This is an optimization exercise on Yosys and OpenROAD, whose aim is small area, a short achievable clock period and few clock cycles, not a production implementation. RTL that was checked went through simulation tests only; none was proved equivalent to the original. Not every run is shown, and edits may drop behaviour that the tests do not exercise. Only the layout flow was run in runs 4 and 5; the RTL was not checked for function there. Power and IR drop assume default switching activity.

**flow/run.sh**
```bash
#!/bin/bash
# synth_recipe.tcl (not shown) runs the flow's synth.tcl, then flattens the netlist and writes it again
# the make line also repeats each setting of config.mk as NAME=value (left out here)
make -C /OpenROAD-flow-scripts/flow DESIGN_CONFIG=/design/flow/config.mk WORK_HOME=/design/flow/orfs CLKGATE_MAP_FILE= SYNTH_SCRIPT=/design/flow/synth_recipe.tcl finish
```
**flow/config.mk**
```make
export PLATFORM = sky130hd
export DESIGN_NAME = MultiCPU
export DESIGN_NICKNAME = MultiCPU
export VERILOG_FILES = /design/flow/design.v
export SDC_FILE = /design/flow/constraint.sdc
export NUM_CORES = 8
export LEC_CHECK = 0
export CAP_MARGIN = 30
export CORE_MARGIN = 2
export CORE_UTILIZATION = 40
export SLEW_MARGIN = 30
```
**flow/constraint.sdc**
```tcl
create_clock -name core_clock -period 13.0 [get_ports {clk}]
set_input_delay 2.6000 -clock core_clock [delete_from_list [all_inputs] [get_ports {clk}]]
set_output_delay 2.6000 -clock core_clock [all_outputs]
set_load 0.01 [all_outputs]
```
**flow/design.v**
```verilog
`timescale 1ns / 1ps
module ALU(
    input [31:0] A,
    input [31:0] B,
    input [31:0] ALT,
    input sub,           
    input [1:0] lop,     
    input sltu,          
    input sl,            
    input sra,           
    input [4:0] rsel,
    output [31:0] res,
    output [31:0] sum,
    output eq
    );
    wire [31:0] bx = sub ? ~B : B;
    assign sum = A + bx + {31'h0, sub};
    wire lt = (A[31] ^ B[31]) ? (sltu ? B[31] : A[31]) : sum[31];
    reg [31:0] lres;
    always @(*)
        case (lop)
            2'b00: lres = A & B;
            2'b01: lres = A | B;
            2'b10: lres = A ^ B;
            default: lres = ~(A | B);
        endcase
    function [31:0] rev(input [31:0] x);
        integer k;
        for (k = 0; k < 32; k = k + 1) rev[k] = x[31 - k];
    endfunction
    wire fill = sra & A[31];
    wire big = |B[31:5];
    wire [31:0] s0 = sl ? rev(A) : A;
    wire [31:0] s1 = B[0] ? {fill, s0[31:1]} : s0;
    wire [31:0] s2 = B[1] ? {{2{fill}}, s1[31:2]} : s1;
    wire [31:0] s3 = B[2] ? {{4{fill}}, s2[31:4]} : s2;
    wire [31:0] s4 = B[3] ? {{8{fill}}, s3[31:8]} : s3;
    wire [31:0] s5 = B[4] ? {{16{fill}}, s4[31:16]} : s4;
    wire [31:0] s6 = big ? {32{fill}} : s5;
    wire [31:0] shres = sl ? rev(s6) : s6;
    assign res = ({32{rsel[0]}} & sum)
               | ({32{rsel[1]}} & lres)
               | ({32{rsel[2]}} & {31'h0, lt})
               | ({32{rsel[3]}} & shres)
               | ({32{rsel[4]}} & ALT);
    assign eq = (A == B);
endmodule
`timescale 1ns / 1ps
module Regs(
    input clk,
    input rst,
    input we,
    input [4:0] wa,
    input [31:0] wd,
    input [4:0] ra,
    input [4:0] rb,
    output [31:0] qa,
    output [31:0] qb
    );
    reg [31:1] v;
    wire [31:0] q [0:31];
    assign q[0] = 32'h0;
    genvar i;
    generate
        for (i = 1; i < 32; i = i + 1) begin : r
            reg [31:0] d;
            always @(posedge clk)
                if (we && wa == i) d <= wd;
            assign q[i] = d;
        end
    endgenerate
    always @(posedge clk or posedge rst)
        if (rst) v <= 31'h0;
        else if (we && wa != 5'd0) v[wa] <= 1'b1;
    wire [31:0] vv = {v, 1'b0};
    assign qa = q[ra] & {32{vv[ra]}};
    assign qb = q[rb] & {32{vv[rb]}};
endmodule
`timescale 1ns / 1ps
module MultiCPU(
    input clk,
    input reset,
    input [31:0] Data_in,
    output mem_w,
    output [2:0] RAMCtrl,
    output [31:0] Data_out,
    output [31:0] Addr_out
    );
    reg [31:0] AR;       
    reg [31:0] FA;       
    reg        isdata;   
    reg        mw_r;
    reg [2:0]  rc_r;
    reg [31:0] IR, SK;
    reg [31:0] NPCD;     
    reg        IRV, SKV;
    reg        EV;
    reg [31:0] A, B, ALT;
    reg [4:0]  rdE;
    reg        weE, memE, stE, phE;
    reg [2:0]  modeE;
    reg        subE, sltuE, slE, sraE;
    reg [1:0]  lopE;
    reg [4:0]  rselE;
    reg        brE, predE, jrE, signE;
    reg [1:0]  brkE;     
    assign Addr_out = AR;
    assign mem_w    = mw_r;
    assign RAMCtrl  = rc_r;
    assign Data_out = ALT;
    wire [31:0] res, sum;
    wire eq;
    ALU alu(.A(A), .B(B), .ALT(ALT), .sub(subE), .lop(lopE), .sltu(sltuE), .sl(slE),
            .sra(sraE), .rsel(rselE), .res(res), .sum(sum), .eq(eq));
    wire e_stall = EV & memE & ~phE;                  
    wire cond = brkE[1] ? ~signE : (brkE[0] ? ~eq : eq);
    wire e_redirect = EV & (jrE | (brE & (cond ^ predE)));
    wire [31:0] e_target = jrE ? sum : ALT;
    wire        wen   = EV & weE & (~memE | phE);
    wire [31:0] wdata = memE ? Data_in : res;
    wire [5:0] op = IR[31:26];
    wire [5:0] fn = IR[5:0];
    wire [4:0] rs = IR[25:21];
    wire [4:0] rt = IR[20:16];
    wire [4:0] rd = IR[15:11];
    wire [4:0] sa = IR[10:6];
    wire [15:0] imm = IR[15:0];
    wire [31:0] simm = {{16{imm[15]}}, imm};
    wire isR    = (op == 6'b000000);
    wire r_jr   = isR & (fn == 6'b001000);
    wire r_jalr = isR & (fn == 6'b001001);
    wire r_shi  = isR & (fn[5:2] == 4'b0000);         
    wire r_sh   = isR & (fn[5:3] == 3'b000);          
    wire r_log  = isR & (fn[5:2] == 4'b1001);
    wire r_slt  = isR & (fn[5:1] == 5'b10101);
    wire isImm  = (op[5:3] == 3'b001) & (op != 6'b001111);
    wire i_log  = isImm & op[2];
    wire i_slt  = isImm & (op[2:1] == 2'b01);
    wire isLui  = (op == 6'b001111);
    wire isLd   = (op[5:3] == 3'b100);
    wire isSt   = (op[5:3] == 3'b101);
    wire isMem  = op[5];
    wire isBeq  = (op == 6'b000100);
    wire isBne  = (op == 6'b000101);
    wire isBgez = (op == 6'b000001);
    wire isJ    = (op == 6'b000010);
    wire isJal  = (op == 6'b000011);
    wire isBr   = isBeq | isBne | isBgez;
    wire [4:0]  wa_d = r_jalr | isJal | isBgez ? 5'd31 : isR ? rd : rt;
    wire        we_d = (isR & ~r_jr) | isImm | isLui | isLd | isJal | isBgez;
    wire [31:0] qa, qb;
    Regs regs(.clk(clk), .rst(reset), .we(wen), .wa(rdE), .wd(wdata),
              .ra(rs), .rb(rt), .qa(qa), .qb(qb));
    wire [31:0] rsv = (wen && rdE == rs) ? wdata : qa;
    wire [31:0] rtv = (wen && rdE == rt) ? wdata : qb;
    wire [31:0] btarget = NPCD + {simm[30:0], 1'b0};
    wire [31:0] jtarget = {NPCD[31:27], IR[25:0], 1'b0};
    wire d_jmp  = isJ | isJal;
    wire d_pt   = d_jmp | (isBr & imm[15]);            
    wire [31:0] d_target = d_jmp ? jtarget : btarget;
    wire d_adv      = IRV & ~e_stall;
    wire d_redirect = d_adv & d_pt & ~e_redirect;
    wire [31:0] a_d = (isJal | isBgez) ? NPCD : isLui ? {imm, 16'h0} : rsv;
    wire [31:0] b_d = (isJal | isBgez | isLui) ? 32'h0 :
                      r_shi ? {27'h0, sa} :
                      isR | isBeq | isBne ? rtv : simm;
    wire [31:0] alt_d = isSt ? rtv : (isBr & ~imm[15]) ? btarget : NPCD;
    wire [4:0] rsel_d;
    assign rsel_d[1] = r_log | i_log;
    assign rsel_d[2] = r_slt | i_slt;
    assign rsel_d[3] = r_sh;
    assign rsel_d[4] = r_jalr;
    assign rsel_d[0] = ~(rsel_d[1] | rsel_d[2] | rsel_d[3] | rsel_d[4]);
    wire sub_d  = isR ? (fn[5] & fn[1]) : (op[5:1] == 5'b00101);
    wire [1:0] lop_d = isR ? fn[1:0] : op[1:0];
    wire sltu_d = isR ? fn[0] : op[0];
    wire [2:0] mode_d = op[2] ? {2'b10, op[0]} : op[1] ? {2'b00, ~op[0]} : {2'b11, op[0]};
    wire kill     = e_redirect | d_redirect;
    wire room     = d_adv | ~IRV | ~SKV;
    wire fetch_ok = ~isdata & ~kill & room;
    wire [31:0] FA2 = FA + 32'd2;
    wire [31:0] FA_next = e_redirect ? e_target :
                          d_redirect ? d_target :
                          fetch_ok ? FA2 : FA;
    always @(posedge clk or posedge reset) begin
        if (reset) begin
            AR <= 32'h0;
            FA <= 32'h0;
            isdata <= 1'b0;
            mw_r <= 1'b0;
            rc_r <= 3'b000;
            IRV <= 1'b0;
            SKV <= 1'b0;
            EV <= 1'b0;
            phE <= 1'b0;
        end else begin
            FA <= FA_next;
            AR <= e_stall ? sum : FA_next;
            isdata <= e_stall;
            mw_r <= e_stall & stE;
            rc_r <= e_stall ? modeE : 3'b000;
            if (e_redirect | d_redirect) begin
                IRV <= 1'b0;
                SKV <= 1'b0;
            end else if (d_adv) begin
                if (SKV) begin
                    IRV <= 1'b1;
                    SKV <= fetch_ok;
                end else begin
                    IRV <= fetch_ok;
                end
            end else if (!IRV) begin
                IRV <= fetch_ok;
            end else if (!SKV) begin
                SKV <= fetch_ok;
            end
            EV <= e_stall | (d_adv & ~e_redirect);
            phE <= e_stall;
        end
    end
    always @(posedge clk) begin
        if (d_adv) begin
            if (SKV) begin
                IR <= SK;
                NPCD <= NPCD + 32'd2;
                SK <= Data_in;
            end else begin
                IR <= Data_in;
                NPCD <= FA2;
            end
        end else if (!IRV) begin
            IR <= Data_in;
            NPCD <= FA2;
        end else if (!SKV) begin
            SK <= Data_in;
        end
    end
    always @(posedge clk) begin
        if (!e_stall) begin
            A <= a_d;
            B <= b_d;
            ALT <= alt_d;
            rdE <= wa_d;
            weE <= we_d & (wa_d != 5'd0);
            memE <= isMem;
            stE <= isSt;
            modeE <= mode_d;
            subE <= sub_d;
            sltuE <= sltu_d;
            slE <= ~fn[1];
            sraE <= fn[0];
            lopE <= lop_d;
            rselE <= rsel_d;
            brE <= isBr;
            brkE <= {isBgez, isBne};
            predE <= imm[15];
            jrE <= r_jr | r_jalr;
            signE <= rsv[31];
        end
    end
endmodule
```
==> run_1/cell_classes.png <==
Fill, decap, tap and diode cells in grey.
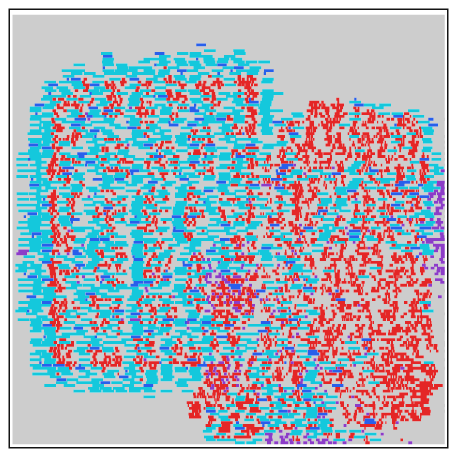
| class | colour | cells | share of their area |
|---|---|---|---|
| clock drivers and dummy loads | blue | 256 | 6.2% |
| all other logic | red | 3868 | 38% |
| other buffers and delay cells | purple | 316 | 3.7% |
| flops | cyan | 1314 | 52% |
end-of-flow core utilization: 0.461
Rows: 150
core area: 168000 µm²
sequential share of cell area: 0.504
post-route cell area: 77300 µm²

==> run_1/pins.png <==
The bar under the picture is 100 µm long. Pins as bars across the die edge, other pins in grey.
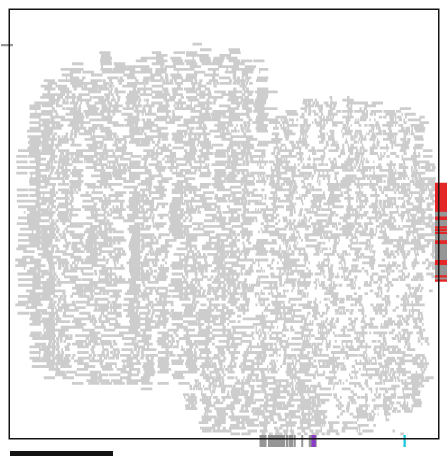
| port | colour | pins | direction | edge |
|---|---|---|---|---|
| Data_out | red | 32 | output | right |
| RAMCtrl | purple | 3 | output | bottom |
| reset | cyan | 1 | input | bottom |
all pins by edge: 70 right, 31 bottom, 1 left
Die Y-Extent: 415 µm
die width: 415 µm

==> run notes, run 1 <==
CP required: 13.54 ns
RSZ-0062 raised after global routing: no
Max FO, Critical Path: 35
TritonCTS clock tree: done
Async set-reset flop share out of synthesis: 0.0784
MaxCap Viol Count: 0
Max Transition Viols Final: 0
I/O pin cnt: 102
Clock root buffer: clkbuf_16
Final setup TNS: 0 ns
H-tree levels: 4
Worst Hold Class: reg -> reg
Synth warnings: 3
Fin crit share: 0.402
Non-Filler Instances: 7968
First-pass GRT wire length: 454000 µm
Seq/Total Area, Yosys: 0.576
Clk slew on worst S/H paths: 0.07 ns
Vias in the first global route: 54800
Layout area overhead: 14.2%
Status: no timing/DRC/antenna violations
FMAX: 191 MHz
Seq cells post-synth: 1314
Routed Antenna Nets: 0
Hold-fix buffers, CTS: 0
Total CTS buffers: 140
Endpoints failing setup: 0
Psw: 0.0122 W
Clk buf depth: 3
Critical path data arrival time: 5.77 ns
Post-CTS Setup Bufs: 0
Synthesized area: 67700 µm²
Ys flop type: edfxtp_1
WL per Instance: 42.4 µm
Relative slew slack: 0.191
Testbench counts for the RTL of run 1, summed over its fixed seeds: cycles 49,337.
==> run_1/met2.png <==
Cells faint in the background.
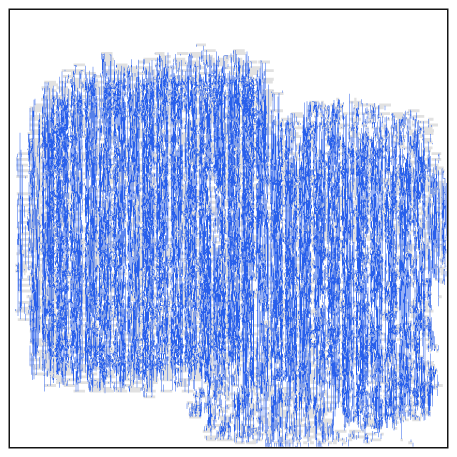
share of all routed wire: 40%
main direction: vertical
via count: 60200
routing usage on met2: 0.530
DRT Wirelength: 338000 µm

## run 1: sequential cells by signal, indices dropped and copies added (netlist names), 2 cells and up
name,flops
IR,32
brkE,2
regs.v,31
regs.r.d,992
rselE,5
SK,32
NPCD,32
FA,32
rdE,5
B,32
A,32
modeE,3
ALT,32
rc_r,3
lopE,2
AR,32
## run 1: Yosys cell counts (40+ instances only)
cell type | instances | share of area
a211oi_1 | 44 | 0.0049
a222oi_1 | 67 | 0.0099
mux4_2 | 55 | 0.018
buf_1 | 46 | 0.0026
a22o_1 | 291 | 0.038
clkbuf_1 | 339 | 0.019
edfxtp_1 | 1211 | 0.54
dfrtp_1 | 103 | 0.038
nor4_1 | 40 | 0.0037
ha_1 | 143 | 0.026
and3_1 | 45 | 0.0042
inv_1 | 148 | 0.0082
o21ai_0 | 239 | 0.018
mux2i_1 | 66 | 0.0098
a22oi_1 | 332 | 0.037
xor2_1 | 96 | 0.012
a21oi_1 | 228 | 0.017
nand4_1 | 111 | 0.010
mux2_2 | 93 | 0.015
xnor2_1 | 81 | 0.010
nor3_1 | 113 | 0.0084
a221oi_1 | 312 | 0.040
nand2_1 | 347 | 0.019
nand3_1 | 194 | 0.014
nor2_1 | 316 | 0.018
## run 1: layout by cell type, fill, tap and decap left out, drive strengths merged, types with 36 or more instances in the layout
| master | synthesis | layout |
|---|---|---|
| o21ai | 249 | 249 |
| a221oi | 314 | 314 |
| nand3 | 194 | 194 |
| edfxtp | 1211 | 1211 |
| mux4 | 58 | 58 |
| ha | 143 | 143 |
| and3 | 45 | 45 |
| xor2 | 96 | 96 |
| clkbuf | 340 | 180 |
| nand2 | 347 | 347 |
| a211oi | 46 | 46 |
| mux2 | 93 | 93 |
| clkinv | 1 | 52 |
| a22o | 291 | 291 |
| buf | 61 | 215 |
| inv | 152 | 159 |
| a22oi | 332 | 332 |
| clkdlybuf4s50 | 0 | 101 |
| a222oi | 67 | 67 |
| dfrtp | 103 | 103 |
| a221o | 37 | 37 |
| mux2i | 66 | 66 |
| xnor2 | 81 | 81 |
| nor2 | 316 | 316 |
| o21bai | 36 | 36 |
| nor3 | 113 | 113 |
| nor4 | 40 | 40 |
| a21oi | 229 | 229 |
| nand4 | 111 | 111 |
## run 1: path summary, 6_finish.rpt
kind	startpoint	endpoint	slack [ns]	depth (start not counted)
max in group asynchronous	reset	FA[31]	9.72	3
setup / recovery	B[1]	B[2]	7.78	11
hold / removal	modeE[0]	rc_r[0]	0.47	1
setup reg to reg	B[1]	B[2]	7.78	11
hold reg to reg	modeE[0]	rc_r[0]	0.47	1
min in group asynchronous	reset	rc_r[2]	2.21	2
## run 1: through the flow
stage	power [W]	utilization	area (µm²)
after floorplan	0.0141	-	67700
after global placement	0.0198	0.432	72400
after detailed placement	0.0199	0.432	72400
after CTS	0.0239	0.460	77100
after global routing	0.0253	0.461	77200
final	0.0249	0.461	77300
## run 1: power by group through the flow
stage / clock network (W) / logic (W) / registers [W]
5_1_grt: 0.00427 / 0.0131 / 0.00787
3_3_place_gp: 0 / 0.0119 / 0.00788
3_5_place_dp: 0 / 0.0120 / 0.00788
6_report: 0.00412 / 0.0129 / 0.00788
2_1_floorplan: 0 / 0.00676 / 0.00731
4_1_cts: 0.00410 / 0.0120 / 0.00780
## run 1: cell type report
cell class / count / area, µm²
flip-flops and latches: 1314 / 38900
clock buffers: 180 / 3730
multi-input cells: 3715 / 27600
fillers: 15000 / 90300
well taps: 2204 / 2760
diodes: 10 / 25.0
inverters: 153 / 577
repair buffers: 316 / 2730
clock inverters: 76 / 905
## run 1: worst max-delay path, stage by stage, from the launching register on
cell       delay, ns
edfxtp_1        0.89
inv_2           0.53
mux2_2          0.37
o21ai_0         0.19
mux2_2          0.38
o311ai_0        0.67
o311ai_0        0.48
a2bb2oi_2       0.29
buf_4           0.35
a21oi_1         0.16
a21o_1          0.19
a21oi_1         0.42
## run 1: routing by layer
metal | GRT usage | part of all wire
met4 | 0.266 | 0.093
met5 | 0.00194 | 0.00062
met1 | 0.463 | 0.33
met3 | 0.167 | 0.17
met2 | 0.530 | 0.40
## run 1: logic make-up after synthesis
kind of cell / after synthesis / share of synthesized area
compound gates: 1863 / 0.206
flops: 1314 / 0.576
simple gates: 1313 / 0.0925
buf+inv: 554 / 0.0314
mux: 217 / 0.0447
xor+xnor: 177 / 0.0229
fa+ha+maj: 145 / 0.0270
## Run 2: files that changed since run 1, shown whole
removed: flow/run.sh
==> flow/design.v <==
`timescale 1ns / 1ps
module ALU(
    input [31:0] A,
    input [31:0] B,
    input [31:0] ALT,
    input sub,           
    input [1:0] lop,     
    input sltu,          
    input sl,            
    input sra,           
    input [5:0] rsel,
    output [31:0] res,
    output [31:0] sum,
    output eq
    );
    wire [31:0] bx = sub ? ~B : B;
    assign sum = A + bx + {31'h0, sub};
    wire lt = (A[31] ^ B[31]) ? (sltu ? B[31] : A[31]) : sum[31];
    reg [31:0] lres;
    always @(*)
        case (lop)
            2'b00: lres = A & B;
            2'b01: lres = A | B;
            2'b10: lres = A ^ B;
            default: lres = ~(A | B);
        endcase
    function [31:0] rev(input [31:0] x);
        integer k;
        for (k = 0; k < 32; k = k + 1) rev[k] = x[31 - k];
    endfunction
    wire fill = sra & A[31];
    wire big = |B[31:5];
    wire [31:0] s0 = sl ? rev(A) : A;
    wire [31:0] s1 = B[0] ? {fill, s0[31:1]} : s0;
    wire [31:0] s2 = B[1] ? {{2{fill}}, s1[31:2]} : s1;
    wire [31:0] s3 = B[2] ? {{4{fill}}, s2[31:4]} : s2;
    wire [31:0] s4 = B[3] ? {{8{fill}}, s3[31:8]} : s3;
    wire [31:0] s5 = B[4] ? {{16{fill}}, s4[31:16]} : s4;
    wire [31:0] s6 = big ? {32{fill}} : s5;
    wire [31:0] shres = sl ? rev(s6) : s6;
    assign res = ({32{rsel[0]}} & sum)
               | ({32{rsel[1]}} & lres)
               | ({32{rsel[2]}} & {31'h0, lt})
               | ({32{rsel[3]}} & shres)
               | ({32{rsel[4]}} & B)
               | ({32{rsel[5]}} & ALT);
    assign eq = (A == B);
endmodule
`timescale 1ns / 1ps
module Regs(
    input clk,
    input rst,
    input we,
    input [4:0] wa,
    input [31:0] wd,
    input [4:0] ra,
    input [4:0] rb,
    output [31:0] qa,
    output [31:0] qb
    );
    reg [31:1] v;
    wire [31:0] sela, selb;
    wire [1023:0] all;
    assign all[31:0] = 32'h0;
    assign sela[0] = 1'b0;
    assign selb[0] = 1'b0;
    genvar i, b;
    generate
        for (i = 1; i < 32; i = i + 1) begin : r
            reg [31:0] d;
            always @(posedge clk)
                if (we && wa == i) d <= wd;
            assign all[32*i +: 32] = d;
            assign sela[i] = v[i] & (ra == i);
            assign selb[i] = v[i] & (rb == i);
        end
        for (b = 0; b < 32; b = b + 1) begin : bt
            wire [31:0] col;
            for (i = 0; i < 32; i = i + 1) begin : c
                assign col[i] = all[32*i + b];
            end
            RDSEL32 pa(.s(sela), .d(col), .q(qa[b]));
            RDSEL32 pb(.s(selb), .d(col), .q(qb[b]));
        end
    endgenerate
    always @(posedge clk or posedge rst)
        if (rst) v <= 31'h0;
        else if (we && wa != 5'd0) v[wa] <= 1'b1;
endmodule
module RDSEL32(input [31:0] s, input [31:0] d, output q);
    wire [10:0] n;
    genvar g;
    generate
        for (g = 0; g < 10; g = g + 1) begin : a
            AOI222 u(.a1(s[3*g+1]), .a2(d[3*g+1]), .b1(s[3*g+2]), .b2(d[3*g+2]),
                     .c1(s[3*g+3]), .c2(d[3*g+3]), .y(n[g]));
        end
    endgenerate
    NAND2 u10(.a(s[31]), .b(d[31]), .y(n[10]));
    NAND11OR m(.n(n), .q(q));
endmodule
module AOI222(input a1, a2, b1, b2, c1, c2, output y);
    assign y = ~((a1 & a2) | (b1 & b2) | (c1 & c2));
endmodule
module NAND2(input a, b, output y);
    assign y = ~(a & b);
endmodule
module NAND11OR(input [10:0] n, output q);
    assign q = ~(&n);
endmodule
`timescale 1ns / 1ps
module MultiCPU(
    input clk,
    input reset,
    input [31:0] Data_in,
    output mem_w,
    output [2:0] RAMCtrl,
    output [31:0] Data_out,
    output [31:0] Addr_out
    );
    reg [31:0] AR;       
    reg [31:0] FA;       
    reg        isdata;   
    reg        mw_r;
    reg [2:0]  rc_r;
    reg [31:0] IR, SK;
    reg [31:0] NPCD;     
    reg        IRV, SKV;
    reg        EV;
    reg [31:0] A, B, ALT;
    reg        bypA, bypB, bypT;
    reg [4:0]  rdE;
    reg        weE, memE, stE, phE;
    reg [2:0]  modeE;
    reg        subE, sltuE, slE, sraE;
    reg [1:0]  lopE;
    reg [5:0]  rselE;
    reg        brE, predE, jrE, off1E;
    reg [1:0]  brkE;     
    reg [31:0] R;
    reg [4:0]  rdW;
    reg        weW;
    assign Addr_out = AR;
    assign mem_w    = mw_r;
    assign RAMCtrl  = rc_r;
    assign Data_out = ALT;
    wire [31:0] ea = bypA ? R : A;
    wire [31:0] eb = bypB ? R : B;
    wire [31:0] res, sum;
    wire eq;
    ALU alu(.A(ea), .B(eb), .ALT(ALT), .sub(subE), .lop(lopE), .sltu(sltuE), .sl(slE),
            .sra(sraE), .rsel(rselE), .res(res), .sum(sum), .eq(eq));
    wire e_stall = EV & memE & ~phE;                  
    wire cond = brkE[1] ? ~ea[31] : (brkE[0] ? ~eq : eq);
    wire e_skip = EV & brE & ~predE & cond & off1E & IRV & ~pt(IR);
    wire e_redirect = EV & (jrE | (brE & (cond ^ predE) & ~e_skip));
    wire [31:0] e_target = jrE ? sum : ALT;
    wire e_wr = EV & weE & ~e_stall;                  
    wire [5:0] op = IR[31:26];
    wire [5:0] fn = IR[5:0];
    wire [4:0] rs = IR[25:21];
    wire [4:0] rt = IR[20:16];
    wire [4:0] rd = IR[15:11];
    wire [4:0] sa = IR[10:6];
    wire [15:0] imm = IR[15:0];
    wire [31:0] simm = {{16{imm[15]}}, imm};
    wire isR    = (op == 6'b000000);
    wire r_jr   = isR & (fn == 6'b001000);
    wire r_jalr = isR & (fn == 6'b001001);
    wire r_shi  = isR & (fn[5:2] == 4'b0000);         
    wire r_sh   = isR & (fn[5:3] == 3'b000);          
    wire r_log  = isR & (fn[5:2] == 4'b1001);
    wire r_slt  = isR & (fn[5:1] == 5'b10101);
    wire isImm  = (op[5:3] == 3'b001) & (op != 6'b001111);
    wire i_log  = isImm & op[2];
    wire i_slt  = isImm & (op[2:1] == 2'b01);
    wire isLui  = (op == 6'b001111);
    wire isLd   = (op[5:3] == 3'b100);
    wire isSt   = (op[5:3] == 3'b101);
    wire isMem  = op[5];
    wire isBeq  = (op == 6'b000100);
    wire isBne  = (op == 6'b000101);
    wire isBgez = (op == 6'b000001);
    wire isJ    = (op == 6'b000010);
    wire isJal  = (op == 6'b000011);
    wire isBr   = isBeq | isBne | isBgez;
    wire [4:0]  wa_d = r_jalr | isJal | isBgez ? 5'd31 : isR ? rd : rt;
    wire        we_d = (isR & ~r_jr) | isImm | isLui | isLd | isJal | isBgez;
    wire [31:0] qa, qb;
    Regs regs(.clk(clk), .rst(reset), .we(weW), .wa(rdW), .wd(R),
              .ra(rs), .rb(rt), .qa(qa), .qb(qb));
    wire [31:0] rsv = (weW && rdW == rs) ? R : qa;
    wire [31:0] rtv = (weW && rdW == rt) ? R : qb;
    wire [31:0] btarget = NPCD + {simm[30:0], 1'b0};
    wire d_pt = pt(IR);
    wire d_adv = IRV & ~e_stall;
    wire b_rt = (isR & ~r_shi) | isBeq | isBne;
    wire [31:0] b_d = (isJal | isBgez) ? NPCD :
                      isLui ? {imm, 16'h0} :
                      r_shi ? {27'h0, sa} :
                      b_rt ? rtv : simm;
    wire [31:0] alt_d = isSt ? rtv : (isBr & ~imm[15]) ? btarget : NPCD;
    wire [5:0] rsel_d;
    assign rsel_d[1] = r_log | i_log;
    assign rsel_d[2] = r_slt | i_slt;
    assign rsel_d[3] = r_sh;
    assign rsel_d[4] = isLui | isJal | isBgez;
    assign rsel_d[5] = r_jalr;
    assign rsel_d[0] = ~(rsel_d[1] | rsel_d[2] | rsel_d[3] | rsel_d[4] | rsel_d[5]);
    wire sub_d  = isR ? (fn[5] & fn[1]) : (op[5:1] == 5'b00101);
    wire [1:0] lop_d = isR ? fn[1:0] : op[1:0];
    wire sltu_d = isR ? fn[0] : op[0];
    wire [2:0] mode_d = op[2] ? {2'b10, op[0]} : op[1] ? {2'b00, ~op[0]} : {2'b11, op[0]};
    function pt(input [31:0] w);
        pt = ((w[31:26] == 6'b000100 || w[31:26] == 6'b000101 || w[31:26] == 6'b000001) && w[15])
           || w[31:27] == 5'b00001;
    endfunction
    wire [31:0] FA2 = FA + 32'd2;
    wire        fpt = pt(Data_in);
    wire [31:0] ftarget = (Data_in[31:27] == 5'b00001) ? {FA2[31:27], Data_in[25:0], 1'b0} :
                          FA2 + {{15{Data_in[15]}}, Data_in[15:0], 1'b0};
    wire full     = ~d_adv & IRV & SKV;
    wire room     = ~full & ~(d_adv & SKV & pt(SK)) & ~(~d_adv & IRV & ~SKV & d_pt);
    wire fetch_ok = ~isdata & ~e_redirect & room;
    wire [31:0] NPCD2 = NPCD + 32'd2;
    wire [31:0] FA_next = e_redirect ? e_target :
                          ~fetch_ok ? FA :
                          fpt ? ftarget : FA2;
    wire [31:0] AR_next = e_stall ? sum : FA_next;
    always @(posedge clk or posedge reset) begin
        if (reset) begin
            AR <= 32'h0;
            FA <= 32'h0;
            isdata <= 1'b0;
            mw_r <= 1'b0;
            rc_r <= 3'b000;
            IRV <= 1'b0;
            SKV <= 1'b0;
            EV <= 1'b0;
            phE <= 1'b0;
            weW <= 1'b0;
        end else begin
            AR <= AR_next;
            FA <= FA_next;
            isdata <= e_stall;
            mw_r <= e_stall & stE;
            rc_r <= e_stall ? modeE : 3'b000;
            if (e_redirect) begin
                IRV <= 1'b0;
                SKV <= 1'b0;
            end else if (d_adv) begin
                if (SKV) begin
                    IRV <= 1'b1;
                    SKV <= fetch_ok;
                end else begin
                    IRV <= fetch_ok;
                end
            end else if (!IRV) begin
                IRV <= fetch_ok;
            end else if (!SKV) begin
                SKV <= fetch_ok;
            end
            EV <= e_stall | (d_adv & ~e_redirect & ~e_skip);
            phE <= e_stall;
            weW <= e_wr;
        end
    end
    always @(posedge clk) begin
        if (d_adv) begin
            if (SKV) begin
                IR <= SK;
                NPCD <= NPCD2;
                SK <= Data_in;
            end else begin
                IR <= Data_in;
                NPCD <= FA2;
            end
        end else if (!IRV) begin
            IR <= Data_in;
            NPCD <= FA2;
        end else if (!SKV) begin
            SK <= Data_in;
        end
    end
    always @(posedge clk) begin
        A <= rsv;
        B <= b_d;
        bypA <= e_wr & (rdE == rs);
        bypB <= e_wr & (rdE == rt) & b_rt;
        R <= memE ? Data_in : res;
        rdW <= rdE;
        if (!e_stall) begin
            ALT <= alt_d;
            bypT <= e_wr & (rdE == rt);
            rdE <= wa_d;
            weE <= we_d & (wa_d != 5'd0);
            memE <= isMem;
            stE <= isSt;
            modeE <= mode_d;
            subE <= sub_d;
            sltuE <= sltu_d;
            slE <= ~fn[1];
            sraE <= fn[0];
            lopE <= lop_d;
            rselE <= rsel_d;
            brE <= isBr;
            brkE <= {isBgez, isBne};
            predE <= imm[15];
            jrE <= r_jr | r_jalr;
            off1E <= (imm == 16'h0001);
        end else if (bypT) begin
            ALT <= R;            
        end
    end
endmodule
==> flow/flow/run.sh <==
#!/bin/bash
# Layout flow: the standard flow (standard.sh) with two changes to how the layout is
# made: timing repair aims at a larger setup slack than 0 (so it keeps shortening the
# critical paths), and the port buffers are plain buffers instead of delay buffers.
# The clock, its period and the I/O constraints are the design's, unchanged.
set -euo pipefail
bash standard.sh synth > synth.log 2>&1
bash standard.sh SETUP_SLACK_MARGIN=8.5 "BUFFER_PORTS_ARGS=-buffer_cell sky130_fd_sc_hd__buf_4" finish > layout.log 2>&1
==> flow/standard.sh <==
#!/bin/bash
# synth_recipe.tcl (not shown) runs the flow's synth.tcl, then flattens the netlist and writes it again
# the make line also repeats each setting of config.mk as NAME=value (left out here)
make -C /OpenROAD-flow-scripts/flow DESIGN_CONFIG=/design/flow/config.mk WORK_HOME=/design/flow/orfs CLKGATE_MAP_FILE= SYNTH_SCRIPT=/design/flow/synth_recipe.tcl "${@:-finish}"
==> flow/config.mk <==
export PLATFORM = sky130hd
export DESIGN_NAME = MultiCPU
export DESIGN_NICKNAME = MultiCPU
export VERILOG_FILES = /design/flow/design.v
export SDC_FILE = /design/flow/constraint.sdc
export NUM_CORES = 8
export LEC_CHECK = 0
export CAP_MARGIN = 30
export CORE_MARGIN = 2
export CORE_UTILIZATION = 40
export SLEW_MARGIN = 30
export SYNTH_HIERARCHICAL = 1
export SYNTH_MINIMUM_KEEP_SIZE = 0
==> run_2/pins.png <==
The bar under the picture is 100 µm long. Pins as bars across the die edge, other pins in grey.
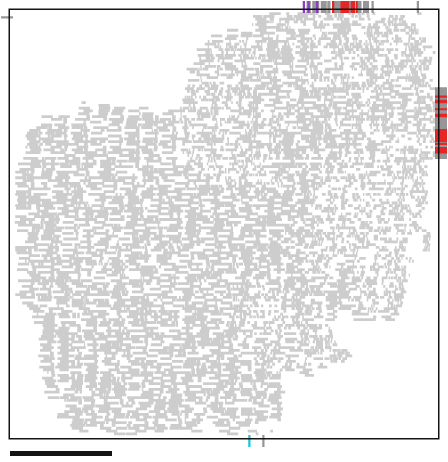
| port | colour | pins | direction | edge |
|---|---|---|---|---|
| Data_out | red | 32 | output | 20 right, 12 top |
| reset | cyan | 1 | input | bottom |
| RAMCtrl | purple | 3 | output | top |
die width: 418 µm
Die Y-Extent: 418 µm

==> run_2/cell_classes.png <==
Fill, decap, tap and diode cells in grey.
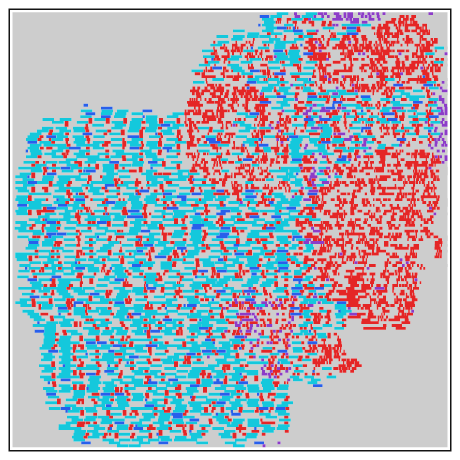
| class | colour | cells | share of their area |
|---|---|---|---|
| flops | cyan | 1356 | 52% |
| all other logic | red | 3946 | 39% |
| other buffers and delay cells | purple | 292 | 3.3% |
| clock drivers and dummy loads | blue | 269 | 6.3% |
core area: 171000 µm²
end-of-flow core utilization: 0.459
post-route cell area: 78500 µm²
Rows: 152
sequential share of cell area: 0.499

==> run 2 against run 1 <==
Sequential share of layout area decreased by 0.52 points; setup slack improved by 0.72 ns; sequential power shrank 11%; die area up 1.4%; still clean on timing, DRC and antenna; clock power increased by 2%; combinational power decreased by 24%; register-to-register slack better by 0.72 ns; core utilization fell by 0.16 points; final cell count up 1.8%; clock-buffer cell count up 9.
==> run notes, run 2 <==
Status: no timing/DRC/antenna violations
Routed Antenna Nets: 0 (unchanged)
Slew @ Worst Pin: 1.11 ns
Slowest cell on crit path: o211ai_1
Endpoints failing setup: 0 (unchanged)
MaxCap Viol Count: 0 (unchanged)
Hold-fix buffers, CTS: 0 (unchanged)
Critical R2R Launch: R[23]
Total clock sinks: 1356
CP required: 13.71 ns (+0.17 ns)
Skew final: 0.0674 ns
Clock root buffer: clkbuf_16
Initial DRC Count: 12900
Vias per cell: 7.12
Worst Hold Class: reg -> reg
FILL cells: 15200 (+1.6%)
Clk buf depth: 3 (unchanged)
Max reg flops: 992 (unchanged)
Critical path origin: R[23]
Placed cell count: 7803
Synth warnings: 9 (+6)
Commonest non-fill, non-tap cell in the layout: edfxtp_1
Syn Nets: 5719
WL per Instance: 36.8 µm (-13%)
Avg Inst Size Synth: 12.5 µm²
CP max stage delay: 0.62 ns (-0.27 ns)
Fraction of layout cells with a size suffix above 1: 0.156
Vias in the first global route: 53000 (-3.4%)
Non-Filler Instances: 8110 (+1.8%)
TritonCTS clock tree: done
Leading cell types in the layout, fill and taps excluded: 1149 x edfxtp_1, 671 x a222oi_1, 523 x nand2_1
Final hold vios: 0
Critical path data arrival time: 5.21 ns (-0.56 ns)
FMAX: 222 MHz (+16%)
GP Congestion: 1.02
Clk slew on worst S/H paths: 0.06 ns (about the same)
IO Port Bufs: 101
Total CTS buffers: 147 (+5.0%)
Max Transition Viols Final: 0 (unchanged)
First-pass GRT wire length: 410000 µm (-9.8%)
Critical-path cell list: buf_4, mux2_2, nor4_1, nand4_1, nor4_2, nor2_1, a21oi_1, mux2i_1, o211ai_1, mux2_2
RSZ-0062 raised after global routing: yes
Relative slew slack: 0.252 (+0.0608)
Final HPWL DP: 190000 µm
Layout area overhead: 14.4%
Fin crit share: 0.346 (-0.0555)
Hold path start: modeE[1]
I/O pin cnt: 102 (unchanged)
Synthesized area: 68600 µm² (+1.5%)
Final setup TNS: 0 ns (unchanged)
Largest reg by FF count: regs.r.d
Most frequent CP cell: mux2_2
Setup CP Type: reg -> reg
H-tree levels: 4 (unchanged)
Max FO, Critical Path: 36 (+2.9%)
Testbench counts for the RTL of run 2, summed over its fixed seeds: cycles 44,940.
==> run_2/met2.png <==
Cells faint in the background.
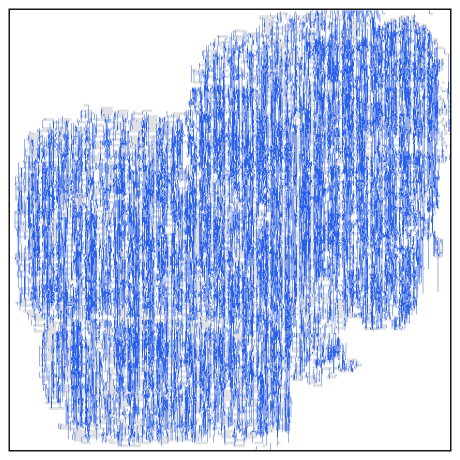
nets with wire on the layer: 5060
main direction: vertical
wire length on this layer: 126 mm
longest straight run: 210 µm
share of all routed wire: 42%
via count: 57800
DRT Wirelength: 298000 µm
routing usage on met2: 0.481

==> run 2: stage by stage <==
step | total power, W | utilization | hold slack [ns] | cell area, µm²
6_report | 0.0210 | 0.459 | 0.459 | 78500
3_3_place_gp | 0.0160 | 0.426 | 0.435 | 72800
4_1_cts | 0.0203 | 0.456 | 0.460 | 77900
5_1_grt | 0.0215 | 0.459 | 0.493 | 78500
2_1_floorplan | 0.0121 | - | 0.409 | 68800
3_5_place_dp | 0.0161 | 0.426 | 0.446 | 72900
==> run 2: worst paths after layout <==
path                           end  slack [ns]  depth (start not counted)
max in group asynchronous   AR[31]        9.95                          3
hold / removal             rc_r[1]        0.46                          1
min in group asynchronous     mw_r        1.83                          2
hold reg to reg            rc_r[1]        0.46                          1
setup / recovery              R[6]        8.50                         10
setup reg to reg              R[6]        8.50                         10
==> run 2: layer usage <==
metal / vias up / GRT usage / share of wire
met4: 12 / 0.195 / 0.073
met3: 943 / 0.109 / 0.15
met2: 4980 / 0.481 / 0.42
met5: - / 0.00500 / 0.00061
met1: 28300 / 0.423 / 0.36
li1: 23500 / - / -
==> run 2: layout make-up <==
type                    instances  area, µm²  share of cell area
inverters                     159        613             0.00781
well taps                    2233       2790              0.0356
flip-flops and latches       1356      39200               0.499
multi-input cells            3787      28700               0.365
clock buffers                 189       3910              0.0497
diodes                         14       35.0            0.000446
clock inverters                80        890              0.0113
repair buffers                292       2480              0.0315
==> run 2: what timing repair did <==
| item | in CTS | in global routing |
|---|---|---|
| resized for setup | 33 | 88 |
| buffers inserted | 9 | 12 |
| cloned | 0 | 3 |
| endpoints found under the hold margin | 0 | 0 |
| pin swaps | 9 | 20 |
| setup endpoints to repair | 89 | 74 |
==> run 2: where the power goes <==
part	total, W	internal (W)	switching (W)	leakage [nW]
clock	0.00419	0.00235	0.00184	2.32
combinational	0.00978	0.00315	0.00663	13.0
sequential	0.00702	0.00604	0.000979	12.6
==> run 2: worst max-delay path, delay by kind of cell, from the launching register on <==
family / cells / cell delay, ns
buf+inv: 1 / 0.28
mux: 3 / 1.09
compound gates: 2 / 1.03
flops: 1 / 0.30
simple gates: 4 / 1.69
==> run 2 -> run 3 <==
==> flow/run.sh (new file) <==
#!/bin/bash
# synth_recipe.tcl (not shown) runs the flow's synth.tcl, then flattens the netlist and writes it again
# the make line also repeats each setting of config.mk as NAME=value (left out here)
make -C /OpenROAD-flow-scripts/flow DESIGN_CONFIG=/design/flow/config.mk WORK_HOME=/design/flow/orfs CLKGATE_MAP_FILE= SYNTH_SCRIPT=/design/flow/synth_recipe.tcl finish
removed: flow/flow/run.sh
removed: flow/standard.sh
==> run_3/cell_classes.png <==
Fill, decap, tap and diode cells in grey.
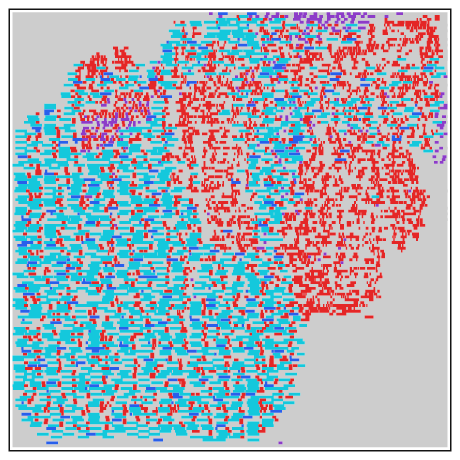
| class | colour | cells | share of their area |
|---|---|---|---|
| other buffers and delay cells | purple | 283 | 3.2% |
| all other logic | red | 3946 | 38% |
| flops | cyan | 1356 | 52% |
| clock drivers and dummy loads | blue | 261 | 6.2% |
end-of-flow core utilization: 0.456
sequential share of cell area: 0.503
post-route cell area: 77900 µm²

==> run_3/pins.png <==
The bar under the picture is 100 µm long. Pins as bars across the die edge, other pins in grey.
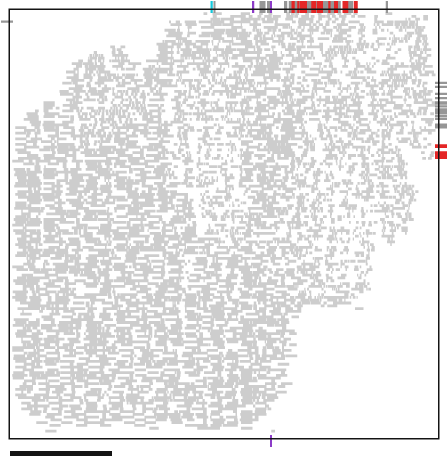
| port | colour | pins | direction | edge |
|---|---|---|---|---|
| Data_out | red | 32 | output | 25 top, 7 right |
| RAMCtrl | purple | 3 | output | 2 top, 1 bottom |
| reset | cyan | 1 | input | top |
all pins by edge: 77 top, 23 right, 1 bottom, 1 left
IO Port Bufs: 101

==> run 3 against run 2 <==
Combinational power down 3.3%; highest routed layer unchanged; flip-flop and latch count stayed put; final area down 0.81%; clock power down 3%; register-to-register slack got worse by 1.2 ns; setup slack got worse by 1.2 ns; non-clock buffer count decreased by 9.
==> run notes, run 3 <==
Status: no timing/DRC/antenna violations
Vias per cell: 7.07 (-0.73%)
Largest reg by FF count: regs.r.d
Placed cell count: 7817 (+0.18%)
Clock root buffer: clkbuf_16
Hold-fix buffers, CTS: 0 (unchanged)
Total clock sinks: 1356 (unchanged)
Routed Antenna Nets: 0 (unchanged)
Slew @ Worst Pin: 1.11 ns (-0.00415 ns)
Critical path data arrival time: 6.39 ns (+1.18 ns)
I/O pin cnt: 102 (unchanged)
Top routing layer in use: met5
Max Transition Viols Final: 0 (unchanged)
Fraction of layout cells with a size suffix above 1: 0.126 (-0.0297)
Switching Share: 0.448 (-0.00162)
Die Y-Extent: 418 µm (unchanged)
Syn Nets: 5719 (unchanged)
Rows: 152 (unchanged)
Multi-input logic area: 28200 µm² (-1.4%)
First-pass GRT wire length: 404000 µm (-1.5%)
Non-Filler Instances: 8097 (-0.16%)
Clk slew on worst S/H paths: 0.06 ns (about the same)
CP required: 13.72 ns (about the same)
RSZ-0062 raised after global routing: no
FILL cells: 15300 (+0.49%)
Worst Hold Slack: 0.438 ns (-0.0209 ns)
Initial DRC Count: 12400 (-4.5%)
Vias in the first global route: 53200 (+0.44%)
DR WL met3: 38600 µm (-13%)
Logic gate share of total power: 0.463 (-0.003)
DP Area: 73100 µm² (+0.31%)
Fin crit share: 0.436 (+0.0893)
Flop pwr share: 0.339 (+0.004)
Commonest non-fill, non-tap cell in the layout: edfxtp_1
Post-CTS Resized: 0 (-100%)
M1 WL: 108000 µm (+1.9%)
Skew final: 0.0672 ns (-0.000127 ns)
Relative slew slack: 0.258 (+0.00559)
Total CTS buffers: 145 (-1.4%)
Setup CP Type: reg -> reg
Int Pwr: 0.0113 W (-2.4%)
Synthesized area: 68600 µm² (unchanged)
Avg Inst Size Synth: 12.5 µm² (unchanged)
GP Congestion: 1.04 (+1.7%)
==> run_3/met2.png <==
Cells faint in the background.
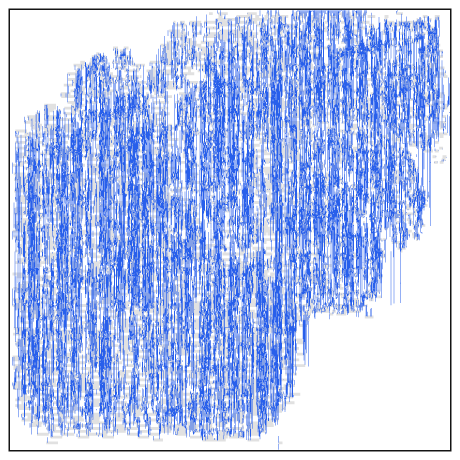
main direction: vertical
nets with wire on the layer: 5101
longest straight run: 124 µm
routing usage on met2: 0.487
DRT Wirelength: 293000 µm
via count: 57200

==> run 3: cell types whose count changed in the layout (fill, tap and decap cells not counted), moves of 6 or more <==
| cell | delta |
|---|---|
| buf_4 | -78 |
| mux2_4 | -8 |
| o21ai_0 | +20 |
| buf_6 | -16 |
| and3_2 | -8 |
| bufinv_16 | -6 |
| and3_1 | +8 |
| mux2_2 | +9 |
| buf_12 | -7 |
| o21ai_1 | -18 |
| clkdlybuf4s50_1 | +101 |
==> run 3: worst max-delay path: stages, from the launching register on <==
cell      delay [ns]
dfxtp_1         0.30
buf_4           0.37
mux2_2          0.24
buf_4           0.39
clkinv_1        0.67
ha_1            0.56
nor4_1          0.32
nand4_1         0.18
nor2_1          0.29
xor2_1          0.18
nor2_1          0.06
a21oi_2         0.19
nand4b_1        0.16
o221ai_2        0.19
buf_4           0.35
nand2b_1        0.23
nor2_1          0.45
a22oi_1         0.21
o21ai_0         0.14
==> run 3: area by class of cell <==
| type | count | share of cell area |
|---|---|---|
| Sequential cell | 1356 | 0.503 |
| Timing Repair Buffer | 283 | 0.0309 |
| Antenna cell | 18 | 0.000578 |
| Multi-Input combinational cell | 3787 | 0.363 |
| Clock buffer | 181 | 0.0492 |
| Tap cell | 2233 | 0.0359 |
| Inverter | 159 | 0.00768 |
| Clock inverter | 80 | 0.0105 |
==> run 3: layer usage <==
layer | track usage | up-vias
met4 | 0.178 | 16
met3 | 0.0878 | 837
li1 | - | 23500
met5 | 0.00167 | -
met2 | 0.487 | 4611
met1 | 0.421 | 28300
==> run 3: path summary, 6_finish.rpt <==
kind	from	end	cells past startpoint	slack [ns]
worst max-delay path	bypB	AR[23]	18	7.34
worst min-delay path	modeE[2]	rc_r[2]	1	0.44
worst max register to register	bypB	AR[23]	18	7.34
worst min register to register	modeE[2]	rc_r[2]	1	0.44
max in group asynchronous	reset	AR[11]	3	9.86
min in group asynchronous	reset	rc_r[1]	2	2.17
==> run 3: power groups by stage <==
| stage | Combinational [W] | Clock (W) | Sequential [W] |
|---|---|---|---|
| 6_report | 0.00946 | 0.00406 | 0.00692 |
| 3_3_place_gp | 0.00903 | 0 | 0.00696 |
| 3_5_place_dp | 0.00906 | 0 | 0.00696 |
| 2_1_floorplan | 0.00528 | 0 | 0.00679 |
| 5_1_grt | 0.00990 | 0.00425 | 0.00694 |
| 4_1_cts | 0.00911 | 0.00408 | 0.00688 |
==> run 3: through the flow <==
step | util | total power (W)
6_report | 0.456 | 0.0204
5_1_grt | 0.455 | 0.0211
4_1_cts | 0.455 | 0.0201
3_5_place_dp | 0.428 | 0.0160
3_3_place_gp | 0.427 | 0.0160
2_1_floorplan | - | 0.0121
==> run 3 -> run 4 <==
--- a/flow/design.v
+++ b/flow/design.v
@@ -129,4 +129,5 @@
     reg        EV;
     reg [31:0] A, B, ALT;
+    reg [31:0] DO;       
     reg        bypA, bypB, bypT;
     reg [4:0]  rdE;
@@ -144,5 +145,5 @@
     assign mem_w    = mw_r;
     assign RAMCtrl  = rc_r;
-    assign Data_out = ALT;
+    assign Data_out = DO;
     wire [31:0] ea = bypA ? R : A;
     wire [31:0] eb = bypB ? R : B;
@@ -195,4 +196,6 @@
     wire d_pt = pt(IR);
     wire d_adv = IRV & ~e_stall;
+    wire d_jr  = (r_jr | r_jalr) & (rt == 5'd0) & ~(e_wr & (rdE == rs));
+    wire d_jrr = d_adv & d_jr & ~e_redirect;
     wire b_rt = (isR & ~r_shi) | isBeq | isBne;
     wire [31:0] b_d = (isJal | isBgez) ? NPCD :
@@ -222,7 +225,8 @@
     wire full     = ~d_adv & IRV & SKV;
     wire room     = ~full & ~(d_adv & SKV & pt(SK)) & ~(~d_adv & IRV & ~SKV & d_pt);
-    wire fetch_ok = ~isdata & ~e_redirect & room;
+    wire fetch_ok = ~isdata & ~e_redirect & ~d_jrr & room;
     wire [31:0] NPCD2 = NPCD + 32'd2;
     wire [31:0] FA_next = e_redirect ? e_target :
+                          d_jrr ? rsv :
                           ~fetch_ok ? FA :
                           fpt ? ftarget : FA2;
@@ -246,5 +250,5 @@
             mw_r <= e_stall & stE;
             rc_r <= e_stall ? modeE : 3'b000;
-            if (e_redirect) begin
+            if (e_redirect | d_jrr) begin
                 IRV <= 1'b0;
                 SKV <= 1'b0;
@@ -289,4 +293,5 @@
         bypB <= e_wr & (rdE == rt) & b_rt;
         R <= memE ? Data_in : res;
+        DO <= bypT ? R : ALT;
         rdW <= rdE;
         if (!e_stall) begin
@@ -307,8 +312,6 @@
             brkE <= {isBgez, isBne};
             predE <= imm[15];
-            jrE <= r_jr | r_jalr;
+            jrE <= (r_jr | r_jalr) & ~d_jr;
             off1E <= (imm == 16'h0001);
-        end else if (bypT) begin
-            ALT <= R;            
         end
     end
==> flow/flow/run.sh (new file) <==
#!/bin/bash
# Layout flow: the standard flow (standard.sh) with two changes to how the layout is
# made: timing repair aims at a larger setup slack than 0 (so it keeps shortening the
# critical paths), and the port buffers are plain buffers instead of delay buffers.
# The clock, its period and the I/O constraints are the design's, unchanged.
set -euo pipefail
bash standard.sh synth > synth.log 2>&1
bash standard.sh SETUP_SLACK_MARGIN=9.0 "BUFFER_PORTS_ARGS=-buffer_cell sky130_fd_sc_hd__buf_4" finish > layout.log 2>&1
==> flow/standard.sh (new file) <==
#!/bin/bash
# synth_recipe.tcl (not shown) runs the flow's synth.tcl, then flattens the netlist and writes it again
# the make line also repeats each setting of config.mk as NAME=value (left out here)
make -C /OpenROAD-flow-scripts/flow DESIGN_CONFIG=/design/flow/config.mk WORK_HOME=/design/flow/orfs CLKGATE_MAP_FILE= SYNTH_SCRIPT=/design/flow/synth_recipe.tcl "${@:-finish}"
removed: flow/run.sh
==> run_4/cell_classes.png <==
Fill, decap, tap and diode cells in grey.
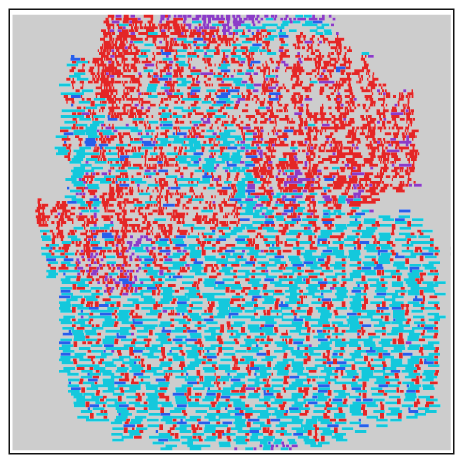
| class | colour | cells | share of their area |
|---|---|---|---|
| clock drivers and dummy loads | blue | 274 | 6.2% |
| all other logic | red | 3949 | 39% |
| other buffers and delay cells | purple | 461 | 5.5% |
| flops | cyan | 1388 | 50% |
core area: 172000 µm²
end-of-flow core utilization: 0.484
post-route cell area: 83300 µm²
sequential share of cell area: 0.479

==> run_4/met2.png <==
Cells faint in the background.
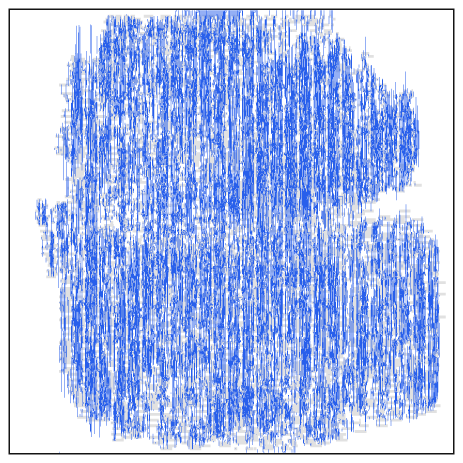
main direction: vertical
nets with wire on the layer: 5430
wire length on this layer: 134 mm
longest straight run: 163 µm
share of all routed wire: 40%
via count: 60700
DRT Wirelength: 332000 µm
routing usage on met2: 0.504

==> run 4 against run 3 <==
Fmax increased by 22%; hold slack better by 0.0050 ns; routed wire length increased by 13%; still clean on timing, DRC and antenna; first-iteration DRC count rose by 18%; largest cell class unchanged.
==> run notes, run 4 <==
Synthesized area: 69500 µm² (+1.2%)
Int Pwr: 0.0127 W (+12%)
Max Transition Viols Final: 0 (unchanged)
Rows: 152 (unchanged)
Initial DRC Count: 14600 (+18%)
Total clock sinks: 1388 (+2.4%)
Hold-fix buffers, CTS: 0 (unchanged)
Status: no timing/DRC/antenna violations
Critical path origin: Data_in[0]
GP Congestion: 1.04 (about the same)
Global route hottest layer: met2
I/O pin cnt: 102 (unchanged)
Total Power: 0.0230 W (+12%)
Avg Inst Size Synth: 12.5 µm² (+0.50%)
CP max stage delay: 0.38 ns (-0.29 ns)
Fraction of layout cells with a size suffix above 1: 0.221 (+0.0950)
Clk slew on worst S/H paths: 0.06 ns (about the same)
Commonest non-fill, non-tap cell in the layout: edfxtp_1
Grt met3 use: 0.142 (+0.0542)
IO Port Bufs: 101 (unchanged)
Routed Antenna Nets: 0 (unchanged)
Worst Hold Slack: 0.443 ns (+0.00502 ns)
Switching Share: 0.447 (-0.000886)
First-pass GRT wire length: 445000 µm (+10%)
DP Area: 73900 µm² (+1.0%)
M1 GR Usage: 0.465 (+0.0433)
Critical path data arrival time: 5.30 ns (-1.09 ns)
Vias per cell: 7.23 (+2.2%)
Logic gate share of total power: 0.493 (+0.030)
Fin crit share: 0.356 (-0.0796)
Critical-path cell list: buf_12, ha_4, fa_2, a211oi_4, o211ai_2, a22oi_2, or3_4, nand3_4, a31oi_4, nor2_2, o2111a_1, a211oi_2, o221ai_1
Relative slew slack: 0.271 (+0.0126)
Clock root buffer: clkbuf_16
Hold path start: rdE[0]
==> run_4/pins.png <==
The bar under the picture is 100 µm long. Pins as bars across the die edge, other pins in grey.
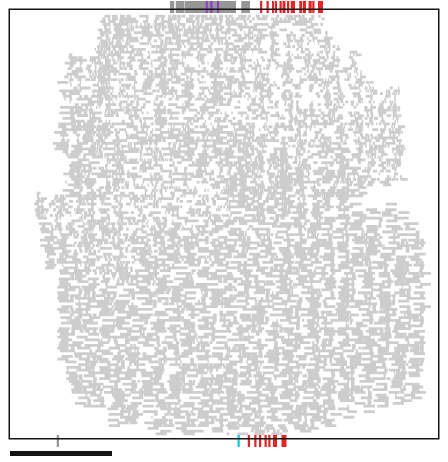
| port | colour | pins | direction | edge |
|---|---|---|---|---|
| reset | cyan | 1 | input | bottom |
| RAMCtrl | purple | 3 | output | top |
| Data_out | red | 32 | output | 21 top, 11 bottom |
all pins by edge: 89 top, 13 bottom
die width: 421 µm
Die Y-Extent: 421 µm

run 4: final timing paths:
path / end / slack [ns] / depth (start not counted)
worst max-delay path: AR[29] / 8.37 / 13
worst min-delay path: rdW[0] / 0.44 / 0
worst max register to register: AR[29] / 8.43 / 16
worst min register to register: rdW[0] / 0.44 / 0
max in group asynchronous: FA[7] / 9.74 / 3
min in group asynchronous: regs.v[24] / 2.01 / 3
run 4: layout make-up:
type	instances	area (µm²)
well taps	2310	2890
flip-flops and latches	1388	39900
multi-input cells	3795	30500
clock buffers	196	3960
diodes	20	50.0
clock inverters	78	993
repair buffers	461	4400
inverters	154	609
fillers	15100	88800
run 4: timing repair:
item,4_1_cts,5_1_grt
setup endpoints to repair,160,137
pin swaps,96,81
cloned,13,2
resized for setup,372,179
buffers inserted,126,57
run 4: routing by layer:
layer,vias up,part of all wire
met3,1206,0.16
met1,30000,0.35
met4,34,0.080
met5,-,0.0014
li1,23900,-
met2,5560,0.40
run 4: power groups by stage:
stage | Sequential [W] | Clock [W] | Combinational [W]
2_1_floorplan | 0.00694 | 0 | 0.00538
3_3_place_gp | 0.00729 | 0 | 0.00907
3_5_place_dp | 0.00730 | 0 | 0.00910
4_1_cts | 0.00720 | 0.00434 | 0.0102
5_1_grt | 0.00730 | 0.00452 | 0.0116
6_report | 0.00730 | 0.00434 | 0.0113
run 4: worst register-to-register path, cell delays in order (launching register included):
cell and delay, ns:
dfrtp_1 0.53, and4_2 0.39, and3_1 0.23, nand3_1 0.11
xor2_1 0.49, inv_1 0.20, ha_4 0.37, nand4_2 0.13
a2111oi_4 0.35, a22oi_2 0.19, or3_4 0.42, nand3_4 0.08
a31oi_4 0.13, buf_4 0.17, o2111a_1 0.23, a211oi_2 0.24
o221ai_1 0.15
run 4: stage by stage:
step / util / worst slack, ns / std cells
6_report: 0.484 / 8.37 / 8402
5_1_grt: 0.484 / 8.28 / 8383
4_1_cts: 0.476 / 8.50 / 8322
3_5_place_dp: 0.429 / 6.64 / 7909
3_3_place_gp: 0.429 / 6.62 / 7907
2_1_floorplan: - / 7.96 / 5542
==> run 4 -> run 5 <==
==> flow/flow/run.sh (replaced) <==
#!/bin/bash
# Layout flow: the standard flow (standard.sh) with three changes to how the layout
# is made: timing repair aims at a larger setup slack than 0 (so it keeps shortening the
# critical paths), the port buffers are plain buffers instead of delay buffers, and clock
# tree synthesis adds no dummy loads. The clock, its period and the I/O constraints are
# the design's, unchanged.
set -euo pipefail
bash standard.sh synth > synth.log 2>&1
bash standard.sh SETUP_SLACK_MARGIN=9.0 "BUFFER_PORTS_ARGS=-buffer_cell sky130_fd_sc_hd__buf_4" \
  "CTS_ARGS=-sink_clustering_enable -repair_clock_nets -dont_use_dummy_load" finish > layout.log 2>&1
==> run_5/cell_classes.png <==
Fill, decap, tap and diode cells in grey.
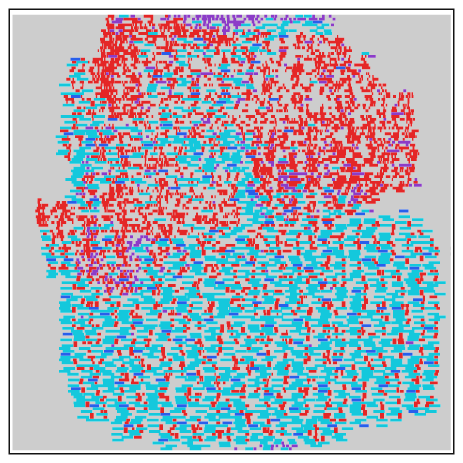
| class | colour | cells | share of their area |
|---|---|---|---|
| other buffers and delay cells | purple | 442 | 5.3% |
| all other logic | red | 3948 | 39% |
| cells driving clock nets | blue | 147 | 4.7% |
| flops | cyan | 1388 | 51% |
end-of-flow core utilization: 0.474
sequential share of cell area: 0.488
post-route cell area: 81700 µm²

==> run_5/pins.png <==
The bar under the picture is 100 µm long. Pins as bars across the die edge, other pins in grey.
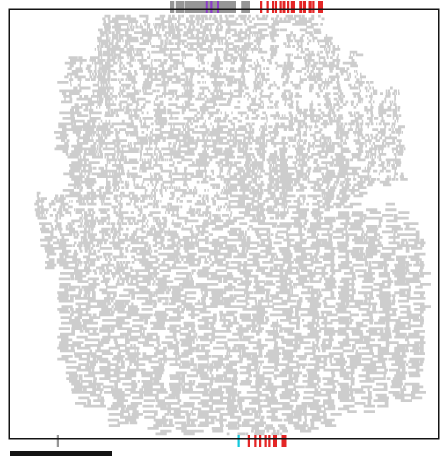
| port | colour | pins | direction | edge |
|---|---|---|---|---|
| RAMCtrl | purple | 3 | output | top |
| reset | cyan | 1 | input | bottom |
| Data_out | red | 32 | output | 21 top, 11 bottom |
all pins by edge: 89 top, 13 bottom

==> run 5 against run 4 <==
Still clean; hold slack improved by 0.0081 ns; area after synthesis unchanged; via count is 0.53% lower; non-clock buffer count is 19 lower; core utilization decreased by 0.94 points; first-iteration DRC count down 2.0%; sequential power is essentially flat; flip-flop and latch count is the same; largest cell class unchanged; largest power group unchanged.
==> run notes, run 5 <==
Status: no timing/DRC/antenna violations
Critical-path cell list: buf_12, ha_4, fa_2, a211oi_4, o211ai_2, a22oi_2, or3_4, nand3_4, a31oi_4, buf_4, buf_6, xnor2_2, nor3_2, o21ai_1, a22o_1
FF-to-FF End: AR[29]
FF-to-FF path depth: 16 (unchanged)
Synth warnings: 9
GP Congestion: 1.04 (unchanged)
Fraction of layout cells with a size suffix above 1: 0.210 (-0.0107)
Relative slew slack: 0.271 (+0.000440)
Multi-input logic area: 30400 µm² (-0.26%)
Routed Antenna Nets: 0 (unchanged)
Fin crit share: 0.363 (+0.00720)
FILL cells: 15200 (+0.71%)
Clock root buffer: clkbuf_16
Critical path data arrival time: 5.38 ns (+0.08 ns)
Total clock sinks: 1388 (unchanged)
Register area: 39800 µm² (about the same)
Initial DRC Count: 14300 (-2.0%)
M1 WL: 116000 µm (-0.94%)
Critical path origin: Data_in[0]
Core area: 172000 µm² (unchanged)
Vias per cell: 7.32 (+1.2%)
Die Y-Extent: 421 µm (unchanged)
Top routing layer in use: met5
First-pass GRT wire length: 443000 µm (-0.38%)
Synthesized area: 69500 µm² (unchanged)
Largest reg by FF count: regs.r.d
Hold-fix buffers, CTS: 0 (unchanged)
DR WL met3: 53900 µm (+0.94%)
Buf/Inv on CP: 3
DR pass1 iterations: 14
Die width: 421 µm (unchanged)
CP max stage delay: 0.38 ns (about the same)
Avg Inst Size Synth: 12.5 µm² (unchanged)
WP depth: 15 (+2)
H-tree levels: 4
I/O pin cnt: 102 (unchanged)
Commonest non-fill, non-tap cell in the layout: edfxtp_1
Crit path to: AR[27]
Flop2flop setup slack: 8.36 ns (-0.07 ns)
CP delay by family, top: compound AO/OA/AOI/OAI gates
==> run_5/met2.png <==
Cells faint in the background.
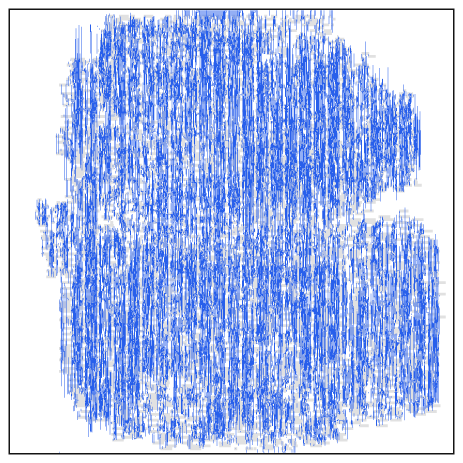
nets with wire on the layer: 5390
main direction: vertical
wire length on this layer: 134 mm
longest straight run: 138 µm
via count: 60400
routing usage on met2: 0.502
DRT Wirelength: 330000 µm

## run 5: layer usage
metal / global-route usage / vias to the layer above
li1: - / 23800
met1: 0.462 / 29900
met2: 0.502 / 5526
met4: 0.235 / 36
met5: 0.00519 / -
met3: 0.143 / 1139
## run 5: through the flow
stage          hold WS (ns)  cells  total power (W)  cell area (µm²)  worst slack, ns
4_1_cts               0.446   8201           0.0210            80500             8.46
3_3_place_gp          0.432   7907           0.0164            73800             6.62
3_5_place_dp          0.440   7909           0.0164            73900             6.64
5_1_grt               0.466   8235           0.0225            81600             8.22
6_report              0.451   8258           0.0220            81700             8.28
2_1_floorplan         0.407   5542           0.0123            69800             7.96
## run 5: worst register-to-register path: stages, from the launching register on
cell and delay, ns:
dfrtp_1 0.51, and4_1 0.40, and3_1 0.25, nand3_1 0.11, xor2_1 0.50, inv_1 0.21
ha_4 0.37, nand4_2 0.13, a2111oi_4 0.35, a22oi_2 0.18, or3_4 0.42, nand3_4 0.08
a31oi_4 0.14, buf_4 0.17, o2111a_1 0.23, a211oi_2 0.27, o221ai_1 0.16
## run 5: timing repair
action,in CTS,in global routing
setup buffers,131,33
resized for setup,336,166
endpoints found under the hold margin,0,0
pin swaps,89,54
setup endpoints to repair,142,131
cloned,14,1
## run 5: where the power goes
group / internal [W] / switching (W)
clock: 0.00197 / 0.00165
combinational: 0.00396 / 0.00716
sequential: 0.00619 / 0.00110
total: 0.0121 / 0.00992
## run 5: worst min-delay path by stage
stage	from	end	slack, ns	cells past startpoint
6_report	rdE[0]	rdW[0]	0.45	0
5_1_grt	rdE[0]	rdW[0]	0.47	0
4_1_cts	rdE[0]	rdW[0]	0.45	0
3_5_place_dp	rdE[2]	rdW[2]	0.44	0
3_3_place_gp	rdE[4]	rdW[4]	0.43	0
2_1_floorplan	rdE[0]	rdW[0]	0.41	0
## run 5: layout make-up
type / count / share of cell area
inverters: 154 / 0.00745
repair buffers: 442 / 0.0506
well taps: 2310 / 0.0354
multi-input cells: 3794 / 0.373
diodes: 23 / 0.000705
clock buffers: 147 / 0.0450
flip-flops and latches: 1388 / 0.488
==> run 5 -> run 6 <==
--- a/flow/design.v
+++ b/flow/design.v
@@ -221,6 +221,11 @@
     wire [31:0] FA2 = FA + 32'd2;
     wire        fpt = pt(Data_in);
+    wire [17:0] flo = {1'b0, FA[16:1], 1'b1} + {1'b0, Data_in[15:0], 1'b1};
+    wire [14:0] fhi_p = FA[31:17] + 15'd1;
+    wire [14:0] fhi_m = FA[31:17] - 15'd1;
+    wire [14:0] fhi = flo[17] ? (Data_in[15] ? FA[31:17] : fhi_p) :
+                                (Data_in[15] ? fhi_m : FA[31:17]);
     wire [31:0] ftarget = (Data_in[31:27] == 5'b00001) ? {FA2[31:27], Data_in[25:0], 1'b0} :
-                          FA2 + {{15{Data_in[15]}}, Data_in[15:0], 1'b0};
+                          {fhi, flo[16:1], 1'b0};
     wire full     = ~d_adv & IRV & SKV;
     wire room     = ~full & ~(d_adv & SKV & pt(SK)) & ~(~d_adv & IRV & ~SKV & d_pt);
--- a/flow/flow/run.sh
+++ b/flow/flow/run.sh
@@ -7,4 +7,4 @@
 set -euo pipefail
 bash standard.sh synth > synth.log 2>&1
-bash standard.sh SETUP_SLACK_MARGIN=9.0 "BUFFER_PORTS_ARGS=-buffer_cell sky130_fd_sc_hd__buf_4" \
+bash standard.sh SETUP_SLACK_MARGIN=8.8 "BUFFER_PORTS_ARGS=-buffer_cell sky130_fd_sc_hd__buf_4" \
   "CTS_ARGS=-sink_clustering_enable -repair_clock_nets -dont_use_dummy_load" finish > layout.log 2>&1
--- a/flow/config.mk
+++ b/flow/config.mk
@@ -8,5 +8,5 @@
 export CAP_MARGIN = 30
 export CORE_MARGIN = 2
-export CORE_UTILIZATION = 40
+export CORE_UTILIZATION = 55
 export SLEW_MARGIN = 30
 export SYNTH_HIERARCHICAL = 1
==> run_6/cell_classes.png <==
Fill, decap, tap and diode cells in grey.
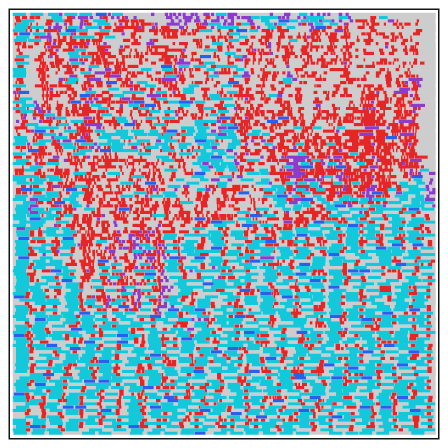
| class | colour | cells | share of their area |
|---|---|---|---|
| flops | cyan | 1388 | 51% |
| other buffers and delay cells | purple | 454 | 5.7% |
| all other logic | red | 3907 | 39% |
| cells driving clock nets | blue | 144 | 4.6% |
post-route cell area: 80300 µm²
Rows: 130

==> run_6/met2.png <==
Cells faint in the background.
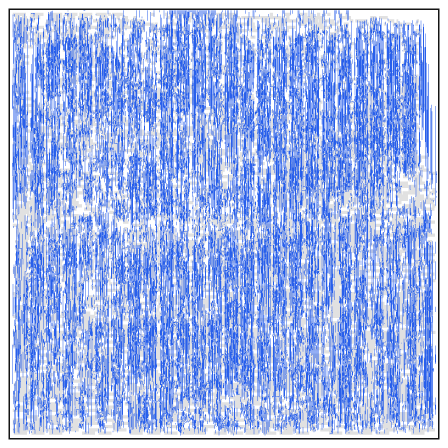
wire length on this layer: 128 mm
longest straight run: 148 µm
main direction: vertical
nets with wire on the layer: 5341
via count: 60800
DRT Wirelength: 324000 µm
routing usage on met2: 0.651

==> run 6 against run 5 <==
Hold slack worse by 0.0023 ns; final area down 1.7%; first-iteration DRC count increased by 15%; non-clock buffer count grew 12; clock-buffer cell count decreased by 3; core utilization grew 17 points; total power fell by 1.1%; flip-flop and latch count stayed put; via count increased by 0.68%; critical path depth is 5 lower; die area is 27% lower; combinational power hardly changed; largest power group unchanged.
==> run notes, run 6 <==
Status: no timing/DRC/antenna violations
H-tree levels: 4 (unchanged)
Endpoints failing setup: 0
Hold path start: rdE[2]
Worst vdd ir: 0.252 mV
Clock power share: 0.164 (about the same)
Critical path data arrival time: 5.14 ns (-0.24 ns)
Non-Filler Instances: 7562 (-8.4%)
Core area: 125000 µm² (-27%)
Final HPWL DP: 207000 µm
Worst setup margin: 8.51 ns (+0.226 ns)
GP Congestion: 1.00 (-3.6%)
Final setup TNS: 0 ns
FF-to-FF End: AR[20]
Logic gate share of total power: 0.508 (+0.003)
I/O pin cnt: 102 (unchanged)
Critical-path cell list: and2_1, and3_2, buf_4, a222oi_1, nand4_1, or3_1, mux2_2, nor2_1, o31ai_2, mux2_4
Psw: 0.00988 W (-0.39%)
Flop2flop setup slack: 8.51 ns (+0.15 ns)
Largest reg by FF count: regs.r.d
Critical path origin: IR[25]
Worst Hold Path Cells: 0 (unchanged)
DP Worst Slack: 6.71 ns (+0.0748 ns)
Fin crit share: 0.346 (-0.0174)
Clock root buffer: clkbuf_16
Initial DRC Count: 16400 (+15%)
Vias in the first global route: 54200
FF-to-FF path depth: 10 (-6)
CP max stage delay: 0.64 ns (+0.26 ns)
Fraction of layout cells with a size suffix above 1: 0.197 (-0.0135)
WP depth: 10 (-5)
CP delay by family, top: simple AND/OR/NAND/NOR gates
Switching Share: 0.453 (+0.00305)
Synth warnings: 9 (unchanged)
Int Pwr: 0.0119 W (-1.6%)
Layout area overhead: 16.1%
Total Power: 0.0218 W (-1.1%)
DR pass1 iterations: 17 (+3)
Hold-fix buffers, CTS: 0 (unchanged)
Total clock sinks: 1388 (unchanged)
Relative slew slack: 0.198 (-0.0734)
Placed cell count: 7229 (-8.6%)
Worst Hold Slack: 0.449 ns (-0.00228 ns)
Worst Hold Path EP: rdW[2]
Routed Antenna Nets: 0 (unchanged)
Synthesized area: 69200 µm² (-0.46%)
Buf/Inv on CP: 1 (-2)
Testbench counts for the RTL of run 6, summed over its fixed seeds: cycles 44,251.
==> run_6/pins.png <==
The bar under the picture is 100 µm long. Pins as bars across the die edge, other pins in grey.
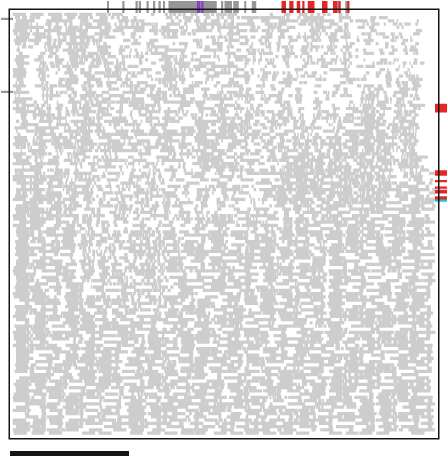
| port | colour | pins | direction | edge |
|---|---|---|---|---|
| reset | cyan | 1 | input | right |
| RAMCtrl | purple | 3 | output | top |
| Data_out | red | 32 | output | 18 top, 14 right |
all pins by edge: 85 top, 15 right, 2 left
Die Y-Extent: 359 µm
die width: 359 µm

run 6: layout make-up:
type,instances,area [µm²]
antenna,19,47.5
clock buffer,144,3600
fill,9554,45000
inverter,152,638
multi-input combinational,3754,29700
sequential,1388,39800
tap,1650,2060
timing repair buffer,454,4420
timing repair inverter,1,5.00
run 6: worst max-delay path by stage:
stage                  end  slack, ns
finish              AR[20]       8.51
detailed placement  AR[14]       6.71
floorplan           AR[23]       7.87
CTS                 AR[23]       8.61
global placement    AR[17]       6.74
global route        AR[23]       8.51
run 6: layer usage:
layer	track usage	up-vias	wire length (µm)
li1	-	23700	-
met1	0.651	29600	111000
met2	0.651	6250	128000
met3	0.233	1206	62200
met4	0.263	56	22400
met5	0.00296	-	523
run 6: power by group through the flow:
stage,Combinational (W),Clock (W),Sequential [W]
4_1_cts,0.00987,0.00355,0.00708
5_1_grt,0.0112,0.00370,0.00717
3_5_place_dp,0.00900,0,0.00719
3_3_place_gp,0.00894,0,0.00718
2_1_floorplan,0.00516,0,0.00693
6_report,0.0111,0.00357,0.00716
run 6: repair_timing:
action	4_1_cts	5_1_grt
setup endpoints to repair	146	165
pin swaps	45	81
cloned	18	4
resized for setup	252	163
buffers inserted	87	61
run 6: metrics by stage:
step | cell area [µm²] | utilization
6_report | 80300 | 0.641
5_1_grt | 80200 | 0.641
3_5_place_dp | 72800 | 0.582
3_3_place_gp | 72800 | 0.581
2_1_floorplan | 69400 | -
4_1_cts | 78800 | 0.629
==> run 6 -> run 7 <==
--- a/flow/config.mk
+++ b/flow/config.mk
@@ -8,5 +8,5 @@
 export CAP_MARGIN = 30
 export CORE_MARGIN = 2
-export CORE_UTILIZATION = 55
+export CORE_UTILIZATION = 40
 export SLEW_MARGIN = 30
 export SYNTH_HIERARCHICAL = 1
==> run_7/pins.png <==
The bar under the picture is 100 µm long. Pins as bars across the die edge, other pins in grey.
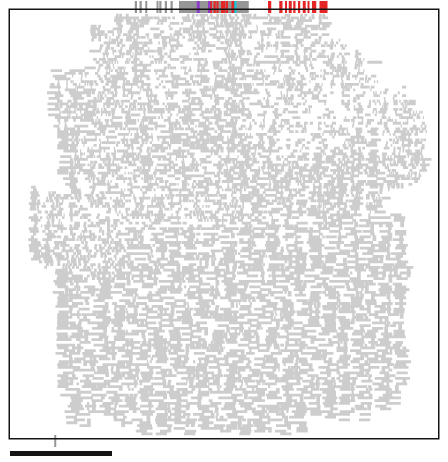
| port | colour | pins | direction | edge |
|---|---|---|---|---|
| RAMCtrl | purple | 3 | output | top |
| Data_out | red | 32 | output | top |
| reset | cyan | 1 | input | top |
Die Y-Extent: 420 µm
die width: 420 µm

==> run_7/met2.png <==
Cells faint in the background.
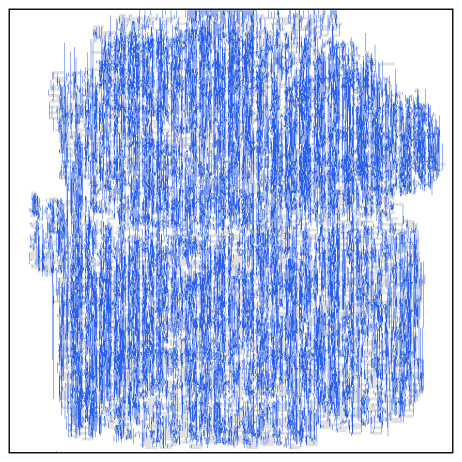
nets with wire on the layer: 5335
main direction: vertical
share of all routed wire: 41%
via count: 60600
DRT Wirelength: 334000 µm
routing usage on met2: 0.514

==> run 7 against run 6 <==
Still clean on timing, DRC and antenna; routed wire length grew 3.1%; hold slack lost 0.0062 ns; sequential power grew 1%; final area grew 0.79%; core utilization shrank 17 points; critical path depth grew 4; final cell count grew 8.7%; die area grew 37%; synthesized cell count is the same; first-iteration DRC count shrank 5.3%.
==> run notes, run 7 <==
Fin crit share: 0.341 (-0.00429)
Total Power: 0.0217 W (-0.51%)
Vias per cell: 7.37
DR WL met3: 55100 µm (-11%)
I/O pin cnt: 102 (unchanged)
DR pass1 iterations: 13 (-4)
Max Transition Viols Final: 0
CP required: 13.71 ns
Commonest non-fill, non-tap cell in the layout: edfxtp_1
Endpoints failing setup: 0 (unchanged)
Leak pwr: 28.7 nW
Critical path data arrival time: 5.15 ns (about the same)
Total CTS buffers: 147
Die area: 176000 µm²
FMAX: 225 MHz
Synthesized area: 69200 µm² (unchanged)
Final hold vios: 0
Routed Antenna Nets: 0 (unchanged)
Initial DRC Count: 15500 (-5.3%)
Largest reg by FF count: regs.r.d
Skew final: 0.0832 ns
First-pass GRT wire length: 447000 µm
Most frequent CP cell: mux2_4
Final HPWL DP: 206000 µm (-0.44%)
Vias in the first global route: 55300 (+1.9%)
H-tree levels: 4 (unchanged)
Clk buf depth: 3
Synth warnings: 9 (unchanged)
Pwr Density: 268 nW/µm²
Post-synthesis cell count: 5514
Grt total ovfl: 0
Flop2flop setup slack: 8.58 ns (+0.07 ns)
Relative slew slack: 0.267 (+0.0689)
Layout area overhead: 17.0%
Final setup TNS: 0 ns (unchanged)
Total clock sinks: 1388 (unchanged)
GP Congestion: 1.05 (+4.4%)
IO Port Bufs: 101
RSZ-0062 raised after global routing: yes
Buf/Inv on CP: 3 (+2)
CP max stage delay: 0.34 ns (-0.30 ns)
Initial antenna violation count: 50
Worst vdd ir: 0.163 mV (-36%)
Clock root buffer: clkbuf_16
Critical-path cell list: buf_12, inv_12, ha_4, inv_2, fa_2, a21o_1, a21oi_2, o21a_2, o21a_4, o31a_4, mux2_4, o221a_4, o32ai_4, mux2_4
M1 WL: 119000 µm (+6.7%)
Status: no timing/DRC/antenna violations
CP delay by family, top: compound AO/OA/AOI/OAI gates
Avg Inst Size Synth: 12.5 µm²
Syn Nets: 5710
DR WL met2: 136000 µm (+6.9%)
Top routing layer in use: met5
Minimum clock period: 4.44 ns
GRT Util Overall: 0.365
Crit. End Element: flop
Fraction of layout cells with a size suffix above 1: 0.196 (-0.000242)
==> run_7/cell_classes.png <==
Fill, decap, tap and diode cells in grey.
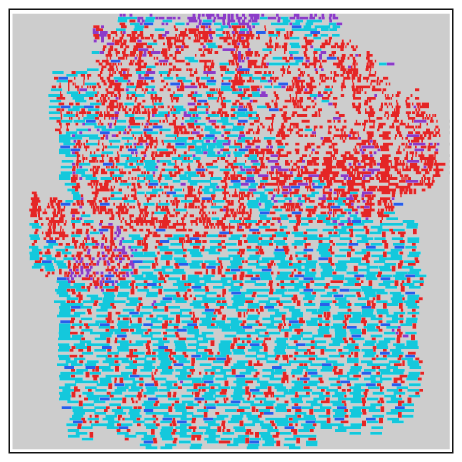
| class | colour | cells | share of their area |
|---|---|---|---|
| cells driving clock nets | blue | 147 | 4.7% |
| flops | cyan | 1388 | 51% |
| all other logic | red | 3905 | 39% |
| other buffers and delay cells | purple | 445 | 5.5% |
sequential share of cell area: 0.492
Rows: 152
end-of-flow core utilization: 0.471
core area: 172000 µm²
post-route cell area: 80900 µm²

[run 7: final timing paths]
check | endpoint | cells after the start | start
min in group asynchronous | regs.v[5] | 3 | reset
max in group asynchronous | FA[28] | 3 | reset
max | AR[23] | 14 | Data_in[0]
min | rdW[4] | 0 | rdE[4]
min reg2reg | rdW[4] | 0 | rdE[4]
max reg2reg | AR[20] | 17 | bypA
[run 7: repair_timing]
action	in CTS	in global routing
endpoints found under the setup margin	98	110
resized for setup	219	162
pin swaps	41	58
buffers inserted	91	56
gates cloned	16	4
hold buffers	0	0
[run 7: metal layers]
| metal | vias to the layer above | GRT usage |
|---|---|---|
| met4 | 40 | 0.209 |
| met2 | 5713 | 0.514 |
| met1 | 30000 | 0.480 |
| met3 | 1107 | 0.135 |
| li1 | 23700 | - |
| met5 | - | 0.0122 |
[run 7: cell type report]
| cell class | instances | area [µm²] |
|---|---|---|
| well taps | 2310 | 2890 |
| repair buffers | 445 | 4250 |
| clock buffers | 147 | 3680 |
| multi-input cells | 3753 | 29600 |
| flip-flops and latches | 1388 | 39800 |
| inverters | 152 | 629 |
| diodes | 24 | 60.1 |
| fillers | 15200 | 90800 |
[run 7: power by group]
part	switching, W	total, W	internal, W
registers	0.00107	0.00725	0.00618
logic	0.00710	0.0108	0.00372
clock network	0.00166	0.00363	0.00197
[run 7: through the flow]
step           std cells  utilization  setup WS, ns  hold WS (ns)  area [µm²]
4_1_cts             8135        0.464          8.63         0.449       79600
2_1_floorplan       5514            -          7.87         0.409       69400
5_1_grt             8196        0.471          8.51         0.480       80800
3_5_place_dp        7881        0.429          6.86         0.435       73600
3_3_place_gp        7880        0.428          6.80         0.434       73600
6_report            8219        0.471          8.56         0.443       80900
[run 7: worst register-to-register path: stages (launching register included)]
cell,delay [ns]
dfxtp_4,0.45
buf_12,0.18
mux2_4,0.37
inv_2,0.08
ha_4,0.21
nor4_4,0.32
nand4_1,0.33
nor2_4,0.30
xnor2_2,0.08
mux2_4,0.31
a22o_4,0.25
a21o_4,0.20
buf_12,0.14
nor3_4,0.28
o21ai_2,0.12
a221oi_2,0.30
o31ai_2,0.10
mux2_2,0.28
==> run 7 -> run 8 <==
--- a/flow/config.mk
+++ b/flow/config.mk
@@ -6,8 +6,8 @@
 export NUM_CORES = 8
 export LEC_CHECK = 0
-export CAP_MARGIN = 30
+export CAP_MARGIN = 10
 export CORE_MARGIN = 2
 export CORE_UTILIZATION = 40
-export SLEW_MARGIN = 30
+export SLEW_MARGIN = 10
 export SYNTH_HIERARCHICAL = 1
 export SYNTH_MINIMUM_KEEP_SIZE = 0
==> run_8/cell_classes.png <==
Fill, decap, tap and diode cells in grey.
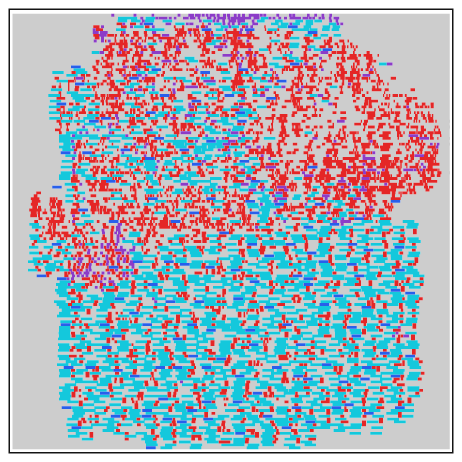
| class | colour | cells | share of their area |
|---|---|---|---|
| other buffers and delay cells | purple | 431 | 5.2% |
| cells driving clock nets | blue | 148 | 4.8% |
| flops | cyan | 1388 | 51% |
| all other logic | red | 3906 | 39% |
post-route cell area: 80600 µm²
sequential share of cell area: 0.494
end-of-flow core utilization: 0.469

==> run_8/met2.png <==
Cells faint in the background.
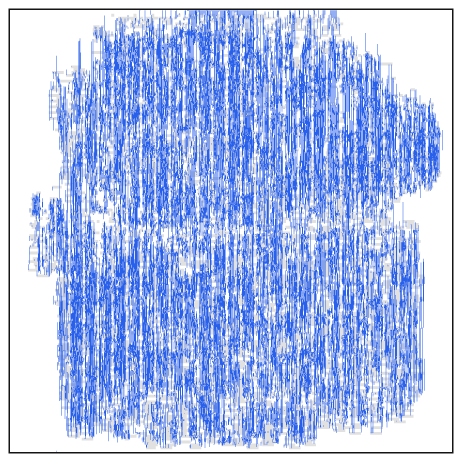
nets with wire on the layer: 5309
share of all routed wire: 41%
via count: 60300
DRT Wirelength: 332000 µm
routing usage on met2: 0.506

==> run 8 against run 7 <==
Still clean on timing, DRC and antenna; sequential power hardly changed; fmax is 0.61% lower; area after synthesis stayed put; largest cell class unchanged; highest routed layer unchanged; final area is 0.41% lower.
==> run notes, run 8 <==
Avg Inst Size Synth: 12.5 µm² (unchanged)
Grt total ovfl: 0 (unchanged)
Non-Filler Instances: 8208 (-0.13%)
CP required: 13.73 ns (+0.02 ns)
GRT Util Overall: 0.361 (-0.00435)
Core area: 172000 µm² (unchanged)
Vias in the first global route: 54500 (-1.4%)
Max Transition Viols Final: 0 (unchanged)
DR WL met2: 136000 µm (-0.50%)
Crit. End Element: flop
Synthesized area: 69200 µm² (unchanged)
Critical path data arrival time: 5.19 ns (+0.04 ns)
Status: no timing/DRC/antenna violations
Pwr Density: 268 nW/µm² (about the same)
Commonest non-fill, non-tap cell in the layout: edfxtp_1
Leak pwr: 28.5 nW (-0.63%)
Most frequent CP cell: mux2_4
RSZ-0062 raised after global routing: yes
DP Area: 73600 µm² (about the same)
Relative slew slack: 0.220 (-0.0462)
IO Port Bufs: 101 (unchanged)
First-pass GRT wire length: 442000 µm (-1.1%)
Initial DRC Count: 14800 (-4.8%)
Die Y-Extent: 420 µm (unchanged)
Final HPWL DP: 206000 µm (about the same)
DP Worst Slack: 6.81 ns (-0.0454 ns)
DR pass1 iterations: 12 (-1)
Total CTS buffers: 148 (+0.68%)
Largest reg by FF count: regs.r.d
Synth warnings: 9 (unchanged)
GP Congestion: 1.05 (unchanged)
Skew final: 0.110 ns (+0.0266 ns)
Top routing layer in use: met5
CP max stage delay: 0.33 ns (about the same)
Routed Antenna Nets: 0 (unchanged)
Final setup TNS: 0 ns (unchanged)
Initial antenna violation count: 49 (-2.0%)
Die width: 420 µm (unchanged)
Endpoints failing setup: 0 (unchanged)
FMAX: 224 MHz (-0.61%)
I/O pin cnt: 102 (unchanged)
M1 WL: 119000 µm (about the same)
Fraction of layout cells with a size suffix above 1: 0.192 (-0.00403)
Die area: 176000 µm² (unchanged)
Total clock sinks: 1388 (unchanged)
Rows: 152 (unchanged)
FF-to-FF path depth: 17 (unchanged)
H-tree levels: 4 (unchanged)
Critical-path cell list: buf_4, ha_4, o211ai_1, or2_1, o21a_4, o31a_4, mux2_4, o221a_4, o32ai_4, mux2_4
Minimum clock period: 4.47 ns (+0.0273 ns)
Placed cell count: 7880 (-0.013%)
Worst setup margin: 8.53 ns (-0.0273 ns)
Clk buf depth: 3 (unchanged)
Syn Nets: 5710 (unchanged)
==> run_8/pins.png <==
The bar under the picture is 100 µm long. Pins as bars across the die edge, other pins in grey.
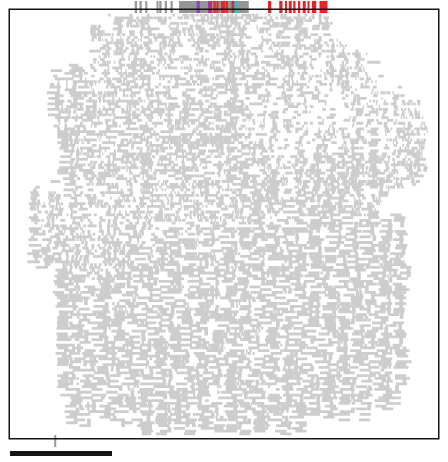
| port | colour | pins | direction | edge |
|---|---|---|---|---|
| Data_out | red | 32 | output | top |
| reset | cyan | 1 | input | top |
| RAMCtrl | purple | 3 | output | top |
all pins by edge: 101 top, 1 bottom

-- run 8: cell type report --
| cell class | count | area (µm²) |
|---|---|---|
| sequential | 1388 | 39800 |
| timing repair buffer | 431 | 4020 |
| multi-input combinational | 3754 | 29400 |
| clock buffer | 148 | 3700 |
| inverter | 152 | 628 |
| antenna | 25 | 62.6 |
| fill | 15300 | 91200 |
| tap | 2310 | 2890 |
-- run 8: stage by stage --
stage          hold slack, ns  total power [W]
3_3_place_gp            0.434           0.0163
6_report                0.445           0.0216
4_1_cts                 0.449           0.0203
3_5_place_dp            0.435           0.0163
2_1_floorplan           0.409           0.0121
5_1_grt                 0.470           0.0220
-- run 8: worst paths after layout --
kind | slack (ns) | from | to
max | 8.53 | Data_in[8] | AR[23]
min | 0.44 | rdE[2] | rdW[2]
max reg2reg | 8.53 | R[22] | AR[20]
min reg2reg | 0.44 | rdE[2] | rdW[2]
max in group asynchronous | 9.98 | reset | isdata
min in group asynchronous | 2.07 | reset | regs.v[21]
-- run 8: what timing repair did --
item,4_1_cts,5_1_grt
buffers inserted,45,93
gates resized for setup,146,227
gates cloned,6,11
pin swaps,27,72
setup endpoints to repair,99,125
-- run 8: layer usage --
layer,track usage,vias to the layer above
met5,0.00695,-
met4,0.211,36
met3,0.136,1103
met2,0.506,5658
met1,0.472,29900
li1,-,23700
-- run 8: power by group --
group / leakage [nW] / switching, W / total [W] / internal (W)
registers: 12.9 / 0.00106 / 0.00724 / 0.00618
clock network: 1.82 / 0.00166 / 0.00365 / 0.00199
logic: 13.8 / 0.00706 / 0.0107 / 0.00364
total: 28.5 / 0.00978 / 0.0216 / 0.0118
==> run 8 -> run 9 <==
--- a/flow/flow/run.sh
+++ b/flow/flow/run.sh
@@ -8,3 +8,3 @@
 bash standard.sh synth > synth.log 2>&1
 bash standard.sh SETUP_SLACK_MARGIN=8.8 "BUFFER_PORTS_ARGS=-buffer_cell sky130_fd_sc_hd__buf_4" \
-  "CTS_ARGS=-sink_clustering_enable -repair_clock_nets -dont_use_dummy_load" finish > layout.log 2>&1
+  "CTS_ARGS=-sink_clustering_enable -repair_clock_nets -dont_use_dummy_load -buf_list sky130_fd_sc_hd__clkbuf_8 -root_buf sky130_fd_sc_hd__clkbuf_16" finish > layout.log 2>&1
--- a/flow/config.mk
+++ b/flow/config.mk
@@ -6,8 +6,8 @@
 export NUM_CORES = 8
 export LEC_CHECK = 0
-export CAP_MARGIN = 10
+export CAP_MARGIN = 30
 export CORE_MARGIN = 2
 export CORE_UTILIZATION = 40
-export SLEW_MARGIN = 10
+export SLEW_MARGIN = 30
 export SYNTH_HIERARCHICAL = 1
 export SYNTH_MINIMUM_KEEP_SIZE = 0
==> run_9/pins.png <==
The bar under the picture is 100 µm long. Pins as bars across the die edge, other pins in grey.
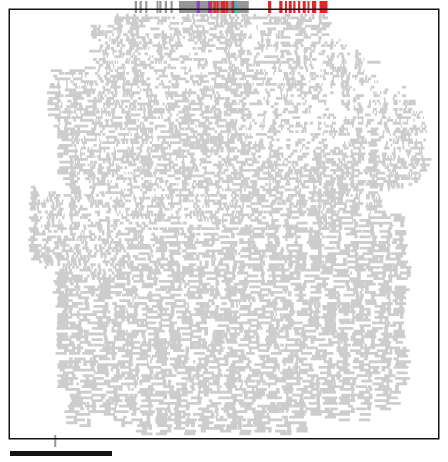
| port | colour | pins | direction | edge |
|---|---|---|---|---|
| reset | cyan | 1 | input | top |
| Data_out | red | 32 | output | top |
| RAMCtrl | purple | 3 | output | top |

==> run_9/cell_classes.png <==
Fill, decap, tap and diode cells in grey.
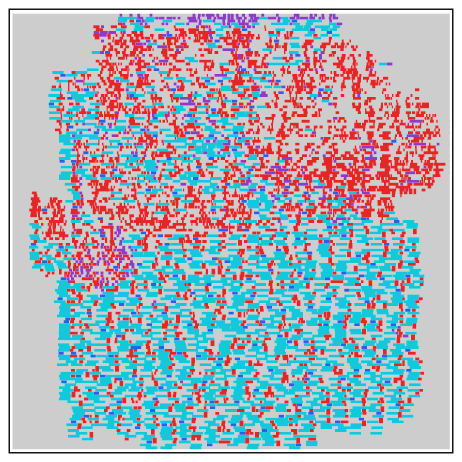
| class | colour | cells | share of their area |
|---|---|---|---|
| all other logic | red | 3905 | 39% |
| flops | cyan | 1388 | 52% |
| other buffers and delay cells | purple | 424 | 5.2% |
| cells driving clock nets | blue | 219 | 3.9% |
sequential share of cell area: 0.499
end-of-flow core utilization: 0.465
post-route cell area: 79900 µm²

==> run 9 against run 8 <==
Still clean; routed wire length increased by 0.55%; critical path depth increased by 1; area after synthesis unchanged; via count increased by 0.27%; global-route usage increased by 0.47 points; core utilization decreased by 0.41 points; sequential share of layout area increased by 0.43 points; clock skew increased by 0.025 ns; final cell count increased by 0.76%; fmax increased by 0.16%; clock power decreased by 15%; largest cell class unchanged.
==> run notes, run 9 <==
Status: no timing/DRC/antenna violations
IO Port Bufs: 101 (unchanged)
Register area: 39800 µm² (unchanged)
RSZ-0062 raised after global routing: yes
Minimum clock period: 4.46 ns (-0.00722 ns)
FILL cells: 15400 (+0.74%)
First-pass GRT wire length: 447000 µm (+1.3%)
Syn Nets: 5710 (unchanged)
DP Worst Slack: 6.86 ns (+0.0454 ns)
H-tree levels: 4 (unchanged)
Vias in the first global route: 55700 (+2.2%)
M1 WL: 120000 µm (+0.91%)
Crit. End Element: flop
Critical path data arrival time: 5.11 ns (-0.08 ns)
FMAX: 224 MHz (+0.16%)
Placed cell count: 7881 (+0.013%)
Leak pwr: 28.3 nW (-0.82%)
Max Transition Viols Final: 0 (unchanged)
Initial antenna violation count: 45 (-8.2%)
Final setup TNS: 0 ns (unchanged)
Relative slew slack: 0.288 (+0.0679)
Initial DRC Count: 15300 (+3.1%)
Core area: 172000 µm² (unchanged)
Multi-input logic area: 29400 µm² (about the same)
Die Y-Extent: 420 µm (unchanged)
Worst setup margin: 8.54 ns (+0.00722 ns)
Die area: 176000 µm² (unchanged)
Clk buf depth: 3 (unchanged)
Synth warnings: 9 (unchanged)
Commonest non-fill, non-tap cell in the layout: edfxtp_1
DR WL met2: 136000 µm (+0.38%)
Routed Antenna Nets: 0 (unchanged)
Die width: 420 µm (unchanged)
CP required: 13.65 ns (-0.08 ns)
Final HPWL DP: 206000 µm (about the same)
FF-to-FF End: AR[22]
FF-to-FF path depth: 11 (-6)
Total CTS buffers: 219 (+48%)
Rows: 152 (unchanged)
Grt total ovfl: 0 (unchanged)
GP Congestion: 1.05 (unchanged)
Non-Filler Instances: 8270 (+0.76%)
Total Power: 0.0211 W (-2.2%)
Pwr Density: 264 nW/µm² (-1.3%)
I/O pin cnt: 102 (unchanged)
==> run_9/met2.png <==
Cells faint in the background.
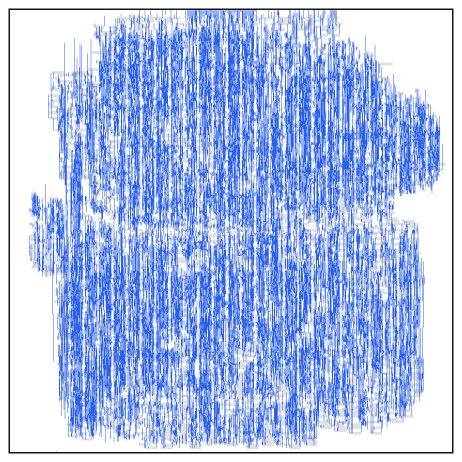
share of all routed wire: 41%
main direction: vertical
wire length on this layer: 136 mm
nets with wire on the layer: 5360
DRT Wirelength: 334000 µm
routing usage on met2: 0.510
via count: 60500

[run 9: cell type report]
type / instances / area share
Multi-Input combinational cell: 3753 / 0.368
Tap cell: 2310 / 0.0362
Timing Repair Buffer: 424 / 0.0502
Antenna cell: 24 / 0.000752
Clock buffer: 219 / 0.0379
Inverter: 152 / 0.00788
Sequential cell: 1388 / 0.499
[run 9: critical path: stages (launching register included)]
cell and delay (ns):
edfxtp_1 0.51, and2_1 0.31, and3_2 0.26, buf_4 0.33, a222oi_1 0.49, nand4_1 0.64
or3_4 0.65, mux2_2 0.38, a21oi_1 0.17, a22o_1 0.16, o21ai_1 0.08, mux2_2 0.26
[run 9: where the power goes]
group	switching (W)	internal, W	total, W
clock	0.00164	0.00148	0.00312
sequential	0.00106	0.00618	0.00724
combinational	0.00708	0.00367	0.0108
total	0.00978	0.0113	0.0211
[run 9: repair_timing]
action | 4_1_cts | 5_1_grt
cloned | 15 | 3
pin swaps | 44 | 54
buffers inserted | 83 | 45
setup endpoints to repair | 98 | 109
gates resized for setup | 217 | 128
[run 9: per-layer routing]
layer	global-route usage	vias up
met5	0.0128	-
met3	0.141	1103
li1	-	23800
met1	0.476	29900
met2	0.510	5663
met4	0.221	39
[run 9: metrics by stage]
stage | area (µm²) | hold slack (ns) | utilization
after global placement | 73600 | 0.434 | 0.428
after global routing | 79800 | 0.477 | 0.465
final | 79900 | 0.447 | 0.465
after detailed placement | 73600 | 0.435 | 0.429
after floorplan | 69400 | 0.409 | -
after CTS | 78800 | 0.447 | 0.459
[run 9: worst max path at each step]
stage          slack (ns)         from      to
6_report             8.54       IR[23]  AR[22]
3_3_place_gp         6.80         R[3]  AR[17]
3_5_place_dp         6.86         R[3]  AR[17]
5_1_grt              8.50   Data_in[5]  AR[21]
2_1_floorplan        7.87   Data_in[0]  AR[23]
4_1_cts              8.64  Data_in[27]   AR[3]
==> run 9 -> run 10 <==
--- a/flow/design.v
+++ b/flow/design.v
@@ -129,5 +129,4 @@
     reg        EV;
     reg [31:0] A, B, ALT;
-    reg [31:0] DO;       
     reg        bypA, bypB, bypT;
     reg [4:0]  rdE;
@@ -145,5 +144,5 @@
     assign mem_w    = mw_r;
     assign RAMCtrl  = rc_r;
-    assign Data_out = DO;
+    assign Data_out = ALT;
     wire [31:0] ea = bypA ? R : A;
     wire [31:0] eb = bypB ? R : B;
@@ -298,5 +297,4 @@
         bypB <= e_wr & (rdE == rt) & b_rt;
         R <= memE ? Data_in : res;
-        DO <= bypT ? R : ALT;
         rdW <= rdE;
         if (!e_stall) begin
@@ -319,4 +317,6 @@
             jrE <= (r_jr | r_jalr) & ~d_jr;
             off1E <= (imm == 16'h0001);
+        end else if (bypT) begin
+            ALT <= R;            
         end
     end
==> run_10/cell_classes.png <==
Fill, decap, tap and diode cells in grey.
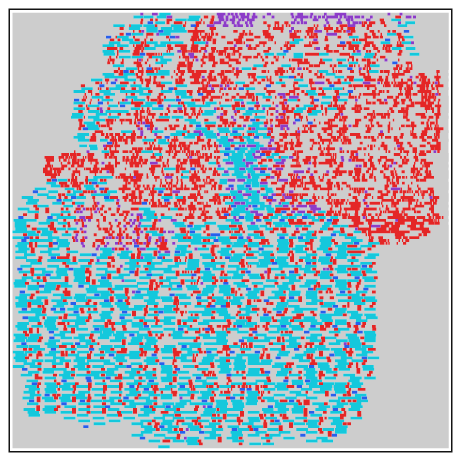
| class | colour | cells | share of their area |
|---|---|---|---|
| flops | cyan | 1356 | 52% |
| all other logic | red | 3960 | 40% |
| other buffers and delay cells | purple | 394 | 4.8% |
| cells driving clock nets | blue | 219 | 4.0% |
core area: 171000 µm²
sequential share of cell area: 0.497
post-route cell area: 78900 µm²
end-of-flow core utilization: 0.461

==> run_10/met2.png <==
Cells faint in the background.
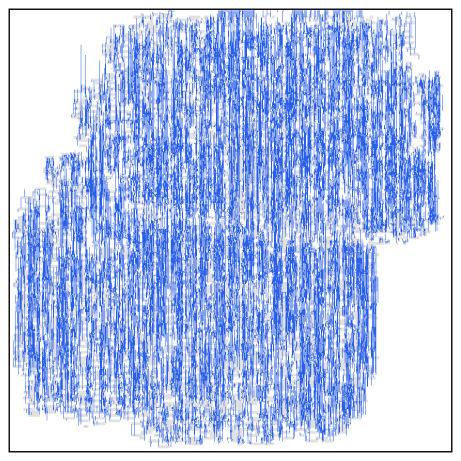
wire length on this layer: 129 mm
nets with wire on the layer: 5335
share of all routed wire: 40%
via count: 59700
DRT Wirelength: 324000 µm
routing usage on met2: 0.483

==> run 10 against run 9 <==
Clock-buffer cell count unchanged; core utilization decreased by 0.43 points; hold slack got worse by 0.0036 ns; non-clock buffer count decreased by 30; largest power group unchanged; highest routed layer unchanged.
==> run notes, run 10 <==
Status: no timing/DRC/antenna violations
Die area: 175000 µm² (-0.51%)
Final HPWL DP: 210000 µm (+2.1%)
RSZ-0062 raised after global routing: yes
FILL cells: 15500 (+0.45%)
Most frequent CP cell: buf_12
Commonest non-fill, non-tap cell in the layout: edfxtp_1
Multi-input logic area: 29600 µm² (+0.49%)
Clk buf depth: 3 (unchanged)
GP Congestion: 1.06 (+0.79%)
CP required: 13.63 ns (-0.02 ns)
Rows: 152 (unchanged)
Worst setup margin: 8.53 ns (-0.00888 ns)
First-pass GRT wire length: 437000 µm (-2.3%)
Max Transition Viols Final: 0 (unchanged)
Relative slew slack: 0.323 (+0.0348)
FMAX: 224 MHz (-0.20%)
Syn Nets: 5731 (+0.37%)
Leak pwr: 27.8 nW (-1.8%)
CP delay by family, top: compound AO/OA/AOI/OAI gates
Synth warnings: 9 (unchanged)
Total CTS buffers: 219 (unchanged)
DP Area: 73100 µm² (-0.69%)
Critical path data arrival time: 5.10 ns (about the same)
H-tree levels: 4 (unchanged)
Initial antenna violation count: 31 (-31%)
Final setup TNS: 0 ns (unchanged)
Slowest cell on crit path: o311a_4
Critical-path cell list: buf_12, inv_12, ha_4, inv_2, fa_2, a21o_1, nand4_1, a311oi_2, buf_4, o21ai_4, buf_12, nand2_8, o311a_4, a2111oi_4, o31ai_1
Grt total ovfl: 0 (unchanged)
IO Port Bufs: 101 (unchanged)
Routed Antenna Nets: 0 (unchanged)
Crit. End Element: flop
I/O pin cnt: 102 (unchanged)
Pwr Density: 266 nW/µm² (+0.71%)
Testbench counts for the RTL of run 10, summed over its fixed seeds: cycles 44,251.
==> run_10/pins.png <==
The bar under the picture is 100 µm long. Pins as bars across the die edge, other pins in grey.
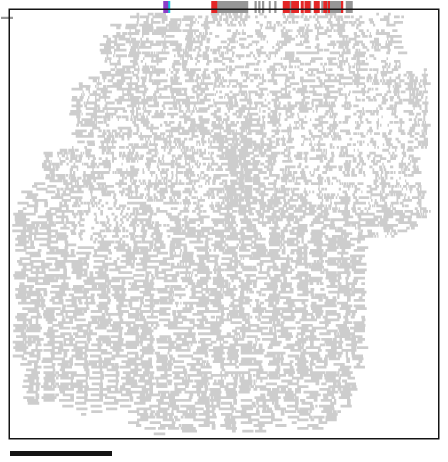
| port | colour | pins | direction | edge |
|---|---|---|---|---|
| RAMCtrl | purple | 3 | output | top |
| reset | cyan | 1 | input | top |
| Data_out | red | 32 | output | top |
Die Y-Extent: 419 µm
die width: 419 µm

==> run 10: where the power goes <==
group | internal (W) | leakage (nW) | switching (W)
clock | 0.00148 | 1.58 | 0.00158
combinational | 0.00357 | 13.6 | 0.00740
sequential | 0.00604 | 12.6 | 0.000929
total | 0.0111 | 27.8 | 0.00991
==> run 10: per-layer routing <==
metal,share of wire,routed length (µm),track usage,vias to the layer above
met5,0.00069,222,0.00972,-
met4,0.066,21500,0.187,22
met3,0.17,54300,0.139,939
met2,0.40,129000,0.483,5319
met1,0.37,119000,0.487,29500
li1,-,-,-,23900
==> run 10: per-stage QoR <==
stage	cells	hold slack [ns]	total power, W
floorplan	5535	0.409	0.0121
global placement	7824	0.439	0.0164
detailed placement	7824	0.441	0.0164
CTS	8134	0.448	0.0200
global route	8167	0.463	0.0215
finish	8182	0.444	0.0210
==> run 10: area by class of cell <==
| type | instances | area share |
|---|---|---|
| Antenna cell | 20 | 0.000634 |
| Clock buffer | 219 | 0.0384 |
| Inverter | 156 | 0.00793 |
| Multi-Input combinational cell | 3803 | 0.375 |
| Sequential cell | 1356 | 0.497 |
| Tap cell | 2233 | 0.0354 |
| Timing Repair Buffer | 394 | 0.0459 |
| Timing Repair inverter | 1 | 0.0000634 |
==> run 10: worst paths after layout <==
kind / end / cells past startpoint / startpoint / slack (ns)
min reg2reg: rdW[1] / 0 / rdE[1] / 0.44
min: rdW[1] / 0 / rdE[1] / 0.44
max: AR[26] / 15 / Data_in[0] / 8.53
max reg2reg: AR[25] / 11 / IR[21] / 8.59
max in group asynchronous: FA[19] / 3 / reset / 10.19
min in group asynchronous: rc_r[1] / 2 / reset / 1.82
==> run 10: what timing repair did <==
action / CTS / global route
gates resized for setup: 195 / 129
gates cloned: 6 / 5
endpoints found under the setup margin: 151 / 127
pin swaps: 46 / 36
buffers inserted: 85 / 23
==> run 10: worst reg2reg max path, delay by kind of cell (launching register included) <==
family                 cells  cell delay [ns]
AO/OA/AOI/OAI              3             1.01
AND/OR/NAND/NOR            5             1.78
buffers and inverters      1             0.31
flip-flops                 1             0.57
multiplexers               2             0.69
==> run 10 -> run 11 <==
--- a/flow/config.mk
+++ b/flow/config.mk
@@ -9,4 +9,5 @@
 export CORE_MARGIN = 2
 export CORE_UTILIZATION = 40
+export GPL_TIMING_DRIVEN = 0
 export SLEW_MARGIN = 30
 export SYNTH_HIERARCHICAL = 1
==> run_11/cell_classes.png <==
Fill, decap, tap and diode cells in grey.
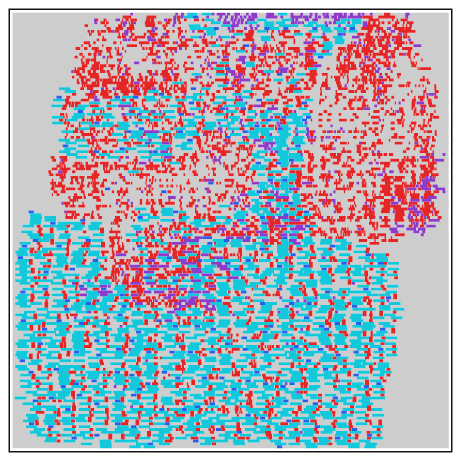
| class | colour | cells | share of their area |
|---|---|---|---|
| cells driving clock nets | blue | 212 | 3.7% |
| flops | cyan | 1356 | 49% |
| all other logic | red | 3959 | 39% |
| other buffers and delay cells | purple | 640 | 8.0% |
end-of-flow core utilization: 0.483
post-route cell area: 82700 µm²
sequential share of cell area: 0.474

==> run_11/pins.png <==
The bar under the picture is 100 µm long. Pins as bars across the die edge, other pins in grey.
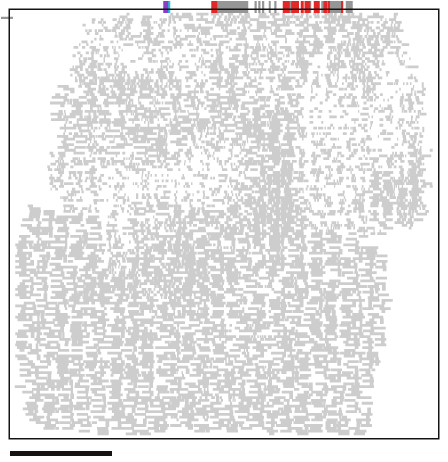
| port | colour | pins | direction | edge |
|---|---|---|---|---|
| reset | cyan | 1 | input | top |
| RAMCtrl | purple | 3 | output | top |
| Data_out | red | 32 | output | top |

==> run 11 against run 10 <==
Still clean on timing, DRC and antenna; first-iteration DRC count down 2.6%; core utilization up 2.2 points; setup slack got worse by 0.18 ns; combinational power grew 14%; global-route usage up 2.1 points; fmax shrank 3.8%; non-clock buffer count rose by 246; critical path type unchanged.
==> run notes, run 11 <==
Commonest non-fill, non-tap cell in the layout: edfxtp_1
Leak pwr: 29.2 nW (+5.3%)
Placed cell count: 8002 (+2.3%)
Critical-path cell list: buf_12, inv_12, ha_4, inv_2, fa_2, a21o_1, nand4_1, buf_6, a311oi_4, o21ai_4, nand2_4, buf_6, a211oi_4, o22ai_4, mux2_4
Critical path data arrival time: 5.32 ns (+0.22 ns)
First-pass GRT wire length: 458000 µm (+4.6%)
IO Port Bufs: 101 (unchanged)
Total Power: 0.0227 W (+8.0%)
Final HPWL DP: 239000 µm (+14%)
Non-Filler Instances: 8410 (+2.8%)
FMAX: 215 MHz (-3.8%)
Synth warnings: 9 (unchanged)
FILL cells: 15200 (-1.7%)
Most frequent CP cell: buf_6
Grt total ovfl: 0 (unchanged)
Initial antenna violation count: 38 (+23%)
Total CTS buffers: 212 (-3.2%)
Status: no timing/DRC/antenna violations
CP required: 13.68 ns (+0.05 ns)
Relative slew slack: 0.262 (-0.0607)
DRT Wirelength: 343000 µm (+5.8%)
Die area: 175000 µm² (unchanged)
I/O pin cnt: 102 (unchanged)
Syn Nets: 5731 (unchanged)
CP delay by family, top: compound AO/OA/AOI/OAI gates
Rows: 152 (unchanged)
Crit. End Element: flop
Final setup TNS: 0 ns (unchanged)
Max Transition Viols Final: 0 (unchanged)
Die width: 419 µm (unchanged)
Die Y-Extent: 419 µm (unchanged)
Worst Hold Slack: 0.459 ns (+0.0152 ns)
Clk buf depth: 3 (unchanged)
Slowest cell on crit path: a211oi_4
H-tree levels: 4 (unchanged)
Core area: 171000 µm² (unchanged)
==> run_11/met2.png <==
Cells faint in the background.
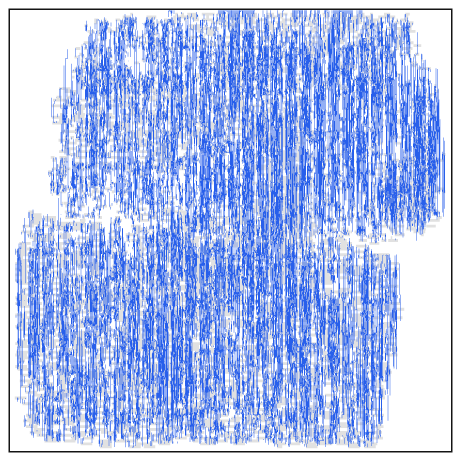
share of all routed wire: 41%
longest straight run: 125 µm
wire length on this layer: 139 mm
main direction: vertical
via count: 61300
routing usage on met2: 0.526

## run 11: worst paths after layout
path	to	from	depth (start not counted)
worst min-delay path	rdW[3]	rdE[3]	0
worst min register to register	rdW[3]	rdE[3]	0
worst max register to register	R[31]	bypB	17
min in group asynchronous	FA[31]	reset	2
max in group asynchronous	AR[31]	reset	4
worst max-delay path	AR[23]	Data_in[0]	15
## run 11: cell type report
| class | count | area, µm² | share of cell area |
|---|---|---|---|
| Clock buffer | 212 | 2930 | 0.0354 |
| Inverter | 156 | 631 | 0.00763 |
| Sequential cell | 1356 | 39200 | 0.474 |
| Buffer | 221 | 1530 | 0.0185 |
| Timing Repair Buffer | 419 | 4880 | 0.0590 |
| Tap cell | 2233 | 2790 | 0.0338 |
| Multi-Input combinational cell | 3803 | 30700 | 0.371 |
| Antenna cell | 10 | 25.0 | 0.000303 |
## run 11: repair_timing
item                       CTS  global route
setup endpoints to repair  130           134
buffers inserted           142            41
hold buffers                 0             0
pin swaps                   90            85
cloned                       3             0
gates resized for setup    412           176
## run 11: routing by layer
layer | share of wire | wire, µm | GRT usage | vias to the layer above
li1 | - | - | - | 24400
met4 | 0.067 | 23100 | 0.207 | 20
met5 | 0.00067 | 229 | 0.00472 | -
met3 | 0.15 | 52300 | 0.128 | 921
met1 | 0.37 | 128000 | 0.512 | 30600
met2 | 0.41 | 139000 | 0.526 | 5358
## run 11: worst reg2reg max path, stage by stage (launching register included)
cell	delay [ns]
dfxtp_2	0.33
buf_8	0.11
buf_4	0.22
mux2_4	0.41
xor2_1	0.18
ha_1	0.28
clkbuf_1	0.38
a21oi_1	0.14
o21ai_0	0.26
a211oi_1	0.12
o31ai_1	0.31
nor2b_1	0.33
or3_4	0.20
o311ai_4	0.08
buf_6	0.18
buf_6	0.13
a221o_1	0.43
mux2_2	0.30
## run 11: per-stage QoR
stage | setup slack [ns] | utilization
6_report | 8.36 | 0.483
5_1_grt | 8.39 | 0.483
4_1_cts | 8.51 | 0.476
3_5_place_dp | 6.49 | 0.440
3_3_place_gp | 5.46 | 0.424
2_1_floorplan | 8.16 | -
## run 11: power by group
part	total, W	leakage [nW]	internal [W]	switching, W
Sequential	0.00717	12.6	0.00605	0.00112
Combinational	0.0125	15.1	0.00441	0.00810
Clock	0.00300	1.53	0.00143	0.00156
Total	0.0227	29.2	0.0119	0.0108
==> run 11 -> run 12 <==
--- a/flow/config.mk
+++ b/flow/config.mk
@@ -8,6 +8,5 @@
 export CAP_MARGIN = 30
 export CORE_MARGIN = 2
-export CORE_UTILIZATION = 40
-export GPL_TIMING_DRIVEN = 0
+export CORE_UTILIZATION = 30
 export SLEW_MARGIN = 30
 export SYNTH_HIERARCHICAL = 1
==> run_12/met2.png <==
Cells faint in the background.
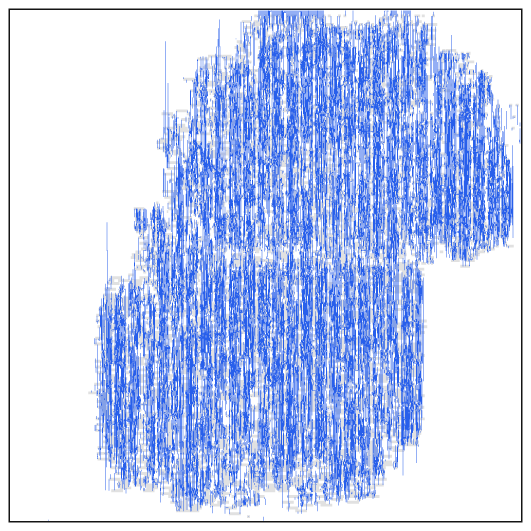
longest straight run: 171 µm
main direction: vertical
nets with wire on the layer: 5342
wire length on this layer: 141 mm
share of all routed wire: 42%
DRT Wirelength: 335000 µm
routing usage on met2: 0.404

==> run_12/pins.png <==
The bar under the picture is 100 µm long. Pins as bars across the die edge, other pins in grey.
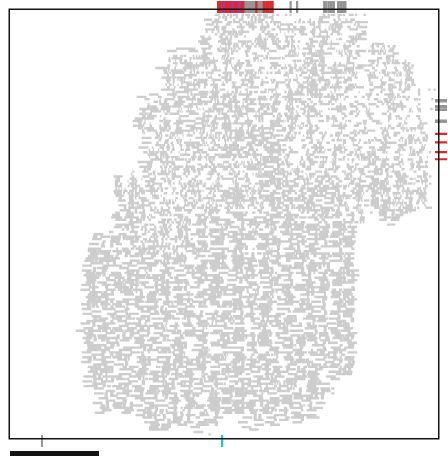
| port | colour | pins | direction | edge |
|---|---|---|---|---|
| reset | cyan | 1 | input | bottom |
| Data_out | red | 32 | output | 28 top, 4 right |
| RAMCtrl | purple | 3 | output | top |
all pins by edge: 89 top, 11 right, 2 bottom
Die Y-Extent: 483 µm
die width: 483 µm

==> run 12 against run 11 <==
Combinational power fell by 11%; sequential share of layout area up 1.5 points; register-to-register slack gained 0.02 ns; still clean; final cell count is 6.7% higher; via count down 2.1%; routed wire length shrank 2.3%; critical path depth is 4 lower; die area up 33%; hold slack worse by 0.019 ns; highest routed layer unchanged; first-iteration DRC count up 5.4%; synthesized cell count did not move.
==> run notes, run 12 <==
I/O pin cnt: 102 (unchanged)
Commonest non-fill, non-tap cell in the layout: edfxtp_1
Flop pwr share: 0.333 (+0.017)
Relative slew slack: 0.264 (+0.00148)
Critical R2R Launch: IR[25]
Leak pwr: 27.9 nW (-4.5%)
Slowest cell on crit path: or3_4
CP required: 13.64 ns (-0.04 ns)
Total CTS buffers: 204 (-3.8%)
Via count: 60000 (-2.1%)
Int Pwr: 0.0112 W (-6.2%)
IO Port Bufs: 101 (unchanged)
Synth warnings: 9 (unchanged)
Grt total ovfl: 0 (unchanged)
Logic gate share of total power: 0.528 (-0.023)
Hold-fix buffers, CTS: 0 (unchanged)
Most frequent CP cell: nand4_1
DP Worst Slack: 6.69 ns (+0.207 ns)
Core area: 228000 µm² (+33%)
Crit. End Element: flop
Psw: 0.00996 W (-7.6%)
Max Transition Viols Final: 0 (unchanged)
Rows: 175 (+15%)
FILL cells: 22300 (+46%)
Clock power share: 0.140 (+0.008)
Final HPWL DP: 211000 µm (-12%)
Placed cell count: 8608 (+7.6%)
Status: no timing/DRC/antenna violations
Hold path start: rdE[2]
Die area: 233000 µm² (+33%)
Worst setup margin: 8.49 ns (+0.137 ns)
==> run_12/cell_classes.png <==
Fill, decap, tap and diode cells in grey.
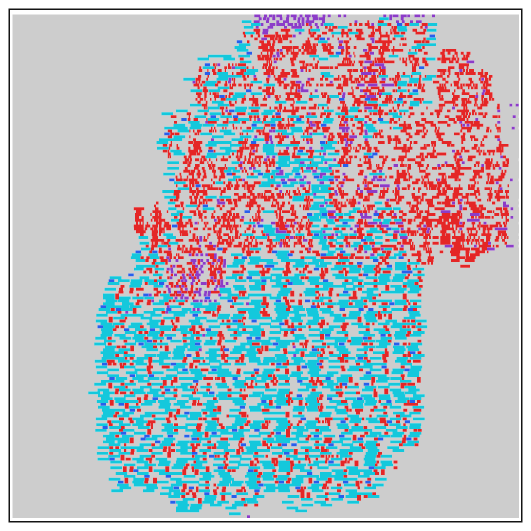
| class | colour | cells | share of their area |
|---|---|---|---|
| other buffers and delay cells | purple | 436 | 5.1% |
| cells driving clock nets | blue | 204 | 3.7% |
| all other logic | red | 3962 | 40% |
| flops | cyan | 1356 | 51% |
sequential share of cell area: 0.489
post-route cell area: 80200 µm²

## run 12: cell count changes in the layout (fill, tap and decap cells not counted), sizes merged
cell | before | now
nand2 | 519 | 518
clkbuf | 356 | 212
buf | 496 | 425
mux2 | 187 | 191
bufbuf | 0 | 3
## run 12: final timing paths
check                        endpoint  slack (ns)  cells past startpoint
max                            AR[25]        8.49                     11
min                            rdW[2]        0.44                      0
max reg2reg                    AR[25]        8.49                     11
min in group asynchronous  regs.v[18]        1.99                      3
max in group asynchronous      AR[30]        9.68                      3
min reg2reg                    rdW[2]        0.44                      0
## run 12: power by group through the flow
stage               Clock [W]  Sequential [W]  Combinational, W
floorplan                   0         0.00680           0.00528
global placement            0         0.00721           0.00921
detailed placement          0         0.00721           0.00923
CTS                   0.00295         0.00697            0.0101
global route          0.00311         0.00704            0.0114
finish                0.00295         0.00702            0.0111
## run 12: metrics by stage
step                       util  area (µm²)  hold slack, ns
final                     0.352       80200           0.440
after detailed placement  0.325       74100           0.444
after floorplan               -       69000           0.409
after global routing      0.352       80100           0.460
after global placement    0.325       74100           0.431
after CTS                 0.346       78700           0.448
## run 12: worst register-to-register path, cell delays in order (launching register included)
cell and delay, ns:
edfxtp_1 0.54, nor2b_1 0.32, and3_4 0.35, buf_4 0.33, a222oi_1 0.43, nand4_1 0.58
or3_4 0.63, mux2_2 0.40, a221oi_1 0.33, a21o_1 0.12, nand4_1 0.11, mux2_4 0.27
## run 12: layout make-up
cell class              instances  share of cell area
diodes                         10            0.000312
clock buffers                 204              0.0352
inverters                     156             0.00774
multi-input cells            3806               0.372
flip-flops and latches       1356               0.489
well taps                    3009              0.0470
repair buffers                436              0.0489
## run 12: per-layer routing
metal / vias to the layer above / track usage / share of wire
li1: 23900 / - / -
met1: 29700 / 0.341 / 0.35
met2: 5347 / 0.404 / 0.42
met3: 1083 / 0.0888 / 0.15
met4: 14 / 0.181 / 0.082
met5: - / 0.00408 / 0.00072
## run 12: what timing repair did
action | CTS | global route
pin swaps | 46 | 57
buffers inserted | 86 | 52
resized for setup | 182 | 165
cloned | 9 | 8
endpoints found under the setup margin | 130 | 119

re-timing with driven ports:
Ports are ideal in the flow. The routed layouts listed here were re-timed in OpenROAD.
Step 1 sets driving cells, clkbuf_16 on the clock port and buf_2 on the other inputs (assumed; they add their load-dependent delay and slew).
Step 2 times the ports against the registers' clock, not the clock port: input delays grow and output delays shrink by t, the midpoint of the rising clock arrivals with the driver on.
Three values: ideal, step 1, step 2; two values: the first two.
run	shift t [ns]	setup WS [ns]	worst hold slack (ns)	slew at the worst register clock pin (ns)	worst slew at a driven data input, ns
run 1	0.889	7.776 / 7.776 / 7.732	0.468 / 0.468 / 0.468	0.07 / 0.07	0.06
run 2	0.873	8.498 / 8.455 / 7.682	0.459 / 0.459 / 0.459	0.07 / 0.07	0.06
run 3	0.898	7.337 / 7.337 / 6.831	0.438 / 0.438 / 0.438	0.07 / 0.07	0.06
run 4	0.900	8.373 / 8.408 / 7.508	0.443 / 0.443 / 0.443	0.07 / 0.07	0.07
run 5	0.873	8.279 / 8.314 / 7.441	0.451 / 0.451 / 0.451	0.06 / 0.06	0.07
run 6	0.848	8.506 / 8.506 / 7.742	0.449 / 0.449 / 0.449	0.07 / 0.07	0.16
run 7	0.878	8.561 / 8.581 / 7.703	0.443 / 0.443 / 0.443	0.07 / 0.07	0.10
run 8	0.875	8.534 / 8.534 / 7.700	0.445 / 0.445 / 0.445	0.07 / 0.07	0.10
run 9	0.885	8.541 / 8.541 / 7.717	0.447 / 0.447 / 0.447	0.07 / 0.07	0.10
run 10	0.875	8.532 / 8.568 / 7.693	0.444 / 0.444 / 0.444	0.07 / 0.07	0.06
run 11	0.848	8.357 / 8.393 / 7.546	0.459 / 0.459 / 0.459	0.07 / 0.07	0.06
run 12	0.859	8.494 / 8.494 / 7.703	0.440 / 0.440 / 0.440	0.07 / 0.07	0.07
After both steps setup and hold are still met in every run listed. The setup slack of run 4, which loses most, moves by +0.035 ns with the drivers and by -0.865 ns with both steps.
